This is an optimization exercise on Yosys and OpenROAD, whose aim is small area, not a production implementation.
The RTL was checked by simulation tests, not by an equivalence proof against the original design.
Some runs may be left out. An edit can pass the tests and still lose a function that they never use.
The flow treats the clock pin as an ideal source, which a real chip does not have.
Power is estimated from default activity; no workload was simulated.

==> flow/design.v <==
`timescale 1ns / 1ps
module cell_unit(
    input wire CLK,
    input wire i_rst,
    input wire i_cal_stb,
    input wire i_flip,     
    input wire i_lf_tp,
    input wire i_md_tp,
    input wire i_rt_tp,
    input wire i_lf_md,
    input wire i_rt_md,
    input wire i_lf_bt,
    input wire i_md_bt,
    input wire i_rt_bt,
    output wire o_sta
    );
    reg state;
    wire state_next;
    wire [3:0] sum;
    assign sum = i_lf_tp + 
                 i_md_tp + 
                 i_rt_tp + 
                 i_lf_md + 
                 i_rt_md + 
                 i_lf_bt + 
                 i_md_bt + 
                 i_rt_bt;
    assign state_next = (sum == 2 & state) | (sum == 3);
    always @ (posedge CLK or posedge i_rst)
    begin
        if(i_rst) state <= 0;
        else
        begin
            if(i_cal_stb) state <= state_next;
            else state <= i_flip ^ state;
        end
    end
    assign o_sta = state;
endmodule
`timescale 1ns / 1ps
module automaton # (
    parameter SCREEN_WIDTH    = 1024,
    parameter SCREEN_HEIGHT   = 768,
    parameter BOARD_WIDTH     = 50,
    parameter BOARD_HEIGHT    = 38,
    parameter CELL_SIZE       = 20,
    parameter PIXEL_X_WIDTH   = 11,
    parameter PIXEL_Y_WIDTH   = 11,
    parameter CORD_X_WIDTH    = 7,
    parameter CORD_Y_WIDTH    = 7,
    parameter LR_SPACE        = (SCREEN_WIDTH - CELL_SIZE * BOARD_WIDTH) / 2,
    parameter UD_SPACE        = (SCREEN_HEIGHT - CELL_SIZE * BOARD_HEIGHT) / 2
    ) (
    input wire CLK,
    input wire i_rst,
    input wire i_cal_stb,      
    input wire i_clk_tick,      
    input wire [PIXEL_X_WIDTH-1:0] i_inq_x,
    input wire [PIXEL_Y_WIDTH-1:0] i_inq_y,
    input wire [PIXEL_X_WIDTH-1:0] i_sel_x,
    input wire [PIXEL_Y_WIDTH-1:0] i_sel_y,
    output wire o_sta
    );
    (* MAX_FANOUT = 50 *) reg [PIXEL_X_WIDTH-1:0] sel_x_fb1;
    (* MAX_FANOUT = 50 *) reg [PIXEL_Y_WIDTH-1:0] sel_y_fb1;
    (* MAX_FANOUT = 50 *) reg [PIXEL_X_WIDTH-1:0] inq_x_fb1;
    (* MAX_FANOUT = 50 *) reg [PIXEL_Y_WIDTH-1:0] inq_y_fb1;
    (* MAX_FANOUT = 50 *) reg [PIXEL_X_WIDTH-1:0] sel_x_fb2;
    (* MAX_FANOUT = 50 *) reg [PIXEL_Y_WIDTH-1:0] sel_y_fb2;
    (* MAX_FANOUT = 50 *) reg [PIXEL_X_WIDTH-1:0] inq_x_fb2;
    (* MAX_FANOUT = 50 *) reg [PIXEL_Y_WIDTH-1:0] inq_y_fb2;
    reg [CORD_X_WIDTH-1:0] sel_x_fb3;
    reg [CORD_Y_WIDTH-1:0] sel_y_fb3;
    reg [CORD_X_WIDTH-1:0] inq_x_fb3;
    reg [CORD_Y_WIDTH-1:0] inq_y_fb3;
    wire [0:BOARD_WIDTH*BOARD_HEIGHT-1] is_sel;
    wire [0:BOARD_WIDTH*BOARD_HEIGHT-1] cell_sta;
    wire [0:BOARD_WIDTH*BOARD_HEIGHT-1] lf_tp_i;  
    wire [0:BOARD_WIDTH*BOARD_HEIGHT-1] md_tp_i;
    wire [0:BOARD_WIDTH*BOARD_HEIGHT-1] rt_tp_i;
    wire [0:BOARD_WIDTH*BOARD_HEIGHT-1] lf_md_i;
    wire [0:BOARD_WIDTH*BOARD_HEIGHT-1] rt_md_i;
    wire [0:BOARD_WIDTH*BOARD_HEIGHT-1] lf_bt_i;
    wire [0:BOARD_WIDTH*BOARD_HEIGHT-1] md_bt_i;
    wire [0:BOARD_WIDTH*BOARD_HEIGHT-1] rt_bt_i;
    wire [0:BOARD_WIDTH*BOARD_HEIGHT-1] lf_tp_o;  
    wire [0:BOARD_WIDTH*BOARD_HEIGHT-1] md_tp_o;
    wire [0:BOARD_WIDTH*BOARD_HEIGHT-1] rt_tp_o;
    wire [0:BOARD_WIDTH*BOARD_HEIGHT-1] lf_md_o;
    wire [0:BOARD_WIDTH*BOARD_HEIGHT-1] rt_md_o;
    wire [0:BOARD_WIDTH*BOARD_HEIGHT-1] lf_bt_o;
    wire [0:BOARD_WIDTH*BOARD_HEIGHT-1] md_bt_o;
    wire [0:BOARD_WIDTH*BOARD_HEIGHT-1] rt_bt_o;
    always @ (posedge CLK)
    begin
        sel_x_fb1 <= i_sel_x;
        sel_y_fb1 <= i_sel_y;
        inq_x_fb1 <= i_inq_x;
        inq_y_fb1 <= i_inq_y;
        sel_x_fb2 <= sel_x_fb1 - LR_SPACE;
        sel_y_fb2 <= sel_y_fb1 - UD_SPACE;
        inq_x_fb2 <= inq_x_fb1 - LR_SPACE;
        inq_y_fb2 <= inq_y_fb1 - UD_SPACE;
        if(
            sel_x_fb2 >= 0 &&
            sel_x_fb2 <= CELL_SIZE * BOARD_WIDTH &&
            sel_y_fb2 >= 0 &&
            sel_y_fb2 <= CELL_SIZE * BOARD_HEIGHT
        )
        begin
            sel_x_fb3 <= sel_x_fb2 / CELL_SIZE;
            sel_y_fb3 <= sel_y_fb2 / CELL_SIZE;
        end
        else
        begin
            sel_x_fb3 <= 63;
            sel_y_fb3 <= 63;
        end
        if(
            inq_x_fb2 >= 0 &&
            inq_x_fb2 <= CELL_SIZE * BOARD_WIDTH &&
            inq_y_fb2 >= 0 &&
            inq_y_fb2 <= CELL_SIZE * BOARD_HEIGHT
        )
        begin
            inq_x_fb3 <= inq_x_fb2 / CELL_SIZE;
            inq_y_fb3 <= inq_y_fb2 / CELL_SIZE;
        end
        else
        begin
            inq_x_fb3 <= 63;
            inq_y_fb3 <= 63;
        end
    end
    wire [0:(BOARD_WIDTH+2)*(BOARD_HEIGHT+2)-1] pad_sta;
    genvar i, j;
    generate
        for(i = 0; i < BOARD_HEIGHT + 2; i = i + 1)
        begin : pad_row
            for(j = 0; j < BOARD_WIDTH + 2; j = j + 1)
            begin : pad_col
                if(i == 0 || j == 0 || i == BOARD_HEIGHT + 1 || j == BOARD_WIDTH + 1)
                    assign pad_sta[i*(BOARD_WIDTH+2)+j] = 1'b0;
                else
                    assign pad_sta[i*(BOARD_WIDTH+2)+j] = cell_sta[(i-1)*BOARD_WIDTH+(j-1)];
            end
        end
        for(i = 0; i < BOARD_HEIGHT; i = i + 1)
        begin
            for(j = 0; j < BOARD_WIDTH; j = j + 1)
            begin
                assign is_sel[i*BOARD_WIDTH+j] = (sel_y_fb3 == i && sel_x_fb3 == j);
                cell_unit cell_ins (
                    .CLK(CLK),
                    .i_rst(i_rst),
                    .i_cal_stb(i_cal_stb),
                    .i_flip(i_clk_tick & is_sel[i*BOARD_WIDTH+j]),
                    .i_lf_tp(pad_sta[(i)*(BOARD_WIDTH+2)+j]),
                    .i_md_tp(pad_sta[(i)*(BOARD_WIDTH+2)+j+1]),
                    .i_rt_tp(pad_sta[(i)*(BOARD_WIDTH+2)+j+2]),
                    .i_lf_md(pad_sta[(i+1)*(BOARD_WIDTH+2)+j]),
                    .i_rt_md(pad_sta[(i+1)*(BOARD_WIDTH+2)+j+2]),
                    .i_lf_bt(pad_sta[(i+2)*(BOARD_WIDTH+2)+j]),
                    .i_md_bt(pad_sta[(i+2)*(BOARD_WIDTH+2)+j+1]),
                    .i_rt_bt(pad_sta[(i+2)*(BOARD_WIDTH+2)+j+2]),
                    .o_sta(cell_sta[i*BOARD_WIDTH+j])
                );
            end
        end
    endgenerate
    assign o_sta = (inq_x_fb3 < BOARD_WIDTH && inq_y_fb3 < BOARD_HEIGHT) ?
                   cell_sta[inq_y_fb3*BOARD_WIDTH+inq_x_fb3] : 1'b0;
endmodule
==> flow/run.sh <==
#!/bin/bash
# synth_recipe.tcl (not shown) runs the flow's synth.tcl, then flattens the netlist and writes it again
# the make line also repeats each setting of config.mk as NAME=value (left out here)
make -C /OpenROAD-flow-scripts/flow DESIGN_CONFIG=/design/flow/config.mk WORK_HOME=/design/flow/orfs CLKGATE_MAP_FILE= SYNTH_SCRIPT=/design/flow/synth_recipe.tcl finish
==> flow/config.mk <==
export PLATFORM = sky130hd
export DESIGN_NAME = automaton
export DESIGN_NICKNAME = automaton
export VERILOG_FILES = /design/flow/design.v
export SDC_FILE = /design/flow/constraint.sdc
export NUM_CORES = 8
export LEC_CHECK = 0
export CAP_MARGIN = 20
export CORE_MARGIN = 2
export CORE_UTILIZATION = 50
export PLACE_DENSITY = 0.6
export SLEW_MARGIN = 20
==> flow/constraint.sdc <==
create_clock -name core_clock -period 15.0 [get_ports {CLK}]
set_input_delay 3.0000 -clock core_clock [delete_from_list [all_inputs] [get_ports {CLK}]]
set_output_delay 3.0000 -clock core_clock [all_outputs]
set_load 0.01 [all_outputs]
Figure 1. Floorplan with the power grid (run 1).
Pins as bars on the die edge. Tap cells in gray.
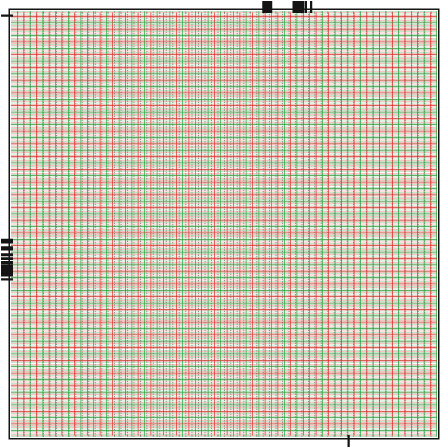
- VSS: green
- VDD: red
- met1 rails: 335
- tap cells: 10,920
- signal pins: 49
- met4 straps: 67
- met5 straps: 66

Figure 2. Placement by cell class (run 1).
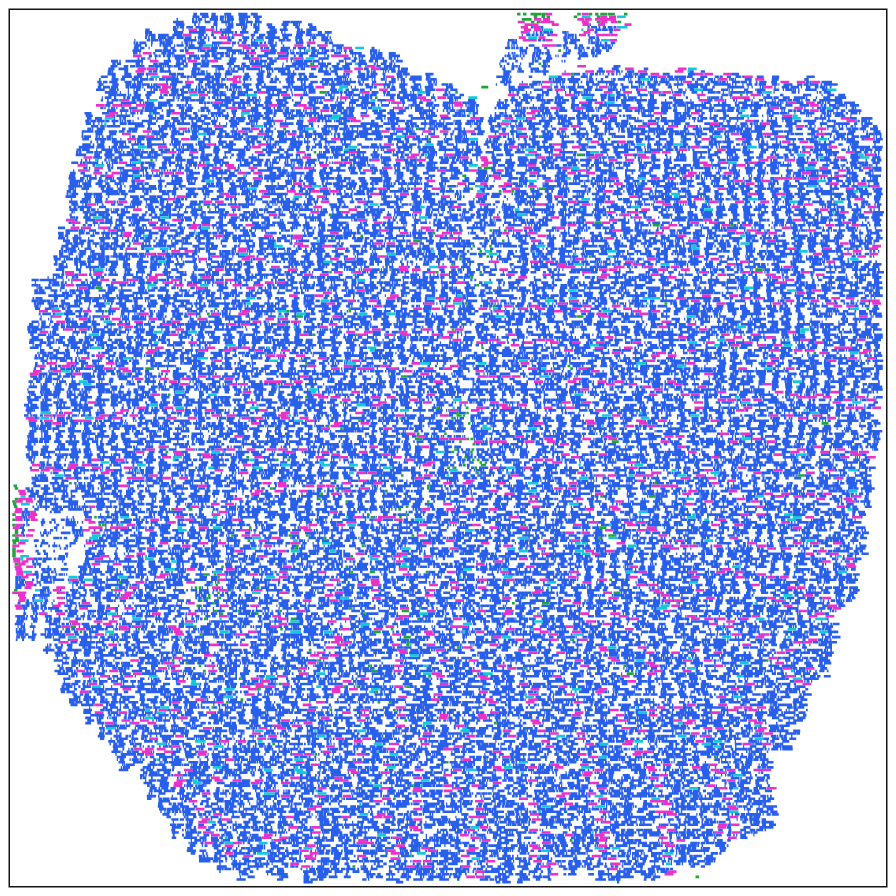
- remaining logic cells: blue (cells 38,692)
- clock drivers and dummy loads: cyan (cells 568)
- registers: magenta (cells 2,016)
- remaining buffers and delay cells: green (cells 317)

Figure 3. Clock distribution (run 1).
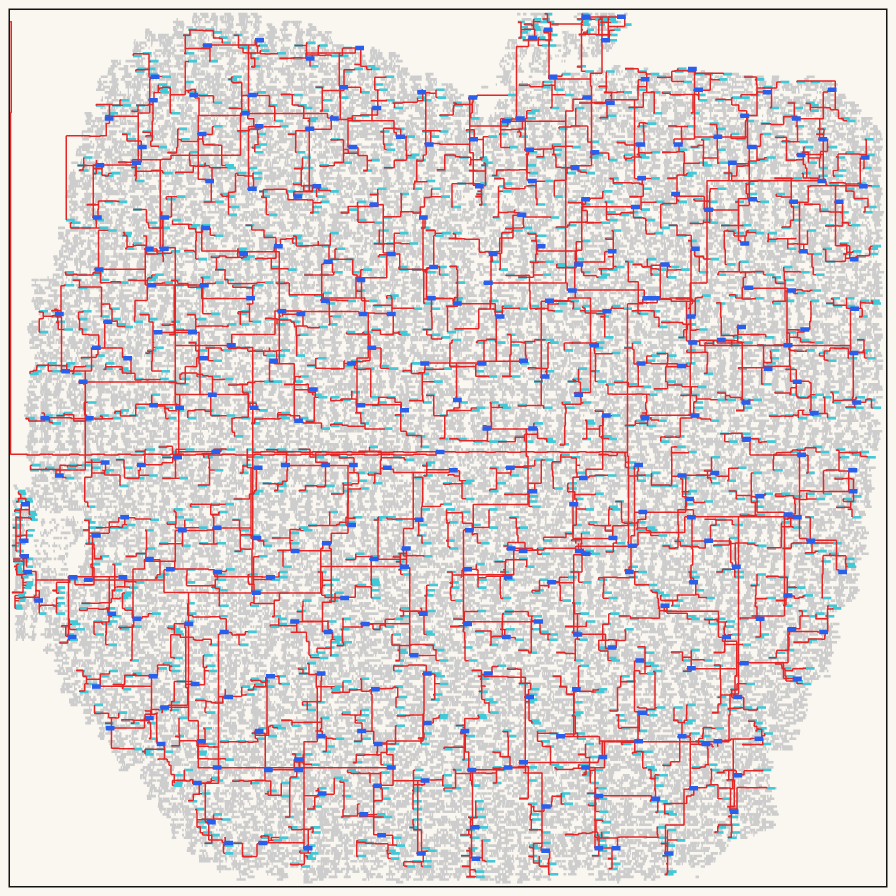
- clock-net drivers: blue (count 321)
- flip-flops: cyan (count 2,016)
- clock wires: red (length 50.2 mm)
- flops lie: widely spread

Figure 4. Metal layers overlaid (run 1).
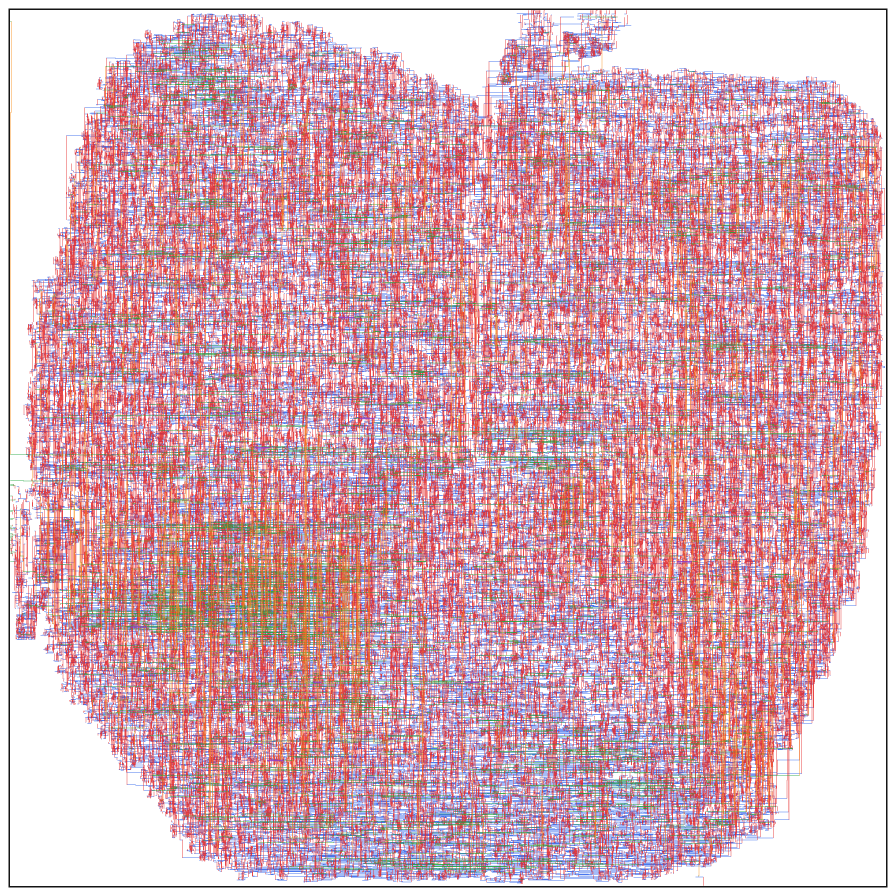
- M5: purple (wire length 191 um)
- M1: blue (wire length 475 mm)
- M4: orange (wire length 63.4 mm)
- M3: green (wire length 62.5 mm)
- M2: red (wire length 590 mm)

-- run 1: layout by cell type (no fill, tap or decap), types with 32 or more instances in the layout --
master / count
clkbuf_16: 333
o21ai_0: 829
dfrtp_1: 1900
fa_1: 7254
nand3b_1: 566
ha_1: 5544
xnor2_1: 1931
mux4_2: 630
dfxtp_1: 115
nor3_1: 982
nor2b_1: 1116
a31oi_1: 160
clkdlybuf4s50_1: 46
nand3_4: 35
clkbuf_8: 73
clkinv_2: 40
a21oi_1: 1781
nor2_1: 2080
nand2b_1: 804
o2111ai_1: 167
mux2i_1: 1510
o22ai_1: 1192
clkbuf_1: 76
nand2_2: 32
buf_4: 242
nand3_1: 747
nand2_1: 1261
inv_1: 9751
-- run 1: synth_stat cells (all sizes together), types with 5 or more instances --
cell     instances
o21ai          831
o31a             5
fa            7255
nor2          2085
inv           9753
ha            5545
nand2         1303
o21a             5
and3             7
nand2b         804
dfxtp          116
o2111ai        167
or2             11
nor3b            7
nor4            11
mux2i         1510
o211ai          25
mux2             5
nand3          786
mux4           630
nand4           15
o31ai           10
or3              6
a2111oi          8
a31oi          160
o22ai         1192
nor3           990
o21bai          10
a211o            6
dfrtp         1900
o311ai           5
nor2b         1117
xnor2         1934
xor2            27
nand3b         566
clkbuf         799
a21oi         1784
maj3            10
a211oi          14
buf            167
a21o            12
and2            12
a22oi            6
-- run 1: metal layers --
| layer | track usage | routed length, um |
|---|---|---|
| met1 | 0.364 | 475000 |
| met2 | 0.505 | 590000 |
| met3 | 0.0351 | 62500 |
| met4 | 0.123 | 63400 |
| met5 | 0 | 191 |
-- run 1: worst paths after layout --
path | depth (start not counted) | slack (ps) | endpoint
worst max-delay path | 15 | 3300 | o_sta
min in group asynchronous | 2 | 2820 | genblk2[26].genblk1[29].cell_ins.state
worst min register to register | 0 | 320 | inq_y_fb2[1]
worst min-delay path | 0 | 320 | inq_y_fb2[1]
max in group asynchronous | 5 | 9020 | genblk2[23].genblk1[14].cell_ins.state
worst max register to register | 15 | 9710 | inq_y_fb3[0]
-- run 1: power groups by stage --
stage | Sequential, mW | Combinational, mW | Clock (mW)
2_1_floorplan | 5.59 | 1.38 | 0
3_3_place_gp | 5.60 | 2.51 | 0
3_5_place_dp | 5.60 | 2.49 | 0
4_1_cts | 5.50 | 2.50 | 8.26
5_1_grt | 5.50 | 2.59 | 8.41
6_report | 5.50 | 2.51 | 8.11
-- run 1: state kept, by name, indices dropped and copies added (netlist names) --
signal and cells:
genblk2.genblk1.cell_ins.state 1900, inq_x_fb1 11, inq_x_fb2 11, inq_y_fb1 11
inq_y_fb2 11, sel_x_fb1 11, sel_x_fb2 11, sel_y_fb1 11
sel_y_fb2 11, inq_x_fb3 7, inq_y_fb3 7, sel_x_fb3 7
sel_y_fb3 7
-- run 1: stage by stage --
step                      power (mW)  cell area, sq um
after floorplan                 6.97            414000
after CTS                       16.3            438000
after global placement          8.11            428000
final                           16.1            438000
after global routing            16.5            438000
after detailed placement        8.09            428000
-- run 1: cell type report --
| class | instances | area, sq um |
|---|---|---|
| well taps | 10900 | 13700 |
| multi-input cells | 28900 | 325000 |
| repair buffers | 317 | 2870 |
| fillers | 73400 | 388000 |
| clock buffers | 482 | 9620 |
| flip-flops and latches | 2016 | 49900 |
| clock inverters | 86 | 1000 |
| inverters | 9755 | 36600 |
| diodes | 10 | 25.0 |
-- run 1: logic make-up (layout without fill, tap and decap cells) --
logic type,Yosys count,after routing
AO/OA/AOI/OAI,4280,4280
XOR/XNOR,1961,1961
adder cells (fa/ha/maj),12800,12800
buffers and inverters,10700,10600
flip-flops,2016,2016
multiplexers,2145,2145
other,1,14
AND/OR/NAND/NOR,7737,7737
==> results.toml, run 1 <==
[grt]
grt_pass1_wl_um = 1880000
first_global_vias = 321000
grtUsageTotal = 0.289

[pwr]
leakagePower_nw = 176
peakVddDrop_uv = 219
power.share.clock = 0.503
switching_share = 0.327

[clock_tree]
cts.sinks = 2016
clockBufferDepth = 4
numCtsBuffers = 321
path_clk_slew_ps = 60
clk_latency_ps = 1070
cts_resized = 0
postCtsSetupRepairBufs = 0

[layout]
stdcell_count = 52500
fin_util = 0.530

[sta]
slew_violations = 0
fin_setup_tns_ps = 0
whs_ps = 321
period_share = 0.780
clock_skew_ps = 51.0
rsz0062_at_grt = "no"
worstMarginPinSlew_ps = 1240

[synthesis]
synth_top_area_cell = "fa_1"
postSynth.asyncResetShare = 0.942
synth_edf_count = 0
muxShareOfSynthArea = 0.0709
synth_seq_cells = 2016
synth_warnings = 2
synth_compound_area_frac = 0.0586
syn_avg_cell_area_sq_um = 9.94
synth-adder-area-share = 0.518
synth_top_family_by_area = "adder cells"
synthTopCellsByArea = "fa_1 (35%), ha_1 (17%), dfrtp_1 (11%)"

[hold_path]
min_from = "inq_y_fb1[1]"
min_path_type = "register to register"

[setup_path]
startpoint_type = "register"
critPathKind = "register to output port"
cp-startpoint = "inq_y_fb3[0]"
critPathBufInv = 6
path_cells = "inv_1 > ha_4 > inv_1 > fa_4 > xor2_4 > buf_12 > buf_4 > mux4_2 > mux4_2 > mux4_2 > mux4_2 > mux2i_1 > a2111oi_2 > buf_4 > clkdlybuf4s50_1"
cpPeakStageDelay_ps = 910
crit_slowest_cell = "buf_4"
crit_top_cell = "mux4_2"
cp_top_family = "multiplexers"
cp_max_fo = 43

[placed_design]
hpwlAfterDp_um = 941000
place_ws_ps = 4400
placed_cells = 51900
numPortBuffers = 48

[die]
die_w_um = 914
initial_core_util = 0.501

[routing]
vias = 296000
via_per_inst = 5.63

[outcome]
status = "finished clean"
## Run 2: what changed since run 1
==> flow/design.v (replaced) <==
module automaton (
    input  wire        CLK,
    input  wire        i_rst,
    input  wire        i_cal_stb,
    input  wire        i_clk_tick,
    input  wire [10:0] i_inq_x,
    input  wire [10:0] i_inq_y,
    input  wire [10:0] i_sel_x,
    input  wire [10:0] i_sel_y,
    output wire        o_sta
    );
    localparam W = 50;
    localparam H = 38;
    function [11:0] to_cell;
        input [10:0] x;
        input [10:0] y;
        reg [10:0] xo, yo;
        reg [10:0] cx, cy;
        begin
            xo = x - 11'd12;
            yo = y - 11'd4;
            cx = xo / 11'd20;
            cy = yo / 11'd20;
            if (xo < 11'd1000 && yo < 11'd760)
                to_cell = {cy[5:0], cx[5:0]};
            else
                to_cell = {cy[5:0], 6'd63};
        end
    endfunction
    reg [11:0] sel1, sel2, sel3;    
    reg [11:0] inq1, inq2;
    always @(posedge CLK) begin
        sel1 <= to_cell(i_sel_x, i_sel_y);
        sel2 <= sel1;
        sel3 <= sel2;
        inq1 <= to_cell(i_inq_x, i_inq_y);
        inq2 <= inq1;
    end
    reg clr;
    always @(posedge CLK or posedge i_rst)
        if (i_rst) clr <= 1'b1;
        else       clr <= 1'b0;
    wire cal  = i_cal_stb & ~clr;
    wire hold = ~i_cal_stb & ~clr;
    wire tick = i_clk_tick & ~i_cal_stb;
    reg  [W-1:0] st [0:H-1];
    wire [W-1:0] nx [0:H-1];
    wire [1:0] hh [0:H+1][0:W-1];
    genvar i, j, k;
    generate
        for (j = 0; j < W; j = j + 1) begin : hpad
            assign hh[0][j] = 2'd0;
            assign hh[H+1][j] = 2'd0;
        end
        for (i = 0; i < H; i = i + 1) begin : hrow
            wire [W+1:0] p = {1'b0, st[i], 1'b0};
            for (j = 0; j < W; j = j + 1) begin : hcol
                assign hh[i+1][j] = p[j] + p[j+1] + p[j+2];
            end
        end
        for (k = 0; k < H/2; k = k + 1) begin : pair
            for (j = 0; j < W; j = j + 1) begin : pcol
                wire [2:0] q = hh[2*k+1][j] + hh[2*k+2][j];
                wire q2 = q[2], q1 = q[1], q0 = q[0];
                wire w = q1 ^ q0;
                wire m = q2 ^ (q1 | q0);
                wire [1:0] ha = hh[2*k][j];
                wire [1:0] hb = hh[2*k+3][j];
                wire a3a = ~q2 & (ha[0] ^ q0) & (ha[1] ^ q1);
                wire a4a = m & ~(ha[0] ^ q0) & ~(ha[1] ^ w);
                wire a3b = ~q2 & (hb[0] ^ q0) & (hb[1] ^ q1);
                wire a4b = m & ~(hb[0] ^ q0) & ~(hb[1] ^ w);
                wire la = cal & a3a | st[2*k][j]   & (cal & a4a | hold);
                wire lb = cal & a3b | st[2*k+1][j] & (cal & a4b | hold);
                wire fa = tick && sel3[11:6] == 2*k   && sel3[5:0] == j;
                wire fb = tick && sel3[11:6] == 2*k+1 && sel3[5:0] == j;
                assign nx[2*k][j]   = la ^ fa;
                assign nx[2*k+1][j] = lb ^ fb;
            end
        end
        for (i = 0; i < H; i = i + 1) begin : upd
            always @(posedge CLK) st[i] <= nx[i];
        end
    endgenerate
    reg sta;
    wire [W-1:0] qrow = (inq2[11:6] < H) ? nx[inq2[11:6]] : {W{1'b0}};
    always @(posedge CLK or posedge i_rst)
        if (i_rst) sta <= 1'b0;
        else       sta <= (inq2[5:0] < W) ? qrow[inq2[5:0]] : 1'b0;
    assign o_sta = sta;
endmodule
==> run 2 against run 1 <==
Effect of this change: via count decreased by 18%; synthesized area decreased by 33%; worst hold slack got worse by 4.9 ps; sequential power decreased by 3.8%; first-iteration DRC count increased by 68%; synthesized cell count decreased by 25%; register-to-register slack got worse by 2900 ps; critical path depth increased by 2; combinational power decreased by 31%; sequential share of layout area increased by 1.8 points; core utilization increased by 0.72 points; design area decreased by 32%; largest power group unchanged.
==> results.toml, run 2 <==
[outcome]
status = "finished clean"

[routing]
via_per_inst = 6.35
vias = 244000

[setup_path]
cp_top_family = "simple AND/OR/NAND/NOR gates"
critPathBufInv = 4
cp_max_fo = 49
critPathKind = "input pin to register"
startpoint_type = "input pin"
crit_top_cell = "buf_4"

[sta]
period_share = 0.635
rsz0062_at_grt = "no"
fin_setup_tns_ps = 0
slew_violations = 0

[synthesis]
synth_seq_cells = 1962
synthTopCellsByArea = "fa_1 (20%), xor2_1 (15%), dfxtp_1 (14%)"
postSynth.asyncResetShare = 0.00102
synth_common_cells = "xor2_1 (4,876), inv_1 (4,020), xnor2_1 (3,407)"
synth_warnings = 2
synth_top_area_cell = "fa_1"

[die]
initial_core_util = 0.503
die_w_um = 750

[clock_tree]
cts.sinks = 1962
path_clk_slew_ps = 60
clockBufferDepth = 4
clk_latency_ps = 1020
numCtsBuffers = 278
cts_resized = 0

[placed_design]
hpwlAfterDp_um = 896000

[hold_path]
min_path_type = "register to register"

[layout]
layout_commonest_cell = "xor2_1"
fin_util = 0.538
layout_common_cells = "xor2_1 (4,876), inv_1 (4,019), xnor2_1 (3,407)"
regMostFlops = "st"

[pwr]
leakagePower_nw = 125

[grt]
grtUsageTotal = 0.407
first_global_vias = 236000
==> run 2: cell families after synthesis <==
family                     after synthesis  synth area share
xor gates and xnor gates              8284             0.261
and+or+nand+nor                       6157             0.104
buffers and inverters                 5216            0.0713
AOI/OAI and AO/OA                     4806             0.133
adders and majority gates             4758             0.289
DFF                                   1962             0.141
muxes                                   13          0.000481
other                                    1         0.0000135
==> run 2: through the flow <==
step / cells / worst slack [ps] / hold WS, ps / power (mW)
2_1_floorplan: 31200 / 8480 / 310 / 6.15
3_3_place_gp: 37800 / 4810 / 313 / 7.02
3_5_place_dp: 37800 / 4850 / 312 / 7.03
4_1_cts: 38300 / 5880 / 318 / 14.1
5_1_grt: 38300 / 5790 / 322 / 14.4
6_report: 38400 / 5480 / 316 / 14.2
==> run 2: path summary, 6_finish.rpt <==
kind                            from       to  slack, ps  cells after the start
setup / recovery           i_cal_stb      sta       5480                     17
hold / removal               sel2[6]  sel3[6]        320                      0
setup reg to reg                 clr      sta       6840                     16
hold reg to reg              sel2[6]  sel3[6]        320                      0
max in group asynchronous      i_rst      clr      12670                      2
min in group asynchronous      i_rst      sta       2130                      2
==> run 2: cell type report <==
cell class	instances	area [sq um]
Fill cell	50800	256000
Timing Repair Buffer	498	4460
Tap cell	7287	9120
Antenna cell	91	228
Sequential cell	1962	39300
Multi-Input combinational cell	24000	220000
Clock buffer	400	8260
Inverter	4023	15100
Clock inverter	84	1110
==> run 2: power breakdown <==
part | total (mW) | switching (mW) | internal, mW
Combinational | 1.74 | 1.38 | 0.367
Clock | 7.20 | 3.02 | 4.18
Sequential | 5.29 | 0.0535 | 5.24
==> run 2: routing by layer <==
| metal | vias up | track usage | part of all wire |
|---|---|---|---|
| met5 | - | 0 | 0.00047 |
| met4 | 72 | 0.259 | 0.078 |
| met3 | 3666 | 0.111 | 0.12 |
| met2 | 15100 | 0.593 | 0.41 |
| met1 | 120000 | 0.531 | 0.38 |
| li1 | 105000 | - | - |
Figure 5. Clock distribution (run 2).
Scale: 1 px per um.
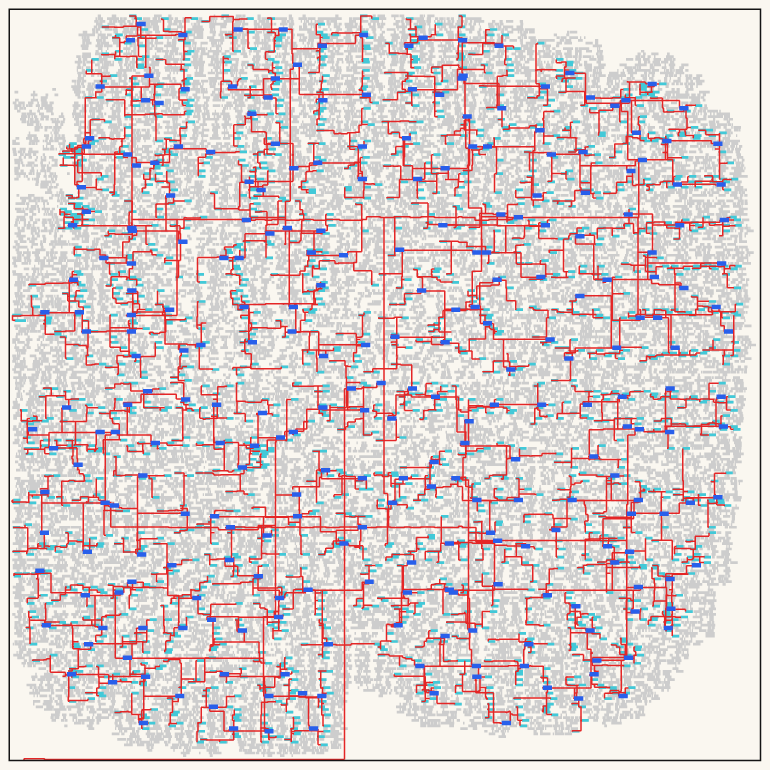
- clock-net drivers: blue (count 278)
- flip-flops: cyan (count 1,962)
- clock wires: red (length 38.9 mm)
- routed clock nets: 279

Figure 6. Floorplan with the power grid (run 2).
Scale: 0.5 px per um. Pins as bars on the die edge. Tap cells in gray.
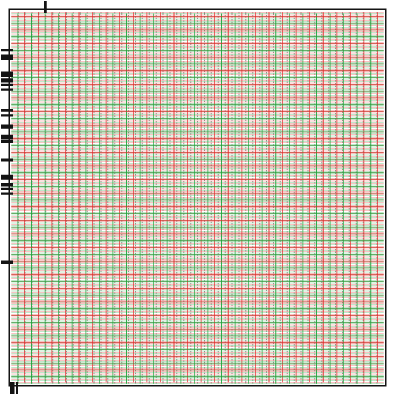
- VDD: red
- VSS: green
- met5 straps: 54
- rows: 273

## Run 3: files that changed since run 2, shown whole
removed: flow/run.sh
==> flow/design.v <==
module lf_fa (input wire a, input wire b, input wire c, output wire s, output wire co);
    assign {co, s} = a + b + c;
endmodule
module lf_ha (input wire a, input wire b, output wire s, output wire co);
    assign {co, s} = a + b;
endmodule
module lf_cell (
    input  wire h1, input wire h0,
    input  wire q1, input wire q0, input wire w,
    input  wire p,  input wire m,
    input  wire s,  input wire hold,
    input  wire flip,
    output wire d
    );
    wire n0 = ~(h0 ^ q0);
    wire n1 = ~(h1 ^ q1);
    wire g  = ~(h1 ^ w);
    wire l  = ~(p | n0 | n1) | s & (m & n0 & g | hold);
    assign d = l ^ flip;
endmodule
module automaton (
    input  wire        CLK,
    input  wire        i_rst,
    input  wire        i_cal_stb,
    input  wire        i_clk_tick,
    input  wire [10:0] i_inq_x,
    input  wire [10:0] i_inq_y,
    input  wire [10:0] i_sel_x,
    input  wire [10:0] i_sel_y,
    output wire        o_sta
    );
    localparam W = 50;
    localparam H = 38;
    function [11:0] to_cell;
        input [10:0] x;
        input [10:0] y;
        reg [10:0] xo, yo;
        reg [10:0] cx, cy;
        begin
            xo = x - 11'd12;
            yo = y - 11'd4;
            cx = xo / 11'd20;
            cy = yo / 11'd20;
            if (xo < 11'd1000 && yo < 11'd760)
                to_cell = {cy[5:0], cx[5:0]};
            else
                to_cell = {cy[5:0], 6'd63};
        end
    endfunction
    reg [11:0] sel1, sel2, sel3;    
    reg [11:0] inq1, inq2;
    always @(posedge CLK) begin
        sel1 <= to_cell(i_sel_x, i_sel_y);
        sel2 <= sel1;
        sel3 <= sel2;
        inq1 <= to_cell(i_inq_x, i_inq_y);
        inq2 <= inq1;
    end
    reg clr;
    always @(posedge CLK or posedge i_rst)
        if (i_rst) clr <= 1'b1;
        else       clr <= 1'b0;
    wire cal  = i_cal_stb & ~clr;
    wire hold = ~i_cal_stb & ~clr;
    wire tick = i_clk_tick & ~i_cal_stb;
    reg  [W-1:0] st [0:H-1];
    wire [W-1:0] nx [0:H-1];
    wire [1:0] hh [0:H+1][0:W-1];
    genvar i, j, k;
    generate
        for (j = 0; j < W; j = j + 1) begin : hpad
            assign hh[0][j] = 2'd0;
            assign hh[H+1][j] = 2'd0;
        end
        for (i = 0; i < H; i = i + 1) begin : hrow
            for (j = 0; j < W; j = j + 1) begin : hcol
                if (j == 0)
                    lf_ha u (.a(st[i][j]), .b(st[i][j+1]), .s(hh[i+1][j][0]), .co(hh[i+1][j][1]));
                else if (j == W-1)
                    lf_ha u (.a(st[i][j-1]), .b(st[i][j]), .s(hh[i+1][j][0]), .co(hh[i+1][j][1]));
                else
                    lf_fa u (.a(st[i][j-1]), .b(st[i][j]), .c(st[i][j+1]), .s(hh[i+1][j][0]), .co(hh[i+1][j][1]));
            end
        end
        for (k = 0; k < H/2; k = k + 1) begin : pair
            for (j = 0; j < W; j = j + 1) begin : pcol
                wire [1:0] ta = hh[2*k+1][j];
                wire [1:0] tb = hh[2*k+2][j];
                wire q0, c0, q1, q2;
                lf_ha ul (.a(ta[0]), .b(tb[0]), .s(q0), .co(c0));
                lf_fa uh (.a(ta[1]), .b(tb[1]), .c(c0), .s(q1), .co(q2));
                wire w = q1 ^ q0;
                wire p = q2 | ~cal;
                wire m = (q2 ^ (q1 | q0)) & cal;
                wire fa = tick && sel3[11:6] == 2*k   && sel3[5:0] == j;
                wire fb = tick && sel3[11:6] == 2*k+1 && sel3[5:0] == j;
                lf_cell ca (.h1(hh[2*k][j][1]), .h0(hh[2*k][j][0]), .q1(q1), .q0(q0), .w(w), .p(p), .m(m),
                            .s(st[2*k][j]), .hold(hold), .flip(fa), .d(nx[2*k][j]));
                lf_cell cb (.h1(hh[2*k+3][j][1]), .h0(hh[2*k+3][j][0]), .q1(q1), .q0(q0), .w(w), .p(p), .m(m),
                            .s(st[2*k+1][j]), .hold(hold), .flip(fb), .d(nx[2*k+1][j]));
            end
        end
        for (i = 0; i < H; i = i + 1) begin : upd
            always @(posedge CLK) st[i] <= nx[i];
        end
    endgenerate
    reg sta;
    wire [W-1:0] qrow = (inq2[11:6] < H) ? nx[inq2[11:6]] : {W{1'b0}};
    always @(posedge CLK or posedge i_rst)
        if (i_rst) sta <= 1'b0;
        else       sta <= (inq2[5:0] < W) ? qrow[inq2[5:0]] : 1'b0;
    assign o_sta = sta;
endmodule
==> flow/flow/run.sh <==
#!/bin/bash
# Standard synthesis, then its combinational logic re-mapped for area
# (flip-flops untouched), then the standard layout from floorplan on.
set -euo pipefail
W=$(pwd)
R=$W/orfs/results/$FLOW_PLATFORM/automaton/base
LIB=$FLOW_HOME/platforms/$FLOW_PLATFORM/lib/sky130_fd_sc_hd__tt_025C_1v80.lib
YOSYS=$(command -v yosys || echo $FLOW_HOME/../tools/install/yosys/bin/yosys)

bash standard.sh synth > synth_standard.log 2>&1
cp $R/1_2_yosys.v $W/standard_netlist.v

DU=""
for c in $(sed -n '/DONT_USE_CELLS/,/^#/p' $FLOW_HOME/platforms/$FLOW_PLATFORM/config.mk | grep -o 'sky130_fd_sc_hd__[a-z0-9_]*'); do
  DU="$DU -dont_use $c"
done
python3 flow/genmap.py $LIB > $W/cellmap.v
sed -e "s|@LIB@|$LIB|g" -e "s|@IN@|$W/standard_netlist.v|" -e "s|@TOP@|$FLOW_TOP|" -e "s|@MAP@|$W/cellmap.v|" \
    -e "s|@DONTUSE@|$DU|" -e "s|@SCRIPT@|$W/flow/area.abc|" -e "s|@OUT@|$W/remapped.v|" \
    flow/remap.ys > $W/remap_run.ys
$YOSYS -s $W/remap_run.ys > remap.log 2>&1

cp $W/remapped.v $R/1_2_yosys.v
rm -f $R/1_synth.odb $R/1_synth.sdc
bash standard.sh synth > synth_odb.log 2>&1
cmp -s $W/remapped.v $R/1_2_yosys.v || { echo "re-mapped netlist was overwritten"; exit 1; }
bash standard.sh > layout.log 2>&1
test -f out/final.def
==> flow/flow/area.abc <==
&get -n
&st
&dch -f
&nf
&st
&syn2
&dch -f
&nf
&put
==> flow/flow/genmap.py <==
import re, sys
lib = open(sys.argv[1]).read()
out = []
for m in re.finditer(r'\n    cell \("?(\w+)"?\) \{', lib):
    name = m.group(1)
    # cell body: up to next "\n    cell (" or end
    start = m.end()
    nxt = lib.find('\n    cell (', start)
    body = lib[start: nxt if nxt > 0 else len(lib)]
    if re.search(r'\b(ff|latch|statetable)\s*\(', body):
        continue
    pins = re.findall(r'\n        pin \("?(\w+)"?\) \{(.*?)\n        \}', body, re.S)
    ins, outs = [], []
    for pn, pb in pins:
        d = re.search(r'direction\s*:\s*"?(\w+)"?', pb)
        if not d: continue
        if d.group(1) == 'input': ins.append(pn)
        elif d.group(1) == 'output':
            f = re.search(r'function\s*:\s*"([^"]*)"', pb)
            if not f: break
            outs.append((pn, f.group(1)))
    else:
        if not outs or not name.startswith('sky130_fd_sc_hd__'): continue
        if any(k in name for k in ('lpflow', 'probe', '__fa_', '__ha_', '__conb_', '__fah')): continue
        lines = [f"(* techmap_celltype = \"{name}\" *)",
                 f"module _map_{name} ({', '.join(ins + [o for o,_ in outs])});"]
        lines += [f"  input {p};" for p in ins]
        for o, f in outs:
            e = f.replace('!', '~').replace('+', '|').replace('*', '&')
            e = re.sub(r'(\w)\s+(?=[\w(~])', r'\1 & ', e)
            e = re.sub(r'\)\s+(?=[\w(~])', ') & ', e)
            lines += [f"  output {o};", f"  assign {o} = {e};"]
        lines.append("endmodule")
        out.append("\n".join(lines))
print("\n\n".join(out))
==> flow/flow/remap.ys <==
# Re-map the standard synthesis for area: flip-flops, adders and tie cells
# stay as they are (instances, names, cell types); every other cell is read
# as its logic function and the whole is mapped again with ABC.
read_liberty -lib @LIB@
read_verilog @IN@
hierarchy -top @TOP@
techmap -map @MAP@
techmap
opt -fast
opt_clean
abc -liberty @LIB@ @DONTUSE@ -script @SCRIPT@
opt_clean -purge
setundef -zero
splitnets
opt_clean -purge
check -assert
tee -o remap_stat.txt stat -liberty @LIB@
write_verilog -noattr -noexpr -nohex -nodec @OUT@
==> flow/standard.sh <==
#!/bin/bash
# synth_recipe.tcl (not shown) runs the flow's synth.tcl, then flattens the netlist and writes it again
# the make line also repeats each setting of config.mk as NAME=value (left out here)
make -C /OpenROAD-flow-scripts/flow DESIGN_CONFIG=/design/flow/config.mk WORK_HOME=/design/flow/orfs CLKGATE_MAP_FILE= SYNTH_SCRIPT=/design/flow/synth_recipe.tcl "${@:-finish}"
==> flow/config.mk <==
export PLATFORM = sky130hd
export DESIGN_NAME = automaton
export DESIGN_NICKNAME = automaton
export VERILOG_FILES = /design/flow/design.v
export SDC_FILE = /design/flow/constraint.sdc
export NUM_CORES = 8
export LEC_CHECK = 0
export CAP_MARGIN = 20
export CORE_MARGIN = 2
export CORE_UTILIZATION = 50
export PLACE_DENSITY = 0.6
export SLEW_MARGIN = 20
export SYNTH_HIERARCHICAL = 1
export SYNTH_MINIMUM_KEEP_SIZE = 0
==> run 3 against run 2 <==
Effect of this change: count of clock-buffer cells in the layout grew 15; critical path type unchanged; global-route usage is 3.7 points lower; power increased by 15%; combinational power up 120%; critical endpoint unchanged; largest cell class unchanged.
==> results.toml, run 3 <==
[setup_path]
cp_top_family = "simple AND/OR/NAND/NOR gates"
rrSetupSlack_ps = 7340
cpPeakStageDelay_ps = 1070
startpoint_type = "input pin"
cp_max_fo = 22
path_cells = "buf_2 > nand4bb_1 > nor2_4 > buf_4 > nand2_1 > xor2_1 > a221o_1 > a2111o_1 > nor3b_1 > o21ai_0 > a31oi_1 > nor4_1 > o21ai_0 > o21ai_0 > o221a_1"
critPathKind = "input pin to register"
critPathBufInv = 2
crit_slowest_cell = "nor2_4"
crit_top_cell = "o21ai_0"

[pwr]
leakagePower_nw = 145
p_per_area_nw_per_um2 = 57.6
p_total_mw = 16.4

[layout]
layout_common_cells = "xor2_1 (7,139), fa_1 (2,774), ha_1 (1,986)"
layout_commonest_cell = "xor2_1"
regMostFlops = "st"
largest_reg_flops = 1900

[routing]
vias = 224000
via_per_inst = 6.39

[sta]
whs_ps = 325
rsz0062_at_grt = "no"
timing.max_slew.rel_slack = 0.127
slew_violations = 0
period_share = 0.592
clock_skew_ps = 80.9
worstMarginPinSlew_ps = 1310

[outcome]
status = "finished clean"

[clock_tree]
postCtsSetupRepairBufs = 0
cts_resized = 0
cts.sinks = 1962
holdBufCountCts = 0
clk_latency_ps = 1030
clockBufferDepth = 4
path_clk_slew_ps = 60
numCtsBuffers = 279

[hold_path]
min_path_type = "register to register"

[die]
core_area_sq_um = 521000
initial_core_util = 0.502
die_w_um = 727

[synthesis]
synth_warnings = 9
syn_avg_cell_area_sq_um = 9.78

[job]
cap_violations = 0

[grt]
grtUsageTotal = 0.370
first_global_vias = 226000
grt_pass1_wl_um = 1470000

[placed_design]
hpwlAfterDp_um = 798000
numPortBuffers = 42
==> run 3: changes by cell type in the layout (fill, tap and decap cells not counted), sizes merged, moves of 1179 or more <==
cell	change
o41ai	+1393
inv	-4018
xnor2	-2266
clkinv	+1950
xor2	+2263
o31ai	-1179
==> run 3: per-layer routing <==
layer / wire [um] / vias to the layer above / GRT usage
li1: - / 98400 / -
met2: 431000 / 10700 / 0.562
met3: 91000 / 3036 / 0.0785
met4: 88400 / 36 / 0.270
met1: 392000 / 111000 / 0.466
met5: 293 / - / 0
==> run 3: worst paths after layout <==
check | start | to | cells after the start
hold / removal | inq1[3] | inq2[3] | 0
hold reg to reg | inq1[3] | inq2[3] | 0
setup / recovery | i_cal_stb | sta | 15
max in group asynchronous | i_rst | clr | 2
setup reg to reg | clr | sta | 18
min in group asynchronous | i_rst | sta | 2
==> run 3: cell type report <==
| cell class | instances | area, sq um |
|---|---|---|
| fill | 46200 | 236000 |
| multi-input combinational | 23100 | 217000 |
| sequential | 1962 | 39300 |
| tap | 6942 | 8690 |
| clock buffer | 415 | 8390 |
| inverter | 1944 | 7300 |
| timing repair buffer | 419 | 3650 |
| clock inverter | 81 | 921 |
| antenna | 57 | 143 |
==> run 3: per-stage QoR <==
step	setup slack, ps	instances	util	setup TNS, ps	area [sq um]
finish	6120	35000	0.548	0	285000
global route	6200	34900	0.548	0	285000
CTS	6340	34900	0.547	0	285000
detailed placement	5270	34400	0.530	0	276000
global placement	5320	34400	0.530	0	276000
floorplan	-5330	27100	-	-6941700	263000
==> run 3: report_power, final <==
group	internal [mW]	switching, mW
combinational	1.26	2.60
sequential	5.30	0.208
clock	4.12	2.95
Figure 7. Metal layers overlaid (run 3).
Scale: 1 px per um.
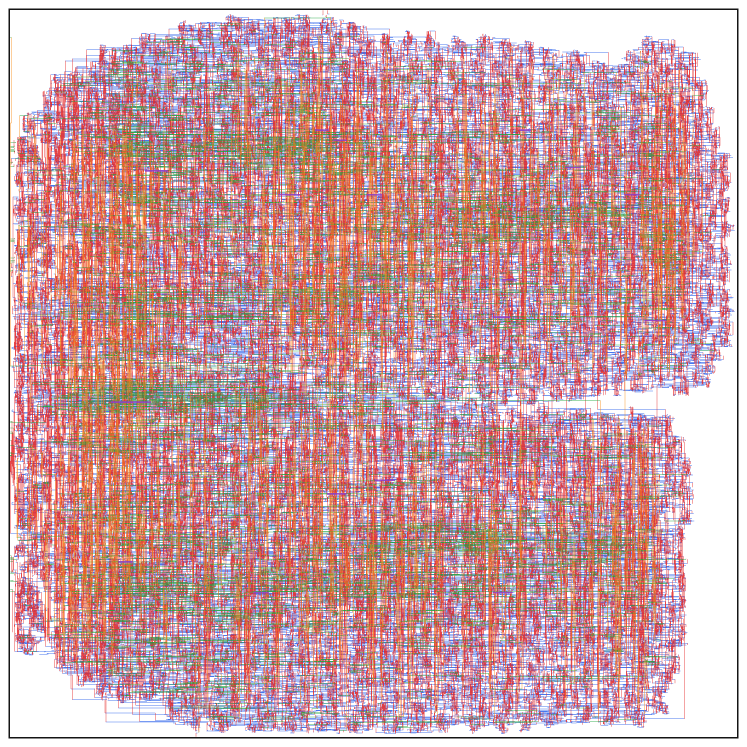
- M1: blue (wire length 392 mm)
- M4: orange (wire length 88.4 mm)
- M5: purple (wire length 294 um)
- M3: green (wire length 91.0 mm)
- M2: red (wire length 431 mm)

Figure 8. Critical path on the layout (run 3).
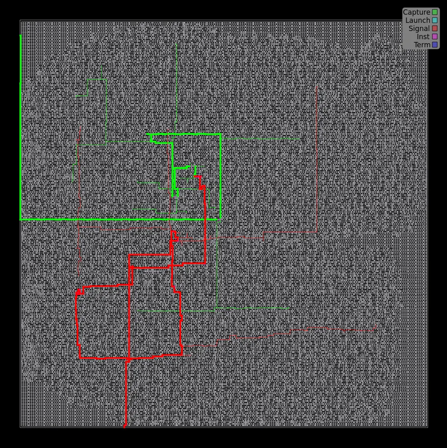
crit path time final: 8880 ps
final setup TNS: 0 ps
Post-Layout Cell Count: 35.0k

Figure 9. Floorplan with the power grid (run 3).
Scale: 0.5 px per um. Pins as bars on the die edge. Tap cells in gray.
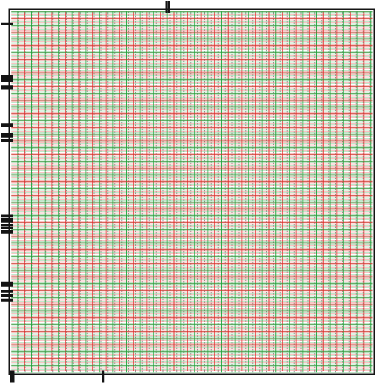

## Run 4: what changed since run 3
--- a/flow/flow/run.sh
+++ b/flow/flow/run.sh
@@ -24,5 +24,8 @@
 rm -f $R/1_synth.odb $R/1_synth.sdc
 bash standard.sh synth > synth_odb.log 2>&1
 cmp -s $W/remapped.v $R/1_2_yosys.v || { echo "re-mapped netlist was overwritten"; exit 1; }
+# Clock tree: larger sink clusters and no dummy loads, which the tree's
+# balance does not need here.
+export CTS_ARGS="-sink_clustering_enable -repair_clock_nets -dont_use_dummy_load -sink_clustering_size 20 -sink_clustering_max_diameter 80 -buf_list {sky130_fd_sc_hd__clkbuf_4 sky130_fd_sc_hd__clkbuf_8 sky130_fd_sc_hd__clkbuf_16}"
 bash standard.sh > layout.log 2>&1
 test -f out/final.def
==> flow/flow/area.abc (replaced) <==
&get -n
&st
&dch -f
&nf -p -R 1000 -F 8 -A 4 -C 32
&put
--- a/flow/flow/genmap.py
+++ b/flow/flow/genmap.py
@@ -21,7 +21,7 @@
             outs.append((pn, f.group(1)))
     else:
         if not outs or not name.startswith('sky130_fd_sc_hd__'): continue
-        if any(k in name for k in ('lpflow', 'probe', '__fa_', '__ha_', '__conb_', '__fah')): continue
+        if any(k in name for k in ('lpflow', 'probe', '__fa_', '__conb_', '__fah')): continue
         lines = [f"(* techmap_celltype = \"{name}\" *)",
                  f"module _map_{name} ({', '.join(ins + [o for o,_ in outs])});"]
         lines += [f"  input {p};" for p in ins]
--- a/flow/flow/remap.ys
+++ b/flow/flow/remap.ys
@@ -1,4 +1,4 @@
-# Re-map the standard synthesis for area: flip-flops, adders and tie cells
+# Re-map the standard synthesis for area: flip-flops, full adders and tie cells
 # stay as they are (instances, names, cell types); every other cell is read
 # as its logic function and the whole is mapped again with ABC.
 read_liberty -lib @LIB@
Figure 10. Floorplan with the power grid (run 4).
Scale: 0.5 px per um. Pins as bars on the die edge. Tap cells in gray.
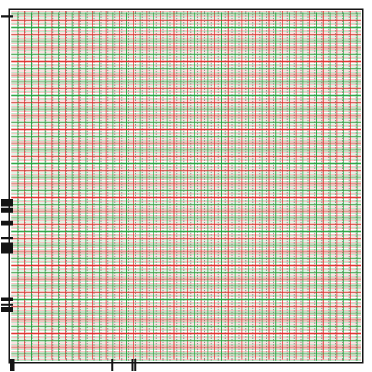
- VSS: green
- VDD: red
- signal pins: 49
- rows: 257
- met1 rails: 258

Figure 11. Metal layers overlaid (run 4).
Scale: 1 px per um.
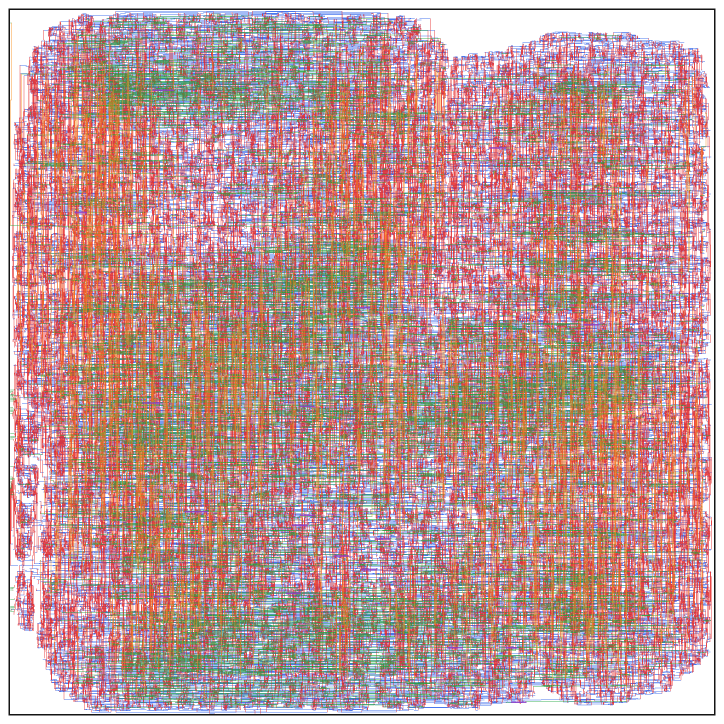
- M5: purple (wire length 329 um)
- M4: orange (wire length 87.6 mm)
- M2: red (wire length 455 mm)
- M3: green (wire length 152 mm)
- M1: blue (wire length 423 mm)

==> run 4 against run 3 <==
Effect of this change: synthesized area down 6.2%; largest cell class unchanged; combinational power up 15%; largest power group is now registers; core utilization down 0.77 points; non-clock buffer count up 33; via count up 11%; critical endpoint unchanged; worst hold slack better by 2.0 ps; count of clock-buffer cells in the layout down 212; highest routed layer unchanged; first-iteration DRC count up 64%; critical path type unchanged.
==> results.toml, run 4 <==
[setup_path]
startpoint_type = "input pin"
critPathKind = "input pin to register"
critPathBufInv = 4
crit_slowest_cell = "nor4_1"
cpPeakStageDelay_ps = 970
cp_top_family = "simple AND/OR/NAND/NOR gates"
path_cells = "clkdlybuf4s50_1 > nand2b_1 > nor2_1 > nand4_1 > nor2_4 > buf_12 > buf_4 > nand2_1 > xor2_1 > a22o_1 > a221oi_1 > nand4_1 > nor4_1 > o21ai_0 > a41oi_1 > o21ai_0 > a21oi_1 > a221oi_1 > buf_4"
cp_max_fo = 24

[pwr]
leakagePower_nw = 100
p_per_area_nw_per_um2 = 57.0
peakVddDrop_uv = 100

[layout]
largest_reg_flops = 1900
regMostFlops = "st"
layout_common_cells = "nor2_1 (5,487), nand2_1 (4,478), xor2_1 (4,258)"
layout_commonest_cell = "nor2_1"

[clock_tree]
holdBufCountCts = 0
numCtsBuffers = 203
clk_latency_ps = 1040
ctsRootBufferMaster = "clkbuf_16"
path_clk_slew_ps = 60
cts_resized = 0
cts.sinks = 1962
postCtsSetupRepairBufs = 0

[die]
core_area_sq_um = 489000
initial_core_util = 0.501
die_w_um = 704

[synthesis]
syn_avg_cell_area_sq_um = 8.28
synth_warnings = 9
synth_area_sq_um = 245000

[sta]
period_share = 0.655
fmax_mhz = 102
clock_skew_ps = 107
rsz0062_at_grt = "no"
fin_setup_tns_ps = 0
setup_viol = 0
layout_setup_ws_ps = 5180
worstMarginPinSlew_ps = 1310
min_period_ps = 9820
slew_violations = 0

[grt]
grtUsageTotal = 0.435
grt_pass1_wl_um = 1590000
globalRoute.totalOverflow = 0

[placed_design]
place_ws_ps = 4930
hpwlAfterDp_um = 867000
numPortBuffers = 42

[job]
cap_violations = 0

[routing]
vias = 248000
via_per_inst = 6.70
dr.first_iter.drc_count = 35600

[outcome]
status = "finished clean"

[hold_path]
min_path_type = "register to register"
run 4: routing by layer:
layer | global-route usage | vias up | routed length (um)
met4 | 0.304 | 46 | 87600
met5 | 0.000385 | - | 329
met1 | 0.564 | 120000 | 423000
met2 | 0.614 | 16200 | 455000
li1 | - | 108000 | -
met3 | 0.138 | 3554 | 152000
run 4: worst paths after layout:
check,start,slack (ps),endpoint,cells past startpoint
setup / recovery,i_cal_stb,5180,sta,19
hold / removal,inq1[6],330,inq2[6],0
setup reg to reg,inq2[6],7460,sta,18
hold reg to reg,inq1[6],330,inq2[6],0
max in group asynchronous,i_rst,12590,clr,2
min in group asynchronous,i_rst,2230,sta,2
run 4: area by class of cell:
class	count	area, sq um
sequential	1962	39300
tap	6475	8100
timing repair buffer	452	4260
antenna	128	320
multi-input combinational	27700	207000
inverter	23	86.3
clock buffer	203	5080
fill	45600	225000
run 4: stage by stage:
step                cell area (sq um)  cells  utilization  power (mW)  hold slack, ps
CTS                            264000  36800        0.539        14.8             325
floorplan                      245000  29700            -        8.69             310
global route                   264000  36800        0.539        15.6             332
finish                         264000  37000        0.540        15.0             327
detailed placement             259000  36600        0.529        10.1             312
global placement               259000  36600        0.529        9.96             310
run 4: power by group:
part / switching (mW) / internal [mW] / leakage, nW
logic: 3.05 / 1.39 / 81.7
clock network: 2.51 / 2.36 / 2.50
registers: 0.388 / 5.35 / 15.8
Figure 12. Critical path on the layout (run 4).
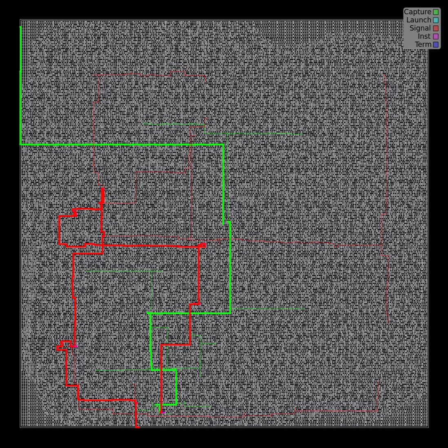

## Run 5: what changed since run 4
--- a/flow/design.v
+++ b/flow/design.v
@@ -6,16 +6,15 @@
 endmodule
 module lf_cell (
     input  wire h1, input wire h0,
-    input  wire q1, input wire q0, input wire w,
-    input  wire p,  input wire m,
+    input  wire q1, input wire q0,
+    input  wire p,  input wire m0, input wire m1,
     input  wire s,  input wire hold,
     input  wire flip,
     output wire d
     );
     wire n0 = ~(h0 ^ q0);
     wire n1 = ~(h1 ^ q1);
-    wire g  = ~(h1 ^ w);
-    wire l  = ~(p | n0 | n1) | s & (m & n0 & g | hold);
+    wire l  = ~(p | n0 | n1) | s & (n0 & (n1 ? m0 : m1) | hold);
     assign d = l ^ flip;
 endmodule
 module automaton (
@@ -89,14 +88,14 @@
                 wire q0, c0, q1, q2;
                 lf_ha ul (.a(ta[0]), .b(tb[0]), .s(q0), .co(c0));
                 lf_fa uh (.a(ta[1]), .b(tb[1]), .c(c0), .s(q1), .co(q2));
-                wire w = q1 ^ q0;
                 wire p = q2 | ~cal;
                 wire m = (q2 ^ (q1 | q0)) & cal;
+                wire m0 = m & ~q0, m1 = m & q0;
                 wire fa = tick && sel3[11:6] == 2*k   && sel3[5:0] == j;
                 wire fb = tick && sel3[11:6] == 2*k+1 && sel3[5:0] == j;
-                lf_cell ca (.h1(hh[2*k][j][1]), .h0(hh[2*k][j][0]), .q1(q1), .q0(q0), .w(w), .p(p), .m(m),
+                lf_cell ca (.h1(hh[2*k][j][1]), .h0(hh[2*k][j][0]), .q1(q1), .q0(q0), .m0(m0), .m1(m1), .p(p),
                             .s(st[2*k][j]), .hold(hold), .flip(fa), .d(nx[2*k][j]));
-                lf_cell cb (.h1(hh[2*k+3][j][1]), .h0(hh[2*k+3][j][0]), .q1(q1), .q0(q0), .w(w), .p(p), .m(m),
+                lf_cell cb (.h1(hh[2*k+3][j][1]), .h0(hh[2*k+3][j][0]), .q1(q1), .q0(q0), .m0(m0), .m1(m1), .p(p),
                             .s(st[2*k+1][j]), .hold(hold), .flip(fb), .d(nx[2*k+1][j]));
             end
         end
--- a/flow/config.mk
+++ b/flow/config.mk
@@ -7,8 +7,8 @@
 export LEC_CHECK = 0
 export CAP_MARGIN = 20
 export CORE_MARGIN = 2
-export CORE_UTILIZATION = 50
-export PLACE_DENSITY = 0.6
+export CORE_UTILIZATION = 60
+export PLACE_DENSITY = 0.68
 export SLEW_MARGIN = 20
 export SYNTH_HIERARCHICAL = 1
 export SYNTH_MINIMUM_KEEP_SIZE = 0
Figure 13. Critical path on the layout (run 5).
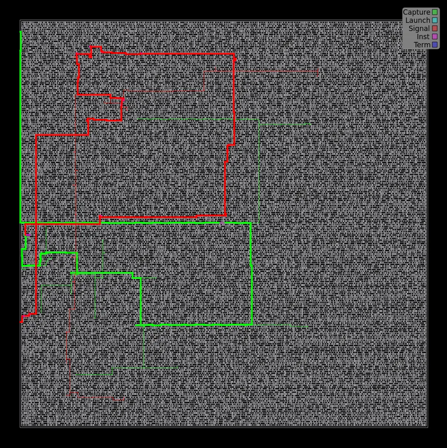
Post-Layout Cell Count: 34.5k
final worst slack: 4820 ps
Finished Core Util: 0.644

Figure 14. Floorplan with the power grid (run 5).
Scale: 0.5 px per um. Pins as bars on the die edge. Tap cells in gray.
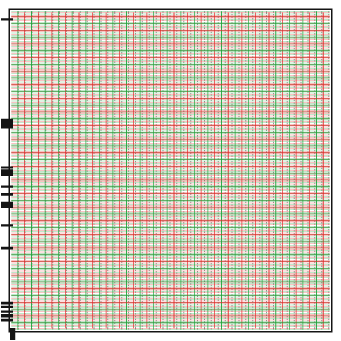
- VDD: red
- VSS: green
- met4 straps: 46
- met5 straps: 46

==> run 5 against run 4 <==
Effect of this change: register-to-register slack worse by 520 ps; critical path depth stayed put; sequential cell count unchanged; worst hold slack worse by 3.6 ps; routed wire length is 12% lower; largest power group unchanged; non-clock buffer count grew 5; core utilization grew 10 points; largest cell class unchanged; global-route usage rose by 2.9 points; still clean on timing, DRC and antenna; final cell count is 6.6% lower; first-iteration DRC count is 19% lower; highest routed layer unchanged.
==> results.toml, run 5 <==
[layout]
layout_commonest_cell = "xor2_1"
regMostFlops = "st"

[clock_tree]
cts_resized = 0
holdBufCountCts = 0
path_clk_slew_ps = 70
numCtsBuffers = 173
cts.sinks = 1962
postCtsSetupRepairBufs = 0
ctsRootBufferMaster = "clkbuf_16"
clockBufferDepth = 4

[sta]
slew_violations = 0
period_share = 0.679
timing.max_slew.rel_slack = 0.171
rsz0062_at_grt = "no"
worstMarginPinSlew_ps = 1240
min_period_ps = 10180
clock_skew_ps = 61.8
fmax_mhz = 98.2

[pwr]
p_per_area_nw_per_um2 = 48.9
leakagePower_nw = 117
p_int_mw = 8.14
p_sw_mw = 4.63
p_total_mw = 12.8
seqPwrFrac = 0.430
switching_share = 0.363

[grt]
grt_pass1_wl_um = 1430000
first_global_vias = 225000
grtUsageTotal = 0.464
globalRoute.totalOverflow = 0

[placed_design]
place_ws_ps = 4540
numPortBuffers = 40

[setup_path]
reg2reg_depth = 15
startpoint_type = "input pin"
cp_max_fo = 17
critPathKind = "input pin to register"

[outcome]
status = "finished clean"

[routing]
wl_met1_um = 340000
dr_wl_met3_um = 130000
dr_wl_met2_um = 425000
dr.first_iter.drc_count = 29000
vias = 237000
via_per_inst = 6.87
top_layer = "met5"

[die]
initial_core_util = 0.602

[synthesis]
synth_warnings = 9

[job]
cap_violations = 0
==> run 5: critical path, stage by stage <==
cell and delay [ps]:
clkdlybuf4s50_1 540, nand2b_1 570, nor2_1 330, nand2_1 370, or2_0 630, nor2_4 570, buf_4 560, nand2_1 130
xor2_1 280, a22oi_1 150, nand4_1 170, nor4_1 120, a31oi_1 720, nor2_1 120, nor3_1 190, o21ai_0 320
o21ai_0 750, nand2_1 460, a222oi_1 920
==> run 5: metal layers <==
layer  up-vias  track usage
met3      4762        0.163
li1     103000            -
met5         -       0.0173
met4        57        0.376
met2     15200        0.697
met1    114000        0.534
==> run 5: power groups by stage <==
stage          combinational [mW]  clock (mW)  sequential, mW
3_3_place_gp                 2.70           0            5.61
4_1_cts                      2.78        4.34            5.49
2_1_floorplan                1.99           0            5.51
5_1_grt                      3.10        4.51            5.50
6_report                     2.93        4.35            5.49
3_5_place_dp                 2.77           0            5.61
==> run 5: metrics by stage <==
| step | hold WS, ps | setup TNS [ps] | instance area (sq um) | instances |
|---|---|---|---|---|
| finish | 323 | 0 | 261000 | 34500 |
| global route | 330 | 0 | 261000 | 34400 |
| CTS | 321 | 0 | 261000 | 34400 |
| detailed placement | 312 | 0 | 256000 | 34200 |
| global placement | 311 | 0 | 256000 | 34200 |
| floorplan | 310 | -154230 | 245000 | 28300 |
==> run 5: area by class of cell <==
type	count	area (sq um)
Inverter	24	91.3
Fill cell	35000	144000
Clock buffer	173	4330
Sequential cell	1962	39300
Antenna cell	163	408
Timing Repair Buffer	457	3990
Multi-Input combinational cell	26300	206000
Tap cell	5428	6790
==> run 5: path summary, 6_finish.rpt <==
| path | slack, ps | end | startpoint |
|---|---|---|---|
| max | 4820 | sta | i_cal_stb |
| max in group asynchronous | 12550 | clr | i_rst |
| min in group asynchronous | 2210 | sta | i_rst |
| min | 320 | sel3[11] | sel2[11] |
| min reg2reg | 320 | sel3[11] | sel2[11] |
| max reg2reg | 6940 | sta | sel3[6] |
## Run 6: what changed since run 5
--- a/flow/flow/run.sh
+++ b/flow/flow/run.sh
@@ -26,6 +26,6 @@
 cmp -s $W/remapped.v $R/1_2_yosys.v || { echo "re-mapped netlist was overwritten"; exit 1; }
 # Clock tree: larger sink clusters and no dummy loads, which the tree's
 # balance does not need here.
-export CTS_ARGS="-sink_clustering_enable -repair_clock_nets -dont_use_dummy_load -sink_clustering_size 20 -sink_clustering_max_diameter 80 -buf_list {sky130_fd_sc_hd__clkbuf_4 sky130_fd_sc_hd__clkbuf_8 sky130_fd_sc_hd__clkbuf_16}"
+export CTS_ARGS="-sink_clustering_enable -repair_clock_nets -dont_use_dummy_load -sink_clustering_size 16 -sink_clustering_max_diameter 60 -buf_list sky130_fd_sc_hd__clkbuf_8"
 bash standard.sh > layout.log 2>&1
 test -f out/final.def
==> flow/config.mk (replaced) <==
export PLATFORM = sky130hd
export DESIGN_NAME = automaton
export DESIGN_NICKNAME = automaton
export VERILOG_FILES = /design/flow/design.v
export SDC_FILE = /design/flow/constraint.sdc
export NUM_CORES = 8
export LEC_CHECK = 0
export CAP_MARGIN = 5
export CORE_MARGIN = 2
export CORE_UTILIZATION = 50
export PLACE_DENSITY = 0.6
export SLEW_MARGIN = 5
export SYNTH_HIERARCHICAL = 1
export SYNTH_MINIMUM_KEEP_SIZE = 0
Figure 15. Placement by cell class (run 6).
Scale: 1 px per um.
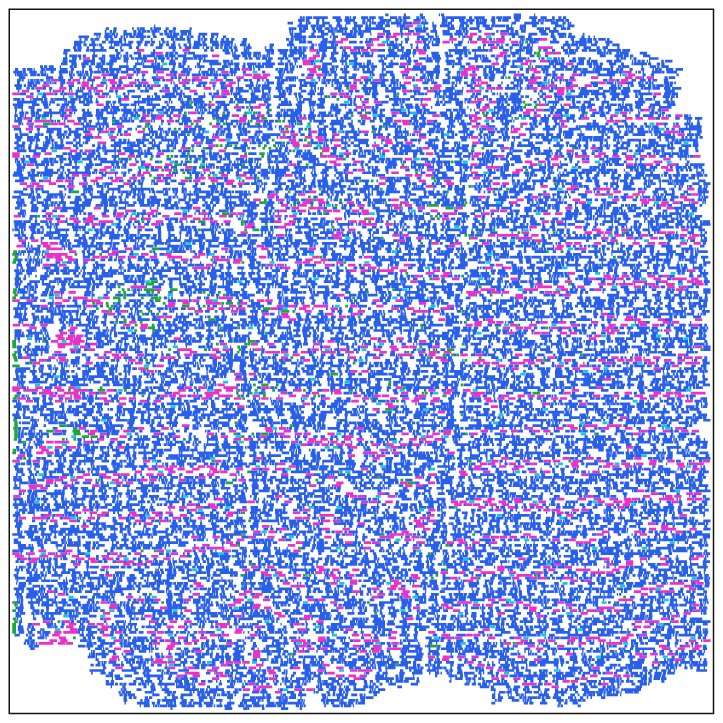
Core ar.: 486,000 sq um
# rows: 256

Figure 16. Clock distribution (run 6).
Scale: 1 px per um.
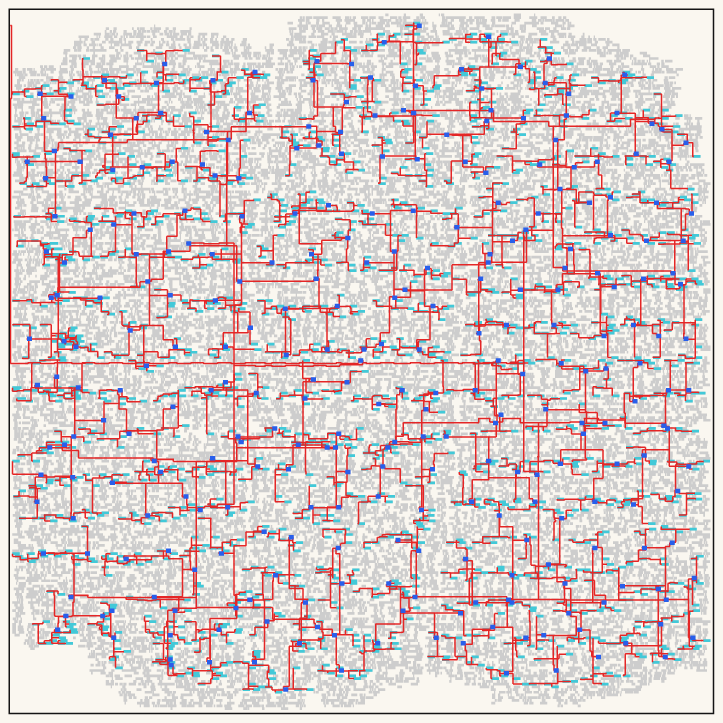
power share of the clock group: 0.333
worst clock skew: 122 ps
Clock Power: 4.20 mW
Clock Latency Late Sink: 1260 ps

==> run 6 against run 5 <==
Effect of this change: worst setup slack got worse by 690 ps; count of clock-buffer cells in the layout rose by 131; synthesized cell count did not move; combinational power barely moved; synthesized area did not move; design area rose by 0.35%; power fell by 1.2%; largest power group unchanged.
==> results.toml, run 6 <==
[setup_path]
critPathBufInv = 2
rrSetupSlack_ps = 6320
cp_max_fo = 17
reg2reg_depth = 16
critPathKind = "input pin to register"
crit_slowest_cell = "o21ai_0"
startpoint_type = "input pin"
crit_cells = 19
crit_top_cell = "nand2_1"

[sta]
setup_viol = 0
whs_ps = 314
rsz0062_at_grt = "no"
period_share = 0.725
worstMarginPinSlew_ps = 1410
fmax_mhz = 91.9
slew_violations = 0
timing.max_slew.rel_slack = 0.0482
fin_setup_tns_ps = 0
min_period_ps = 10880

[pwr]
p_total_mw = 12.6
leakagePower_nw = 117
p_per_area_nw_per_um2 = 48.1

[grt]
first_global_vias = 222000
grt_pass1_wl_um = 1460000
grtUsageTotal = 0.398

[routing]
via_per_inst = 6.54
dr.first_iter.drc_count = 26700
vias = 233000

[layout]
nFillCells = 45300
fin_util = 0.539
layout_commonest_cell = "xor2_1"
layout_common_cells = "xor2_1 (4,715), nand2_1 (3,656), nor2_1 (2,874)"
regMostFlops = "st"

[clock_tree]
path_clk_slew_ps = 100
ctsRootBufferMaster = "clkbuf_8"
numCtsBuffers = 304
clockBufferDepth = 4
postCtsSetupRepairBufs = 0
holdBufCountCts = 0

[placed_design]
hpwlAfterDp_um = 791000
place_ws_ps = 3940

[synthesis]
synth_warnings = 9

[hold_path]
min_path_type = "register to register"

[outcome]
status = "finished clean"

[die]
die_w_um = 703

[job]
cap_violations = 0
[run 6: worst paths after layout]
kind	start	endpoint
setup / recovery	i_cal_stb	sta
hold / removal	inq1[6]	inq2[6]
setup reg to reg	sel3[7]	sta
hold reg to reg	inq1[6]	inq2[6]
max in group asynchronous	i_rst	clr
min in group asynchronous	i_rst	sta
[run 6: layout make-up]
type	count	area (sq um)	area share
Sequential cell	1962	39300	0.150
Multi-Input combinational cell	26300	206000	0.787
Clock buffer	304	4180	0.0160
Inverter	24	91.3	0.000348
Timing Repair Buffer	449	3930	0.0150
Antenna cell	78	195	0.000745
Tap cell	6450	8070	0.0308
[run 6: per-layer routing]
metal | vias to the layer above | share of wire
li1 | 103000 | -
met4 | 92 | 0.078
met1 | 113000 | 0.37
met3 | 3673 | 0.11
met5 | - | 0.00075
met2 | 12600 | 0.44
[run 6: report_power, final]
part / total, mW / switching, mW / internal (mW)
Clock: 4.20 / 2.42 / 1.78
Combinational: 2.91 / 2.09 / 0.818
Sequential: 5.51 / 0.214 / 5.29
Total: 12.6 / 4.72 / 7.89
[run 6: through the flow]
stage,cells,instance area [sq um]
finish,35600,262000
global route,35500,262000
CTS,35500,262000
detailed placement,35200,258000
global placement,35200,258000
floorplan,28300,245000
Figure 17. Metal layers overlaid (run 6).
Scale: 1 px per um.
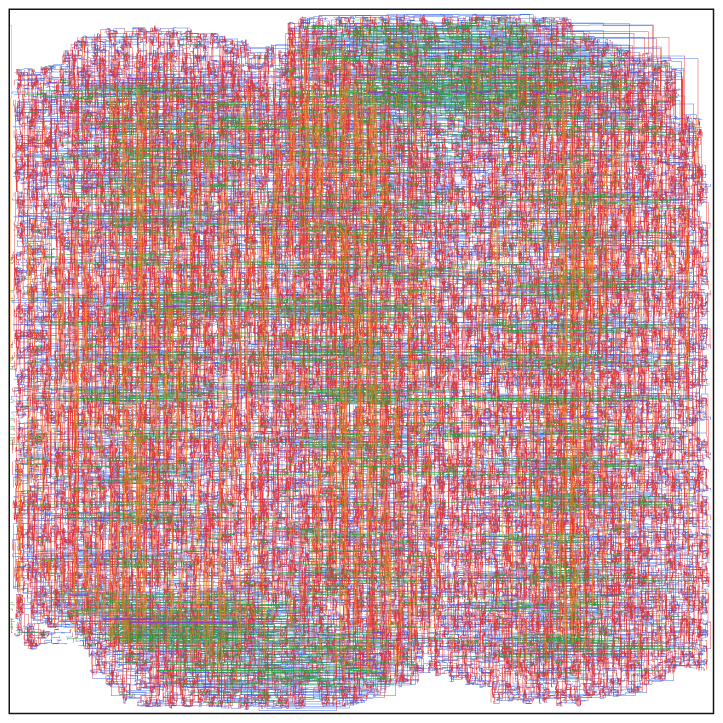

## Run 7: what changed since run 6
--- a/flow/flow/run.sh
+++ b/flow/flow/run.sh
@@ -27,5 +27,7 @@
 # Clock tree: larger sink clusters and no dummy loads, which the tree's
 # balance does not need here.
 export CTS_ARGS="-sink_clustering_enable -repair_clock_nets -dont_use_dummy_load -sink_clustering_size 16 -sink_clustering_max_diameter 60 -buf_list sky130_fd_sc_hd__clkbuf_8"
+bash standard.sh cts > layout_to_cts.log 2>&1
+RESULTS=$R LIB=$LIB openroad -no_init -exit flow/downsize.tcl > downsize.log 2>&1
 bash standard.sh > layout.log 2>&1
 test -f out/final.def
==> flow/flow/downsize.tcl (new file) <==
# Area recovery after clock tree synthesis, on the placed design: every cell
# that has a smaller variant of the same function (a lower drive strength)
# is tried at the smaller size and kept there when slew and capacitance keep
# their margin, setup slack stays above 2 ns and, for clock buffers, every
# flip-flop clock pin's estimated slew stays below CLK_MAX.  Narrower cells
# keep their place, so the placement stays legal.
set R $::env(RESULTS)
read_db $R/4_cts.odb
read_liberty $::env(LIB)
read_sdc $R/4_cts.sdc
source $::env(FLOW_HOME)/platforms/$::env(FLOW_PLATFORM)/setRC.tcl
set CLK_MAX 0.100
report_design_area
proc cell_area {m} { return [expr [$m getWidth]*[$m getHeight]] }
proc smaller_masters {mname} {
  if {![regexp {^(sky130_fd_sc_hd__[a-z0-9]+)_([0-9]+)$} $mname -> base n]} { return {} }
  set out {}
  set db [ord::get_db]
  set cur [$db findMaster $mname]
  set ca [cell_area $cur]
  foreach k {0 1 2 3 4 6 8 12 16} {
    if {$k >= $n} continue
    set m [$db findMaster ${base}_$k]
    if {$m == "NULL" || $m == ""} continue
    if {[cell_area $m] < $ca} { lappend out [list [cell_area $m] ${base}_$k] }
  }
  set out [lsort -real -index 0 $out]
  set names {}
  foreach x $out { lappend names [lindex $x 1] }
  return $names
}
proc clk_slew_worst {} {
  set w 0
  foreach p [get_pins -hierarchical */CLK] {
    set s [get_property $p slew_max]
    if {$s > $w} {set w $s}
  }
  return $w
}
# flip-flop clock pins driven straight by a clock buffer
proc leaf_clk_pins {inst} {
  set pins {}
  foreach it [$inst getITerms] {
    if {![$it isOutputSignal]} continue
    foreach l [[$it getNet] getITerms] {
      if {[$l getMTerm] != "NULL" && [[$l getMTerm] getName] == "CLK"} {
        lappend pins [get_pins [[$l getInst] getName]/CLK]
      }
    }
  }
  return $pins
}
proc pins_slew_worst {pins} {
  set w 0
  foreach p $pins {
    set s [get_property $p slew_max]
    if {$s > $w} {set w $s}
  }
  return $w
}
proc ok_state {slew0 cap0 wns_min clk_max} {
  set s [sta::max_slew_check_slack_limit]
  set c [sta::max_capacitance_check_slack_limit]
  if {$s < [expr min($slew0, $::SLEW_R)]} { return 0 }
  if {$c < [expr min($cap0, $::CAP_R)]} { return 0 }
  if {[sta::worst_slack_cmd max] < $wns_min} { return 0 }
  return 1
}
proc reest {inst} {
  foreach it [$inst getITerms] {
    set n [$it getNet]
    if {$n == "NULL" || $n == ""} continue
    set sn [get_nets -quiet [$n getName]]
    if {$sn != ""} { est::estimate_parasitic_net $sn }
  }
}
set SLEW_R 0.15
set CAP_R 0.15
estimate_parasitics -placement
set slew0 [sta::max_slew_check_slack_limit]
set cap0 [sta::max_capacitance_check_slack_limit]
puts "start: slew ratio $slew0 cap ratio $cap0 wns [sta::worst_slack_cmd max] clk [clk_slew_worst]"
set gained 0
set nswap 0
set ntry 0
foreach inst [[ord::get_db_block] getInsts] {
  set m [$inst getMaster]
  if {[$m getType] != "CORE"} continue
  set mname [$m getName]
  if {[regexp {df|fill|tap|decap|conb|diode} $mname]} continue
  set cands [smaller_masters $mname]
  if {$cands == {}} continue
  set isclk [regexp {clkbuf} $mname]
  if {$isclk} {
    set leaf [leaf_clk_pins $inst]
    if {$leaf == {}} continue
  }
  incr ntry
  foreach c $cands {
    set old [$inst getMaster]
    set iname [$inst getName]
    replace_cell $iname $c
    reest $inst
    set good [ok_state $slew0 $cap0 2e-9 0]
    if {$good && $isclk} {
      if {[pins_slew_worst $leaf] > $::CLK_MAX} { set good 0 }
    }
    if {$good} {
      set gained [expr $gained + ([cell_area $old] - [cell_area [$inst getMaster]])/1e6]
      incr nswap
      break
    } else {
      replace_cell $iname [$old getName]
      reest $inst
    }
  }
}
estimate_parasitics -placement
puts "tried $ntry, downsized $nswap cells, area recovered $gained um2; slew ratio [sta::max_slew_check_slack_limit] cap ratio [sta::max_capacitance_check_slack_limit] wns [sta::worst_slack_cmd max] clk [clk_slew_worst]"
report_design_area
check_placement
write_db $R/4_cts.odb
Figure 18. Metal layers overlaid (run 7).
Scale: 1 px per um.
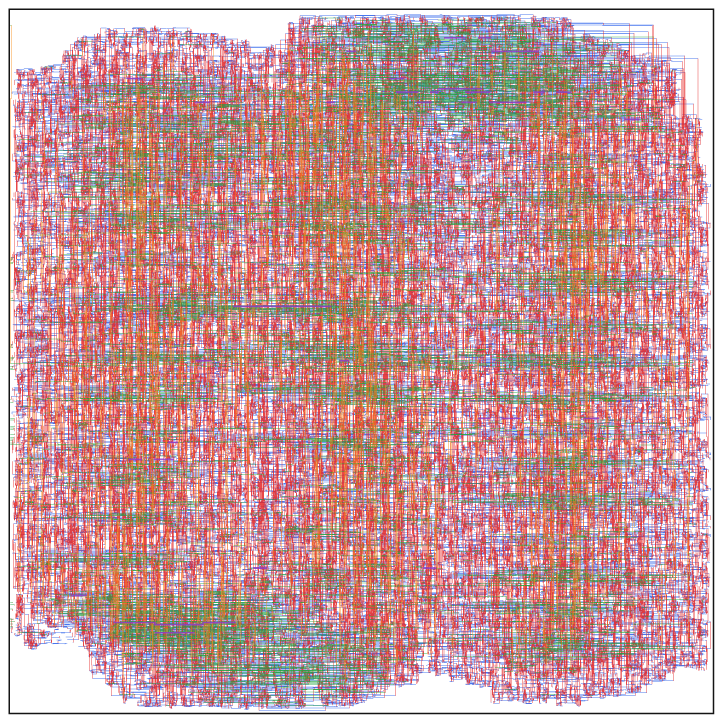
DR vias: 233k
DR WL/cell: 28.4 um

Figure 19. Placement by cell class (run 7).
Scale: 1 px per um.
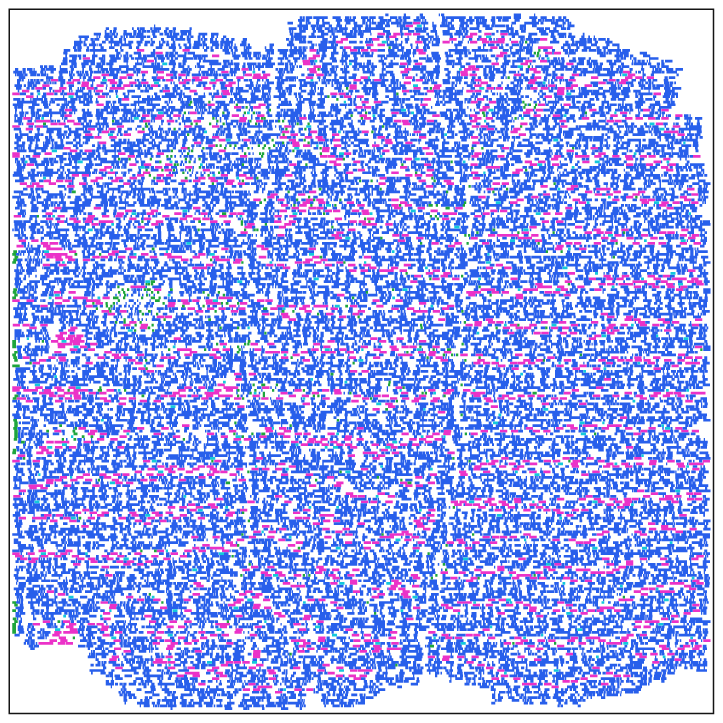
- remaining logic cells: blue (cells 26,348)
- registers: magenta (cells 1,962)
- clock-net drivers: cyan (cells 304)
- remaining buffers and delay cells: green (cells 449)

==> run 7 against run 6 <==
Effect of this change: the layout now fails its checks (max-capacitance violations, max-slew violations); sequential power barely moved; critical path depth fell by 1; sequential share of layout area rose by 0.18 points; clock power fell by 14%; critical endpoint unchanged.
==> results.toml, run 7 <==
[clock_tree]
postCtsSetupRepairBufs = 0
ctsRootBufferMaster = "clkbuf_8"
clockBufferDepth = 4
path_clk_slew_ps = 100
holdBufCountCts = 0

[pwr]
leakagePower_nw = 116
peakVddDrop_uv = 65.9
p_per_area_nw_per_um2 = 46.1

[grt]
grt_pass1_wl_um = 1460000
globalRoute.totalOverflow = 0
first_global_vias = 223000

[sta]
period_share = 0.766
worstMarginPinSlew_ps = 1550
clock_skew_ps = 115
rsz0062_at_grt = "no"
timing.max_slew.rel_slack = -0.0331
whs_ps = 318
slew_violations = 17
min_period_ps = 11490
fin_setup_tns_ps = 0

[die]
die_w_um = 703
core_area_sq_um = 486000
initial_core_util = 0.502

[layout]
layout.area.seq_sq_um = 39300
largest_reg_flops = 1900
layout_common_cells = "xor2_1 (4,715), nand2_1 (3,656), nor2_1 (2,973)"
layout_commonest_cell = "xor2_1"
stdcell_count = 35600
nFillCells = 45900

[synthesis]
synth_area_sq_um = 244000
synth_warnings = 9
syn_avg_cell_area_sq_um = 8.68

[placed_design]
hpwlAfterDp_um = 791000
placed_cells = 35200
numPortBuffers = 40

[setup_path]
reg2reg_depth = 15
critPathKind = "input pin to register"
cp_max_fo = 20

[routing]
via_per_inst = 6.55

[job]
cap_violations = 1

[outcome]
check-failures = "max-capacitance violations, max-slew violations"
status = "finished with violations"

[hold_path]
min_path_type = "register to register"
[run 7: power breakdown]
part           switching [mW]  internal [mW]  total, mW  leakage, nW
registers               0.213           5.29       5.50         15.8
clock network            2.33           1.27       3.61         1.73
logic                    2.05          0.782       2.83         98.2
[run 7: final timing paths]
path / startpoint / endpoint / slack, ps
min in group asynchronous: i_rst / sta / 1930
hold reg to reg: inq1[6] / inq2[6] / 320
setup / recovery: i_cal_stb / sta / 3510
max in group asynchronous: i_rst / clr / 12880
hold / removal: inq1[6] / inq2[6] / 320
setup reg to reg: sel3[6] / sta / 5390
[run 7: critical path, stage by stage]
cell and delay [ps]:
clkdlybuf4s50_1 520, nand2b_1 570, nor2_1 370, nand2_1 210, or2_0 470, nor2_1 870, buf_2 940, buf_2 990
nand2_1 150, xor2_1 280, a222oi_1 370, nand4_1 140, nor4_2 820, nor3_1 90, o21ai_0 980, o21ai_0 680
nand2_1 560, a222oi_1 350
[run 7: area by class of cell]
cell class,instances,area share
well taps,6450,0.0312
diodes,136,0.00131
inverters,24,0.000353
multi-input cells,26300,0.794
flip-flops and latches,1962,0.152
clock buffers,304,0.0117
repair buffers,449,0.00992
[run 7: stage by stage]
step,instance area [sq um],setup WS [ps]
3_5_place_dp,258000,3940
4_1_cts,262000,5230
3_3_place_gp,258000,3890
2_1_floorplan,245000,-1830
5_1_grt,259000,3810
6_report,259000,3510
[run 7: routing by layer]
| metal | up-vias | track usage | part of all wire | wire length [um] |
|---|---|---|---|---|
| met5 | - | 0.00343 | 0.00073 | 745 |
| met4 | 66 | 0.271 | 0.076 | 77600 |
| met3 | 3622 | 0.114 | 0.11 | 116000 |
| met2 | 13000 | 0.621 | 0.44 | 449000 |
| met1 | 113000 | 0.476 | 0.37 | 371000 |
| li1 | 103000 | - | - | - |
## Run 8: what changed since run 7
--- a/flow/flow/run.sh
+++ b/flow/flow/run.sh
@@ -29,5 +29,7 @@
 export CTS_ARGS="-sink_clustering_enable -repair_clock_nets -dont_use_dummy_load -sink_clustering_size 16 -sink_clustering_max_diameter 60 -buf_list sky130_fd_sc_hd__clkbuf_8"
 bash standard.sh cts > layout_to_cts.log 2>&1
 RESULTS=$R LIB=$LIB openroad -no_init -exit flow/downsize.tcl > downsize.log 2>&1
+# more rounds of antenna repair after detailed routing than the default 5
+export MAX_REPAIR_ANTENNAS_ITER_DRT=12
 bash standard.sh > layout.log 2>&1
 test -f out/final.def
--- a/flow/flow/downsize.tcl
+++ b/flow/flow/downsize.tcl
@@ -1,7 +1,7 @@
 # Area recovery after clock tree synthesis, on the placed design: every cell
 # that has a smaller variant of the same function (a lower drive strength)
 # is tried at the smaller size and kept there when slew and capacitance keep
-# their margin, setup slack stays above 2 ns and, for clock buffers, every
+# their margin (and the cell's own net a wide one), setup slack stays above 2 ns and, for clock buffers, every
 # flip-flop clock pin's estimated slew stays below CLK_MAX.  Narrower cells
 # keep their place, so the placement stays legal.
 set R $::env(RESULTS)
@@ -58,6 +58,22 @@
   }
   return $w
 }
+# worst slew on the net a cell drives (its output pin and every load pin)
+proc out_slew_worst {inst} {
+  set w 0
+  foreach it [$inst getITerms] {
+    if {![$it isOutputSignal]} continue
+    set n [$it getNet]
+    if {$n == "NULL" || $n == ""} continue
+    foreach l [$n getITerms] {
+      set p [get_pins -quiet [[$l getInst] getName]/[[$l getMTerm] getName]]
+      if {$p == ""} continue
+      set sl [get_property $p slew_max]
+      if {$sl > $w} {set w $sl}
+    }
+  }
+  return $w
+}
 proc ok_state {slew0 cap0 wns_min clk_max} {
   set s [sta::max_slew_check_slack_limit]
   set c [sta::max_capacitance_check_slack_limit]
@@ -74,8 +90,9 @@
     if {$sn != ""} { est::estimate_parasitic_net $sn }
   }
 }
-set SLEW_R 0.15
-set CAP_R 0.15
+set SLEW_R 0.2
+set CAP_R 0.2
+set NET_SLEW_MAX 0.9
 estimate_parasitics -placement
 set slew0 [sta::max_slew_check_slack_limit]
 set cap0 [sta::max_capacitance_check_slack_limit]
@@ -102,6 +119,7 @@
     replace_cell $iname $c
     reest $inst
     set good [ok_state $slew0 $cap0 2e-9 0]
+    if {$good && [out_slew_worst $inst] > $::NET_SLEW_MAX} { set good 0 }
     if {$good && $isclk} {
       if {[pins_slew_worst $leaf] > $::CLK_MAX} { set good 0 }
     }
--- a/flow/config.mk
+++ b/flow/config.mk
@@ -5,10 +5,10 @@
 export SDC_FILE = /design/flow/constraint.sdc
 export NUM_CORES = 8
 export LEC_CHECK = 0
-export CAP_MARGIN = 5
+export CAP_MARGIN = 20
 export CORE_MARGIN = 2
 export CORE_UTILIZATION = 50
 export PLACE_DENSITY = 0.6
-export SLEW_MARGIN = 5
+export SLEW_MARGIN = 20
 export SYNTH_HIERARCHICAL = 1
 export SYNTH_MINIMUM_KEEP_SIZE = 0
Figure 20. Metal layers overlaid (run 8).
Scale: 1 px per um.
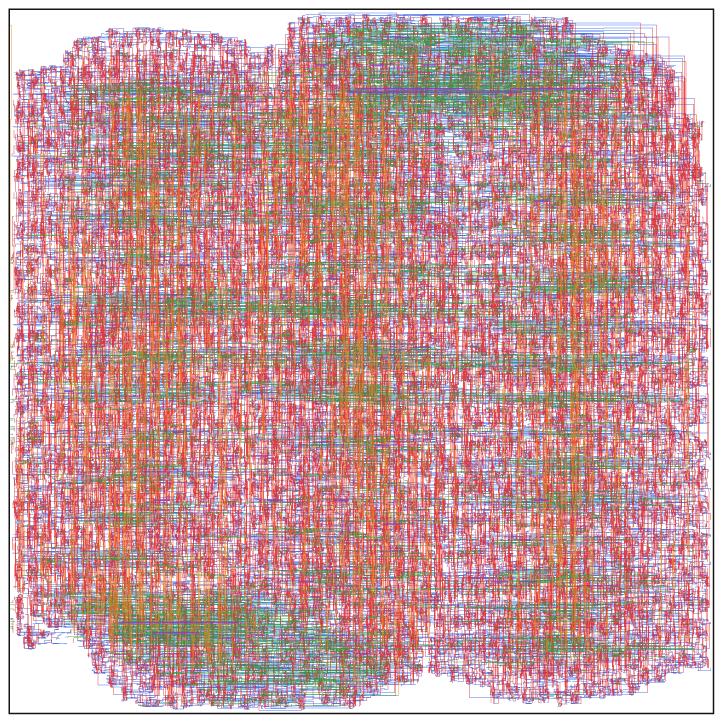
- M5: purple (wire length 842 um)
- M4: orange (wire length 78.0 mm)
- M2: red (wire length 448 mm)
- M1: blue (wire length 371 mm)
- M3: green (wire length 117 mm)

Figure 21. Critical path on the layout (run 8).
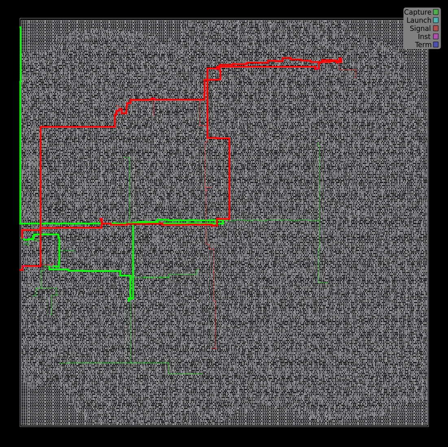
Post-Layout Cell Count: 35.6k
crit path time final: 10,930 ps
final worst slack: 4070 ps

==> run 8 against run 7 <==
Effect of this change: the run now finishes clean; via count barely moved; sequential cell count unchanged; die area unchanged; combinational power about the same; clock power grew 1%; synthesized area stayed put; synthesized cell count stayed put; sequential share of layout area about the same; highest routed layer unchanged; maximum frequency grew 5.2%; global-route usage about the same; non-clock buffer count increased by 1; worst hold slack gained 11 ps.
==> results.toml, run 8 <==
[clock_tree]
ctsRootBufferMaster = "clkbuf_8"
postCtsSetupRepairBufs = 0
holdBufCountCts = 0
path_clk_slew_ps = 90
cts.sinks = 1962
clockBufferDepth = 4
clk_latency_ps = 1220
cts_resized = 0

[grt]
first_global_vias = 222000

[sta]
worstMarginPinSlew_ps = 1350
timing.max_slew.rel_slack = 0.0915
setup_viol = 0
fmax_mhz = 91.5
clock_skew_ps = 123
slew_violations = 0
period_share = 0.728

[outcome]
status = "finished clean"

[routing]
vias = 234000
wl_per_cell_um = 28.5
dr.first_iter.drc_count = 27500
via_per_inst = 6.56

[setup_path]
critPathBufInv = 2
crit_slowest_cell = "o21ai_0"
cpPeakStageDelay_ps = 1070
crit_top_cell = "nand2_1"

[die]
num_rows = 256

[pwr]
leakagePower_nw = 116
peakVddDrop_uv = 68.5
p_per_area_nw_per_um2 = 46.2

[placed_design]
hpwlAfterDp_um = 791000
numPortBuffers = 40

[layout]
regMostFlops = "st"
fin_util = 0.534
final_cell_area_sq_um = 260000
layout_common_cells = "xor2_1 (4,715), nand2_1 (3,656), nor2_1 (2,966)"
largest_reg_flops = 1900

[synthesis]
synth_area_sq_um = 244000
-- run 8: final timing paths --
| check | cells past startpoint | start | end |
|---|---|---|---|
| setup / recovery | 19 | i_cal_stb | sta |
| hold / removal | 0 | inq1[0] | inq2[0] |
| setup reg to reg | 19 | sel3[6] | sta |
| hold reg to reg | 0 | inq1[0] | inq2[0] |
| max in group asynchronous | 2 | i_rst | clr |
| min in group asynchronous | 2 | i_rst | sta |
-- run 8: metrics by stage --
step | power (mW) | TNS, ps | cells
floorplan | 7.50 | -154230 | 28300
global placement | 8.35 | 0 | 35200
detailed placement | 8.40 | 0 | 35200
CTS | 12.6 | 0 | 35500
global route | 12.4 | 0 | 35600
finish | 12.0 | 0 | 35600
-- run 8: layout make-up --
cell class	count	area (sq um)
fill	45700	227000
multi-input combinational	26300	206000
sequential	1962	39300
tap	6450	8070
timing repair buffer	450	3050
clock buffer	312	3040
antenna	118	295
inverter	24	91.3
-- run 8: per-layer routing --
| layer | track usage | vias to the layer above | part of all wire |
|---|---|---|---|
| li1 | - | 103000 | - |
| met4 | 0.268 | 58 | 0.077 |
| met2 | 0.623 | 13000 | 0.44 |
| met3 | 0.112 | 3617 | 0.12 |
| met5 | 0.00451 | - | 0.00083 |
| met1 | 0.477 | 114000 | 0.37 |
-- run 8: power breakdown --
part	switching, mW	total (mW)	internal [mW]
sequential	0.215	5.50	5.29
clock	2.38	3.65	1.27
combinational	2.05	2.84	0.790
total	4.65	12.0	7.35
## Run 9: what changed since run 8
--- a/flow/flow/run.sh
+++ b/flow/flow/run.sh
@@ -26,10 +26,8 @@
 cmp -s $W/remapped.v $R/1_2_yosys.v || { echo "re-mapped netlist was overwritten"; exit 1; }
 # Clock tree: larger sink clusters and no dummy loads, which the tree's
 # balance does not need here.
-export CTS_ARGS="-sink_clustering_enable -repair_clock_nets -dont_use_dummy_load -sink_clustering_size 16 -sink_clustering_max_diameter 60 -buf_list sky130_fd_sc_hd__clkbuf_8"
+export CTS_ARGS="-sink_clustering_enable -repair_clock_nets -dont_use_dummy_load -sink_clustering_size 20 -sink_clustering_max_diameter 80 -buf_list {sky130_fd_sc_hd__clkbuf_4 sky130_fd_sc_hd__clkbuf_8 sky130_fd_sc_hd__clkbuf_16}"
 bash standard.sh cts > layout_to_cts.log 2>&1
 RESULTS=$R LIB=$LIB openroad -no_init -exit flow/downsize.tcl > downsize.log 2>&1
-# more rounds of antenna repair after detailed routing than the default 5
-export MAX_REPAIR_ANTENNAS_ITER_DRT=12
 bash standard.sh > layout.log 2>&1
 test -f out/final.def
Figure 22. Clock distribution (run 9).
Scale: 1 px per um.
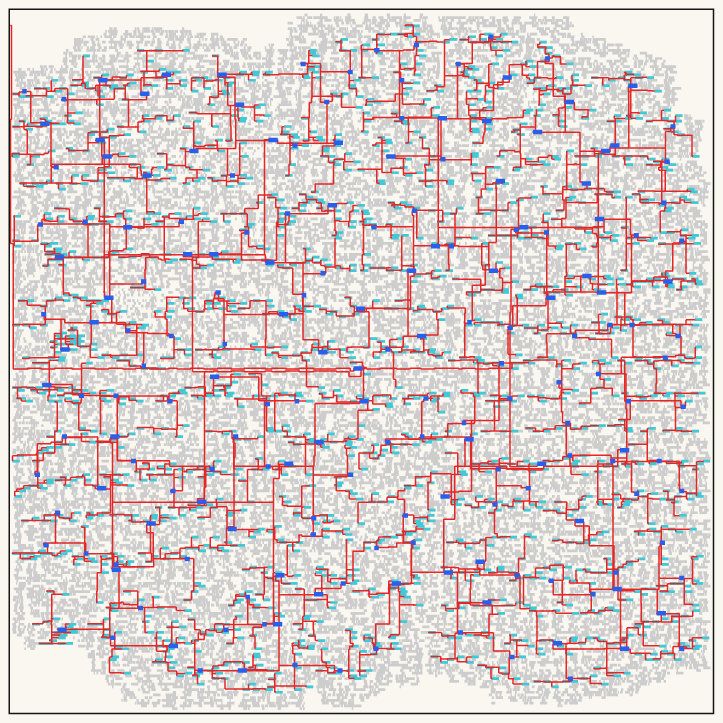
- clock wires: red (length 34.2 mm)
- clock-net drivers: blue (count 186)
- flip-flops: cyan (count 1,962)
- routed clock nets: 187

Figure 23. Placement by cell class (run 9).
Scale: 1 px per um.
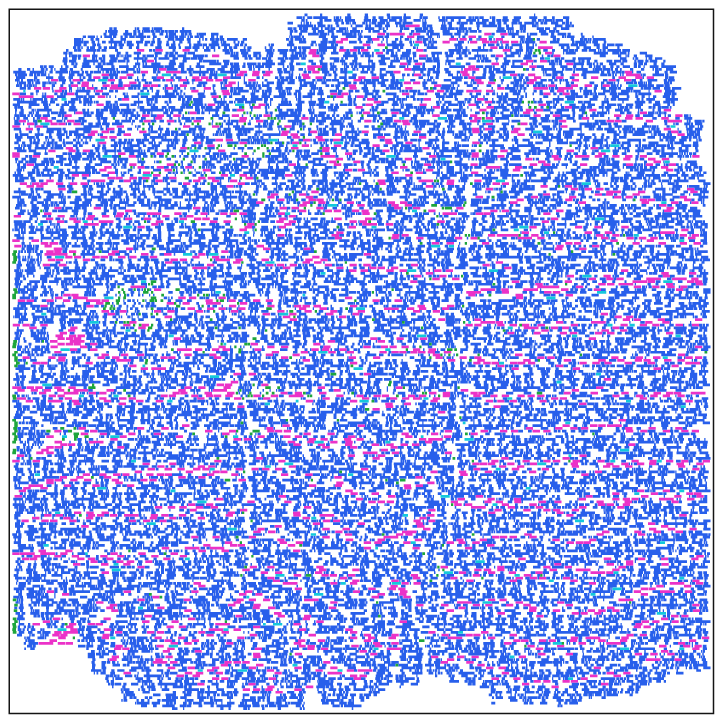
- remaining logic cells: blue (cells 26,348)
- remaining buffers and delay cells: green (cells 450)
- registers: magenta (cells 1,962)
- clock-net drivers: cyan (cells 186)

==> run 9 against run 8 <==
Effect of this change: register-to-register slack worse by 390 ps; routed wire length down 0.25%; largest power group unchanged; final cell count down 0.37%; count of clock-buffer cells in the layout down 126; combinational power about the same; maximum frequency down 5.9%; design area about the same; critical endpoint unchanged; non-clock buffer count unchanged; global-route usage down 0.086 points.
==> results.toml, run 9 <==
[pwr]
leakagePower_nw = 116
peakVddDrop_uv = 89.2
power.share.clock = 0.313

[clock_tree]
cts.sinks = 1962
clockBufferDepth = 4
path_clk_slew_ps = 80

[setup_path]
cp_top_family = "simple AND/OR/NAND/NOR gates"
reg2reg_depth = 15
rrSetupSlack_ps = 5840
reg2reg_to = "sta"
r2r_start = "sel3[7]"

[grt]
grtUsageTotal = 0.398
globalRoute.totalOverflow = 0
first_global_vias = 221000

[layout]
largest_reg_flops = 1900
nFillCells = 45500
layout_commonest_cell = "xor2_1"

[placed_design]
hpwlAfterDp_um = 791000

[synthesis]
synth_warnings = 9
syn_avg_cell_area_sq_um = 8.68

[sta]
whs_ps = 326
worstMarginPinSlew_ps = 1390
min_period_ps = 11610
fmax_mhz = 86.1
setup_viol = 0

[outcome]
status = "finished clean"

[routing]
wl_per_cell_um = 28.5
vias = 233000

[die]
num_rows = 256
run 9: power groups by stage:
| stage | Clock [mW] | Combinational (mW) | Sequential, mW |
|---|---|---|---|
| CTS | 4.57 | 2.79 | 5.50 |
| floorplan | 0 | 1.99 | 5.51 |
| detailed placement | 0 | 2.78 | 5.62 |
| finish | 3.81 | 2.84 | 5.50 |
| global route | 3.97 | 3.02 | 5.51 |
| global placement | 0 | 2.73 | 5.62 |
run 9: area by class of cell:
| class | instances | area share |
|---|---|---|
| flip-flops and latches | 1962 | 0.151 |
| inverters | 24 | 0.000352 |
| clock buffers | 186 | 0.0128 |
| multi-input cells | 26300 | 0.792 |
| repair buffers | 450 | 0.0118 |
| diodes | 111 | 0.00107 |
| well taps | 6450 | 0.0311 |
run 9: worst max path at each step:
stage | startpoint | endpoint | slack (ps) | cells after the start
after floorplan | i_cal_stb | sta | -1830 | 15
after global placement | i_cal_stb | sta | 3890 | 19
after detailed placement | i_cal_stb | sta | 3940 | 19
after CTS | i_cal_stb | sta | 4950 | 19
after global routing | i_cal_stb | sta | 3960 | 18
final | i_cal_stb | sta | 3390 | 18
run 9: metal layers:
metal | up-vias | global-route usage | part of all wire
met4 | 79 | 0.266 | 0.076
met2 | 12500 | 0.623 | 0.44
li1 | 103000 | - | -
met5 | - | 0.00245 | 0.00081
met3 | 3525 | 0.111 | 0.11
met1 | 113000 | 0.476 | 0.37
run 9: metrics by stage:
stage | setup slack [ps] | cell area [sq um] | power [mW] | instances
5_1_grt | 3960 | 260000 | 12.5 | 35400
2_1_floorplan | -1830 | 245000 | 7.50 | 28300
3_3_place_gp | 3890 | 258000 | 8.35 | 35200
3_5_place_dp | 3940 | 258000 | 8.40 | 35200
4_1_cts | 4950 | 262000 | 12.9 | 35400
6_report | 3390 | 260000 | 12.2 | 35500
run 9: worst reg2reg max path: stages (launching register included):
cell and delay (ps):
dfxtp_1 1100, nand2_1 640, or3_1 540, nor2_1 450, buf_2 590, buf_2 700, nand2_1 160, xor2_1 300
a221oi_1 430, nand4_1 220, nor4_2 1110, nor3_1 100, o21ai_0 1000, o21ai_0 700, nand2_1 560, a222oi_1 340
## Run 10: what changed since run 9
--- a/flow/flow/run.sh
+++ b/flow/flow/run.sh
@@ -29,5 +29,7 @@
 export CTS_ARGS="-sink_clustering_enable -repair_clock_nets -dont_use_dummy_load -sink_clustering_size 20 -sink_clustering_max_diameter 80 -buf_list {sky130_fd_sc_hd__clkbuf_4 sky130_fd_sc_hd__clkbuf_8 sky130_fd_sc_hd__clkbuf_16}"
 bash standard.sh cts > layout_to_cts.log 2>&1
 RESULTS=$R LIB=$LIB openroad -no_init -exit flow/downsize.tcl > downsize.log 2>&1
+# more rounds of antenna repair after detailed routing than the default 5
+export MAX_REPAIR_ANTENNAS_ITER_DRT=12
 bash standard.sh > layout.log 2>&1
 test -f out/final.def
--- a/flow/config.mk
+++ b/flow/config.mk
@@ -7,8 +7,8 @@
 export LEC_CHECK = 0
 export CAP_MARGIN = 20
 export CORE_MARGIN = 2
-export CORE_UTILIZATION = 50
-export PLACE_DENSITY = 0.6
+export CORE_UTILIZATION = 56
+export PLACE_DENSITY = 0.66
 export SLEW_MARGIN = 20
 export SYNTH_HIERARCHICAL = 1
 export SYNTH_MINIMUM_KEEP_SIZE = 0
==> run 10 against run 9 <==
Effect of this change: still clean; sequential share of layout area up 0.058 points; worst hold slack worse by 9.4 ps; clock power shrank 2%; critical path depth grew 3; synthesized cell count unchanged; final cell count down 2.0%; register-to-register slack gained 550 ps; first-iteration DRC count increased by 7.5%; via count up 1.6%; worst setup slack better by 1000 ps; design area decreased by 0.38%; sequential power is essentially flat; critical path type unchanged; largest cell class unchanged.
==> results.toml, run 10 <==
[outcome]
status = "finished clean"

[grt]
grtUsageTotal = 0.437
globalRoute.totalOverflow = 0
first_global_vias = 223000
grt_pass1_wl_um = 1440000

[layout]
fin_util = 0.596
nFillCells = 39000
final_cell_area_sq_um = 259000
regMostFlops = "st"
largest_reg_flops = 1900
stdcell_count = 34800

[setup_path]
cp_max_fo = 76
cpPeakStageDelay_ps = 1040
cp-startpoint = "i_cal_stb"
path_cells = "clkdlybuf4s50_1 > nand2b_4 > buf_6 > buf_2 > buf_4 > a211oi_1 > o21ai_0 > nor2_1 > a31oi_1 > o21ai_0 > a32oi_1 > xor2_1 > a221oi_1 > nand4_1 > nor4_2 > nor3_1 > o21ai_0 > o21ai_0 > nand2_1 > a222oi_1 > clkbuf_4"
reg2reg_depth = 20
reg2reg_to = "sta"
startpoint_type = "input pin"
critPathKind = "input pin to register"
crit_cells = 21
r2r_start = "clr"
crit_slowest_cell = "nor4_2"

[sta]
clock_skew_ps = 85.2
timing.max_slew.rel_slack = 0.0654
rsz0062_at_grt = "no"
worstMarginPinSlew_ps = 1390
slew_violations = 0
fmax_mhz = 94.6
whs_ps = 317

[synthesis]
synth_area_sq_um = 244000
syn_avg_cell_area_sq_um = 8.68
synth_warnings = 9

[pwr]
power.share.clock = 0.309
comb_power_share = 0.235
p_int_mw = 7.54
peakVddDrop_uv = 76.9
p_per_area_nw_per_um2 = 46.6
leakagePower_nw = 116

[routing]
vias = 236000
wl_per_cell_um = 28.7
via_per_inst = 6.79

[clock_tree]
postCtsSetupRepairBufs = 0
ctsRootBufferMaster = "clkbuf_16"
clk_latency_ps = 990
cts.sinks = 1962
path_clk_slew_ps = 90
numCtsBuffers = 174
holdBufCountCts = 0

[die]
die_w_um = 664
initial_core_util = 0.562
num_rows = 242
core_area_sq_um = 434000

[placed_design]
hpwlAfterDp_um = 772000
placed_cells = 34500
numPortBuffers = 40

[hold_path]
min_path_type = "register to register"

[job]
cap_violations = 0
==> run 10: power groups by stage <==
stage               Clock, mW  Combinational [mW]  Sequential (mW)
floorplan                   0                1.99             5.51
global placement            0                2.68             5.61
detailed placement          0                2.75             5.62
CTS                      4.36                2.76             5.50
global route             3.87                3.00             5.51
finish                   3.73                2.83             5.50
==> run 10: through the flow <==
step                      setup slack (ps)  setup TNS (ps)
final                                 4430               0
after global routing                  4560               0
after CTS                             5200               0
after detailed placement              4200               0
after global placement                4180               0
after floorplan                      -1830         -154230
==> run 10: worst register-to-register path: stages (launching register included) <==
cell,delay (ps)
dfstp_2,560
nand2b_4,450
buf_6,550
buf_2,940
buf_4,780
a211oi_1,230
o21ai_0,180
nor2_1,80
a31oi_1,150
o21ai_0,110
a32oi_1,230
xor2_1,150
a221oi_1,460
nand4_1,160
nor4_2,1040
nor3_1,80
o21ai_0,800
o21ai_0,680
nand2_1,510
a222oi_1,130
clkbuf_4,210
==> run 10: area by class of cell <==
| cell class | instances | area [sq um] | area share |
|---|---|---|---|
| multi-input cells | 26300 | 206000 | 0.795 |
| clock buffers | 174 | 3190 | 0.0123 |
| diodes | 132 | 330 | 0.00128 |
| repair buffers | 459 | 3070 | 0.0119 |
| inverters | 24 | 91.3 | 0.000353 |
| flip-flops and latches | 1962 | 39300 | 0.152 |
| well taps | 5734 | 7170 | 0.0277 |
==> run 10: metal layers <==
| layer | vias up | wire length, um | global-route usage |
|---|---|---|---|
| met5 | - | 335 | 0 |
| met4 | 34 | 91400 | 0.348 |
| met3 | 4272 | 127000 | 0.143 |
| met2 | 14900 | 431000 | 0.660 |
| met1 | 114000 | 349000 | 0.510 |
| li1 | 103000 | - | - |
==> run 10: how the worst min path moves through the flow <==
stage                  from       to  cells after the start
floorplan           inq1[0]  inq2[0]                      0
global placement    sel1[6]  sel2[6]                      0
detailed placement  inq1[1]  inq2[1]                      0
CTS                 inq1[4]  inq2[4]                      0
global route        inq1[4]  inq2[4]                      0
finish              inq1[4]  inq2[4]                      0
Figure 24. Floorplan with the power grid (run 10).
Scale: 0.5 px per um. Pins as bars on the die edge. Tap cells in gray.
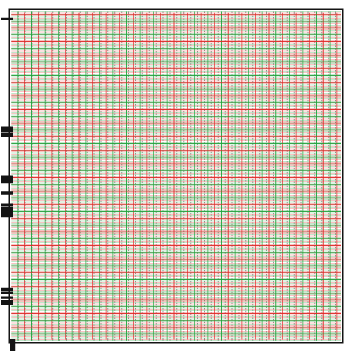
- VDD: red
- VSS: green
- tap cells: 5,734
- met4 straps: 48
- rows: 242
- met1 rails: 243

Figure 25. Placement by cell class (run 10).
Scale: 1 px per um.
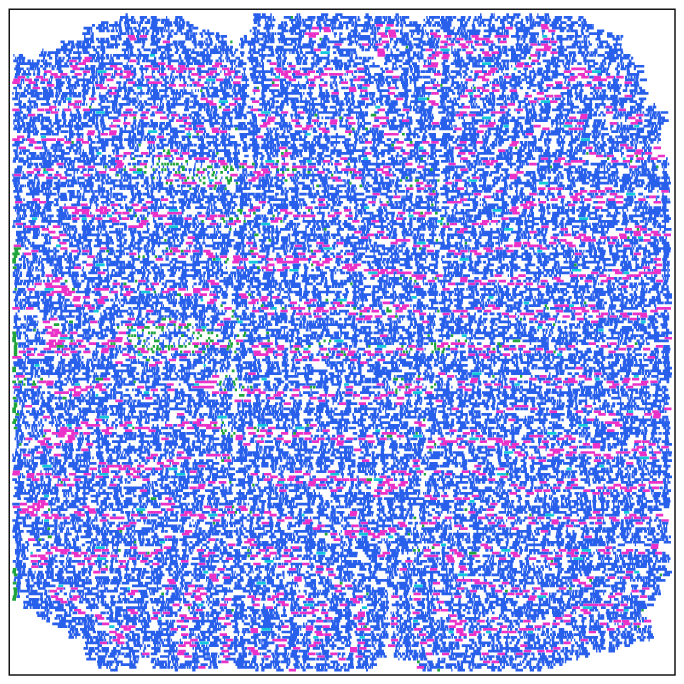
- clock-net drivers: cyan (cells 174)
- registers: magenta (cells 1,962)
- remaining logic cells: blue (cells 26,348)
- remaining buffers and delay cells: green (cells 459)

separate check: timing with driven ports:
The flow's constraints put no driver on any port. The routed layouts listed below were extracted and timed again, unchanged, in two steps. Step 1 (the two cells are an assumption about what drives the block):
set clk [get_ports {CLK}]
set_driving_cell -lib_cell sky130_fd_sc_hd__clkbuf_16 $clk
set_driving_cell -lib_cell sky130_fd_sc_hd__buf_2 [delete_from_list [all_inputs] $clk]
Step 2 also shifts input and output timing later by t, the mid clock arrival at the registers, as if the neighbouring blocks saw the same clock. Slacks: ideal / step 1 / step 2; pairs: ideal / step 1.
run	t (ns)	setup WS [ns]	worst setup path after step 2
run 1	1.178	3.297 / 3.159 / 4.337	register to output
run 2	1.120	5.480 / 5.447 / 4.327	input to register
run 3	1.113	6.118 / 6.018 / 4.905	input to register
run 4	1.119	5.175 / 5.260 / 4.141	input to register
run 5	1.087	4.817 / 4.910 / 3.822	input to register
run 6	1.317	4.124 / 4.221 / 2.905	input to register
run 7	1.297	3.511 / 3.607 / 2.310	input to register
run 8	1.284	4.074 / 4.173 / 2.888	input to register
run 9	1.062	3.391 / 3.495 / 2.432	input to register
run 10	1.070	4.429 / 4.512 / 3.442	input to register
For run 6, which loses most, drivers alone change the setup slack by +0.097 ns; drivers and shift together by -1.219 ns.
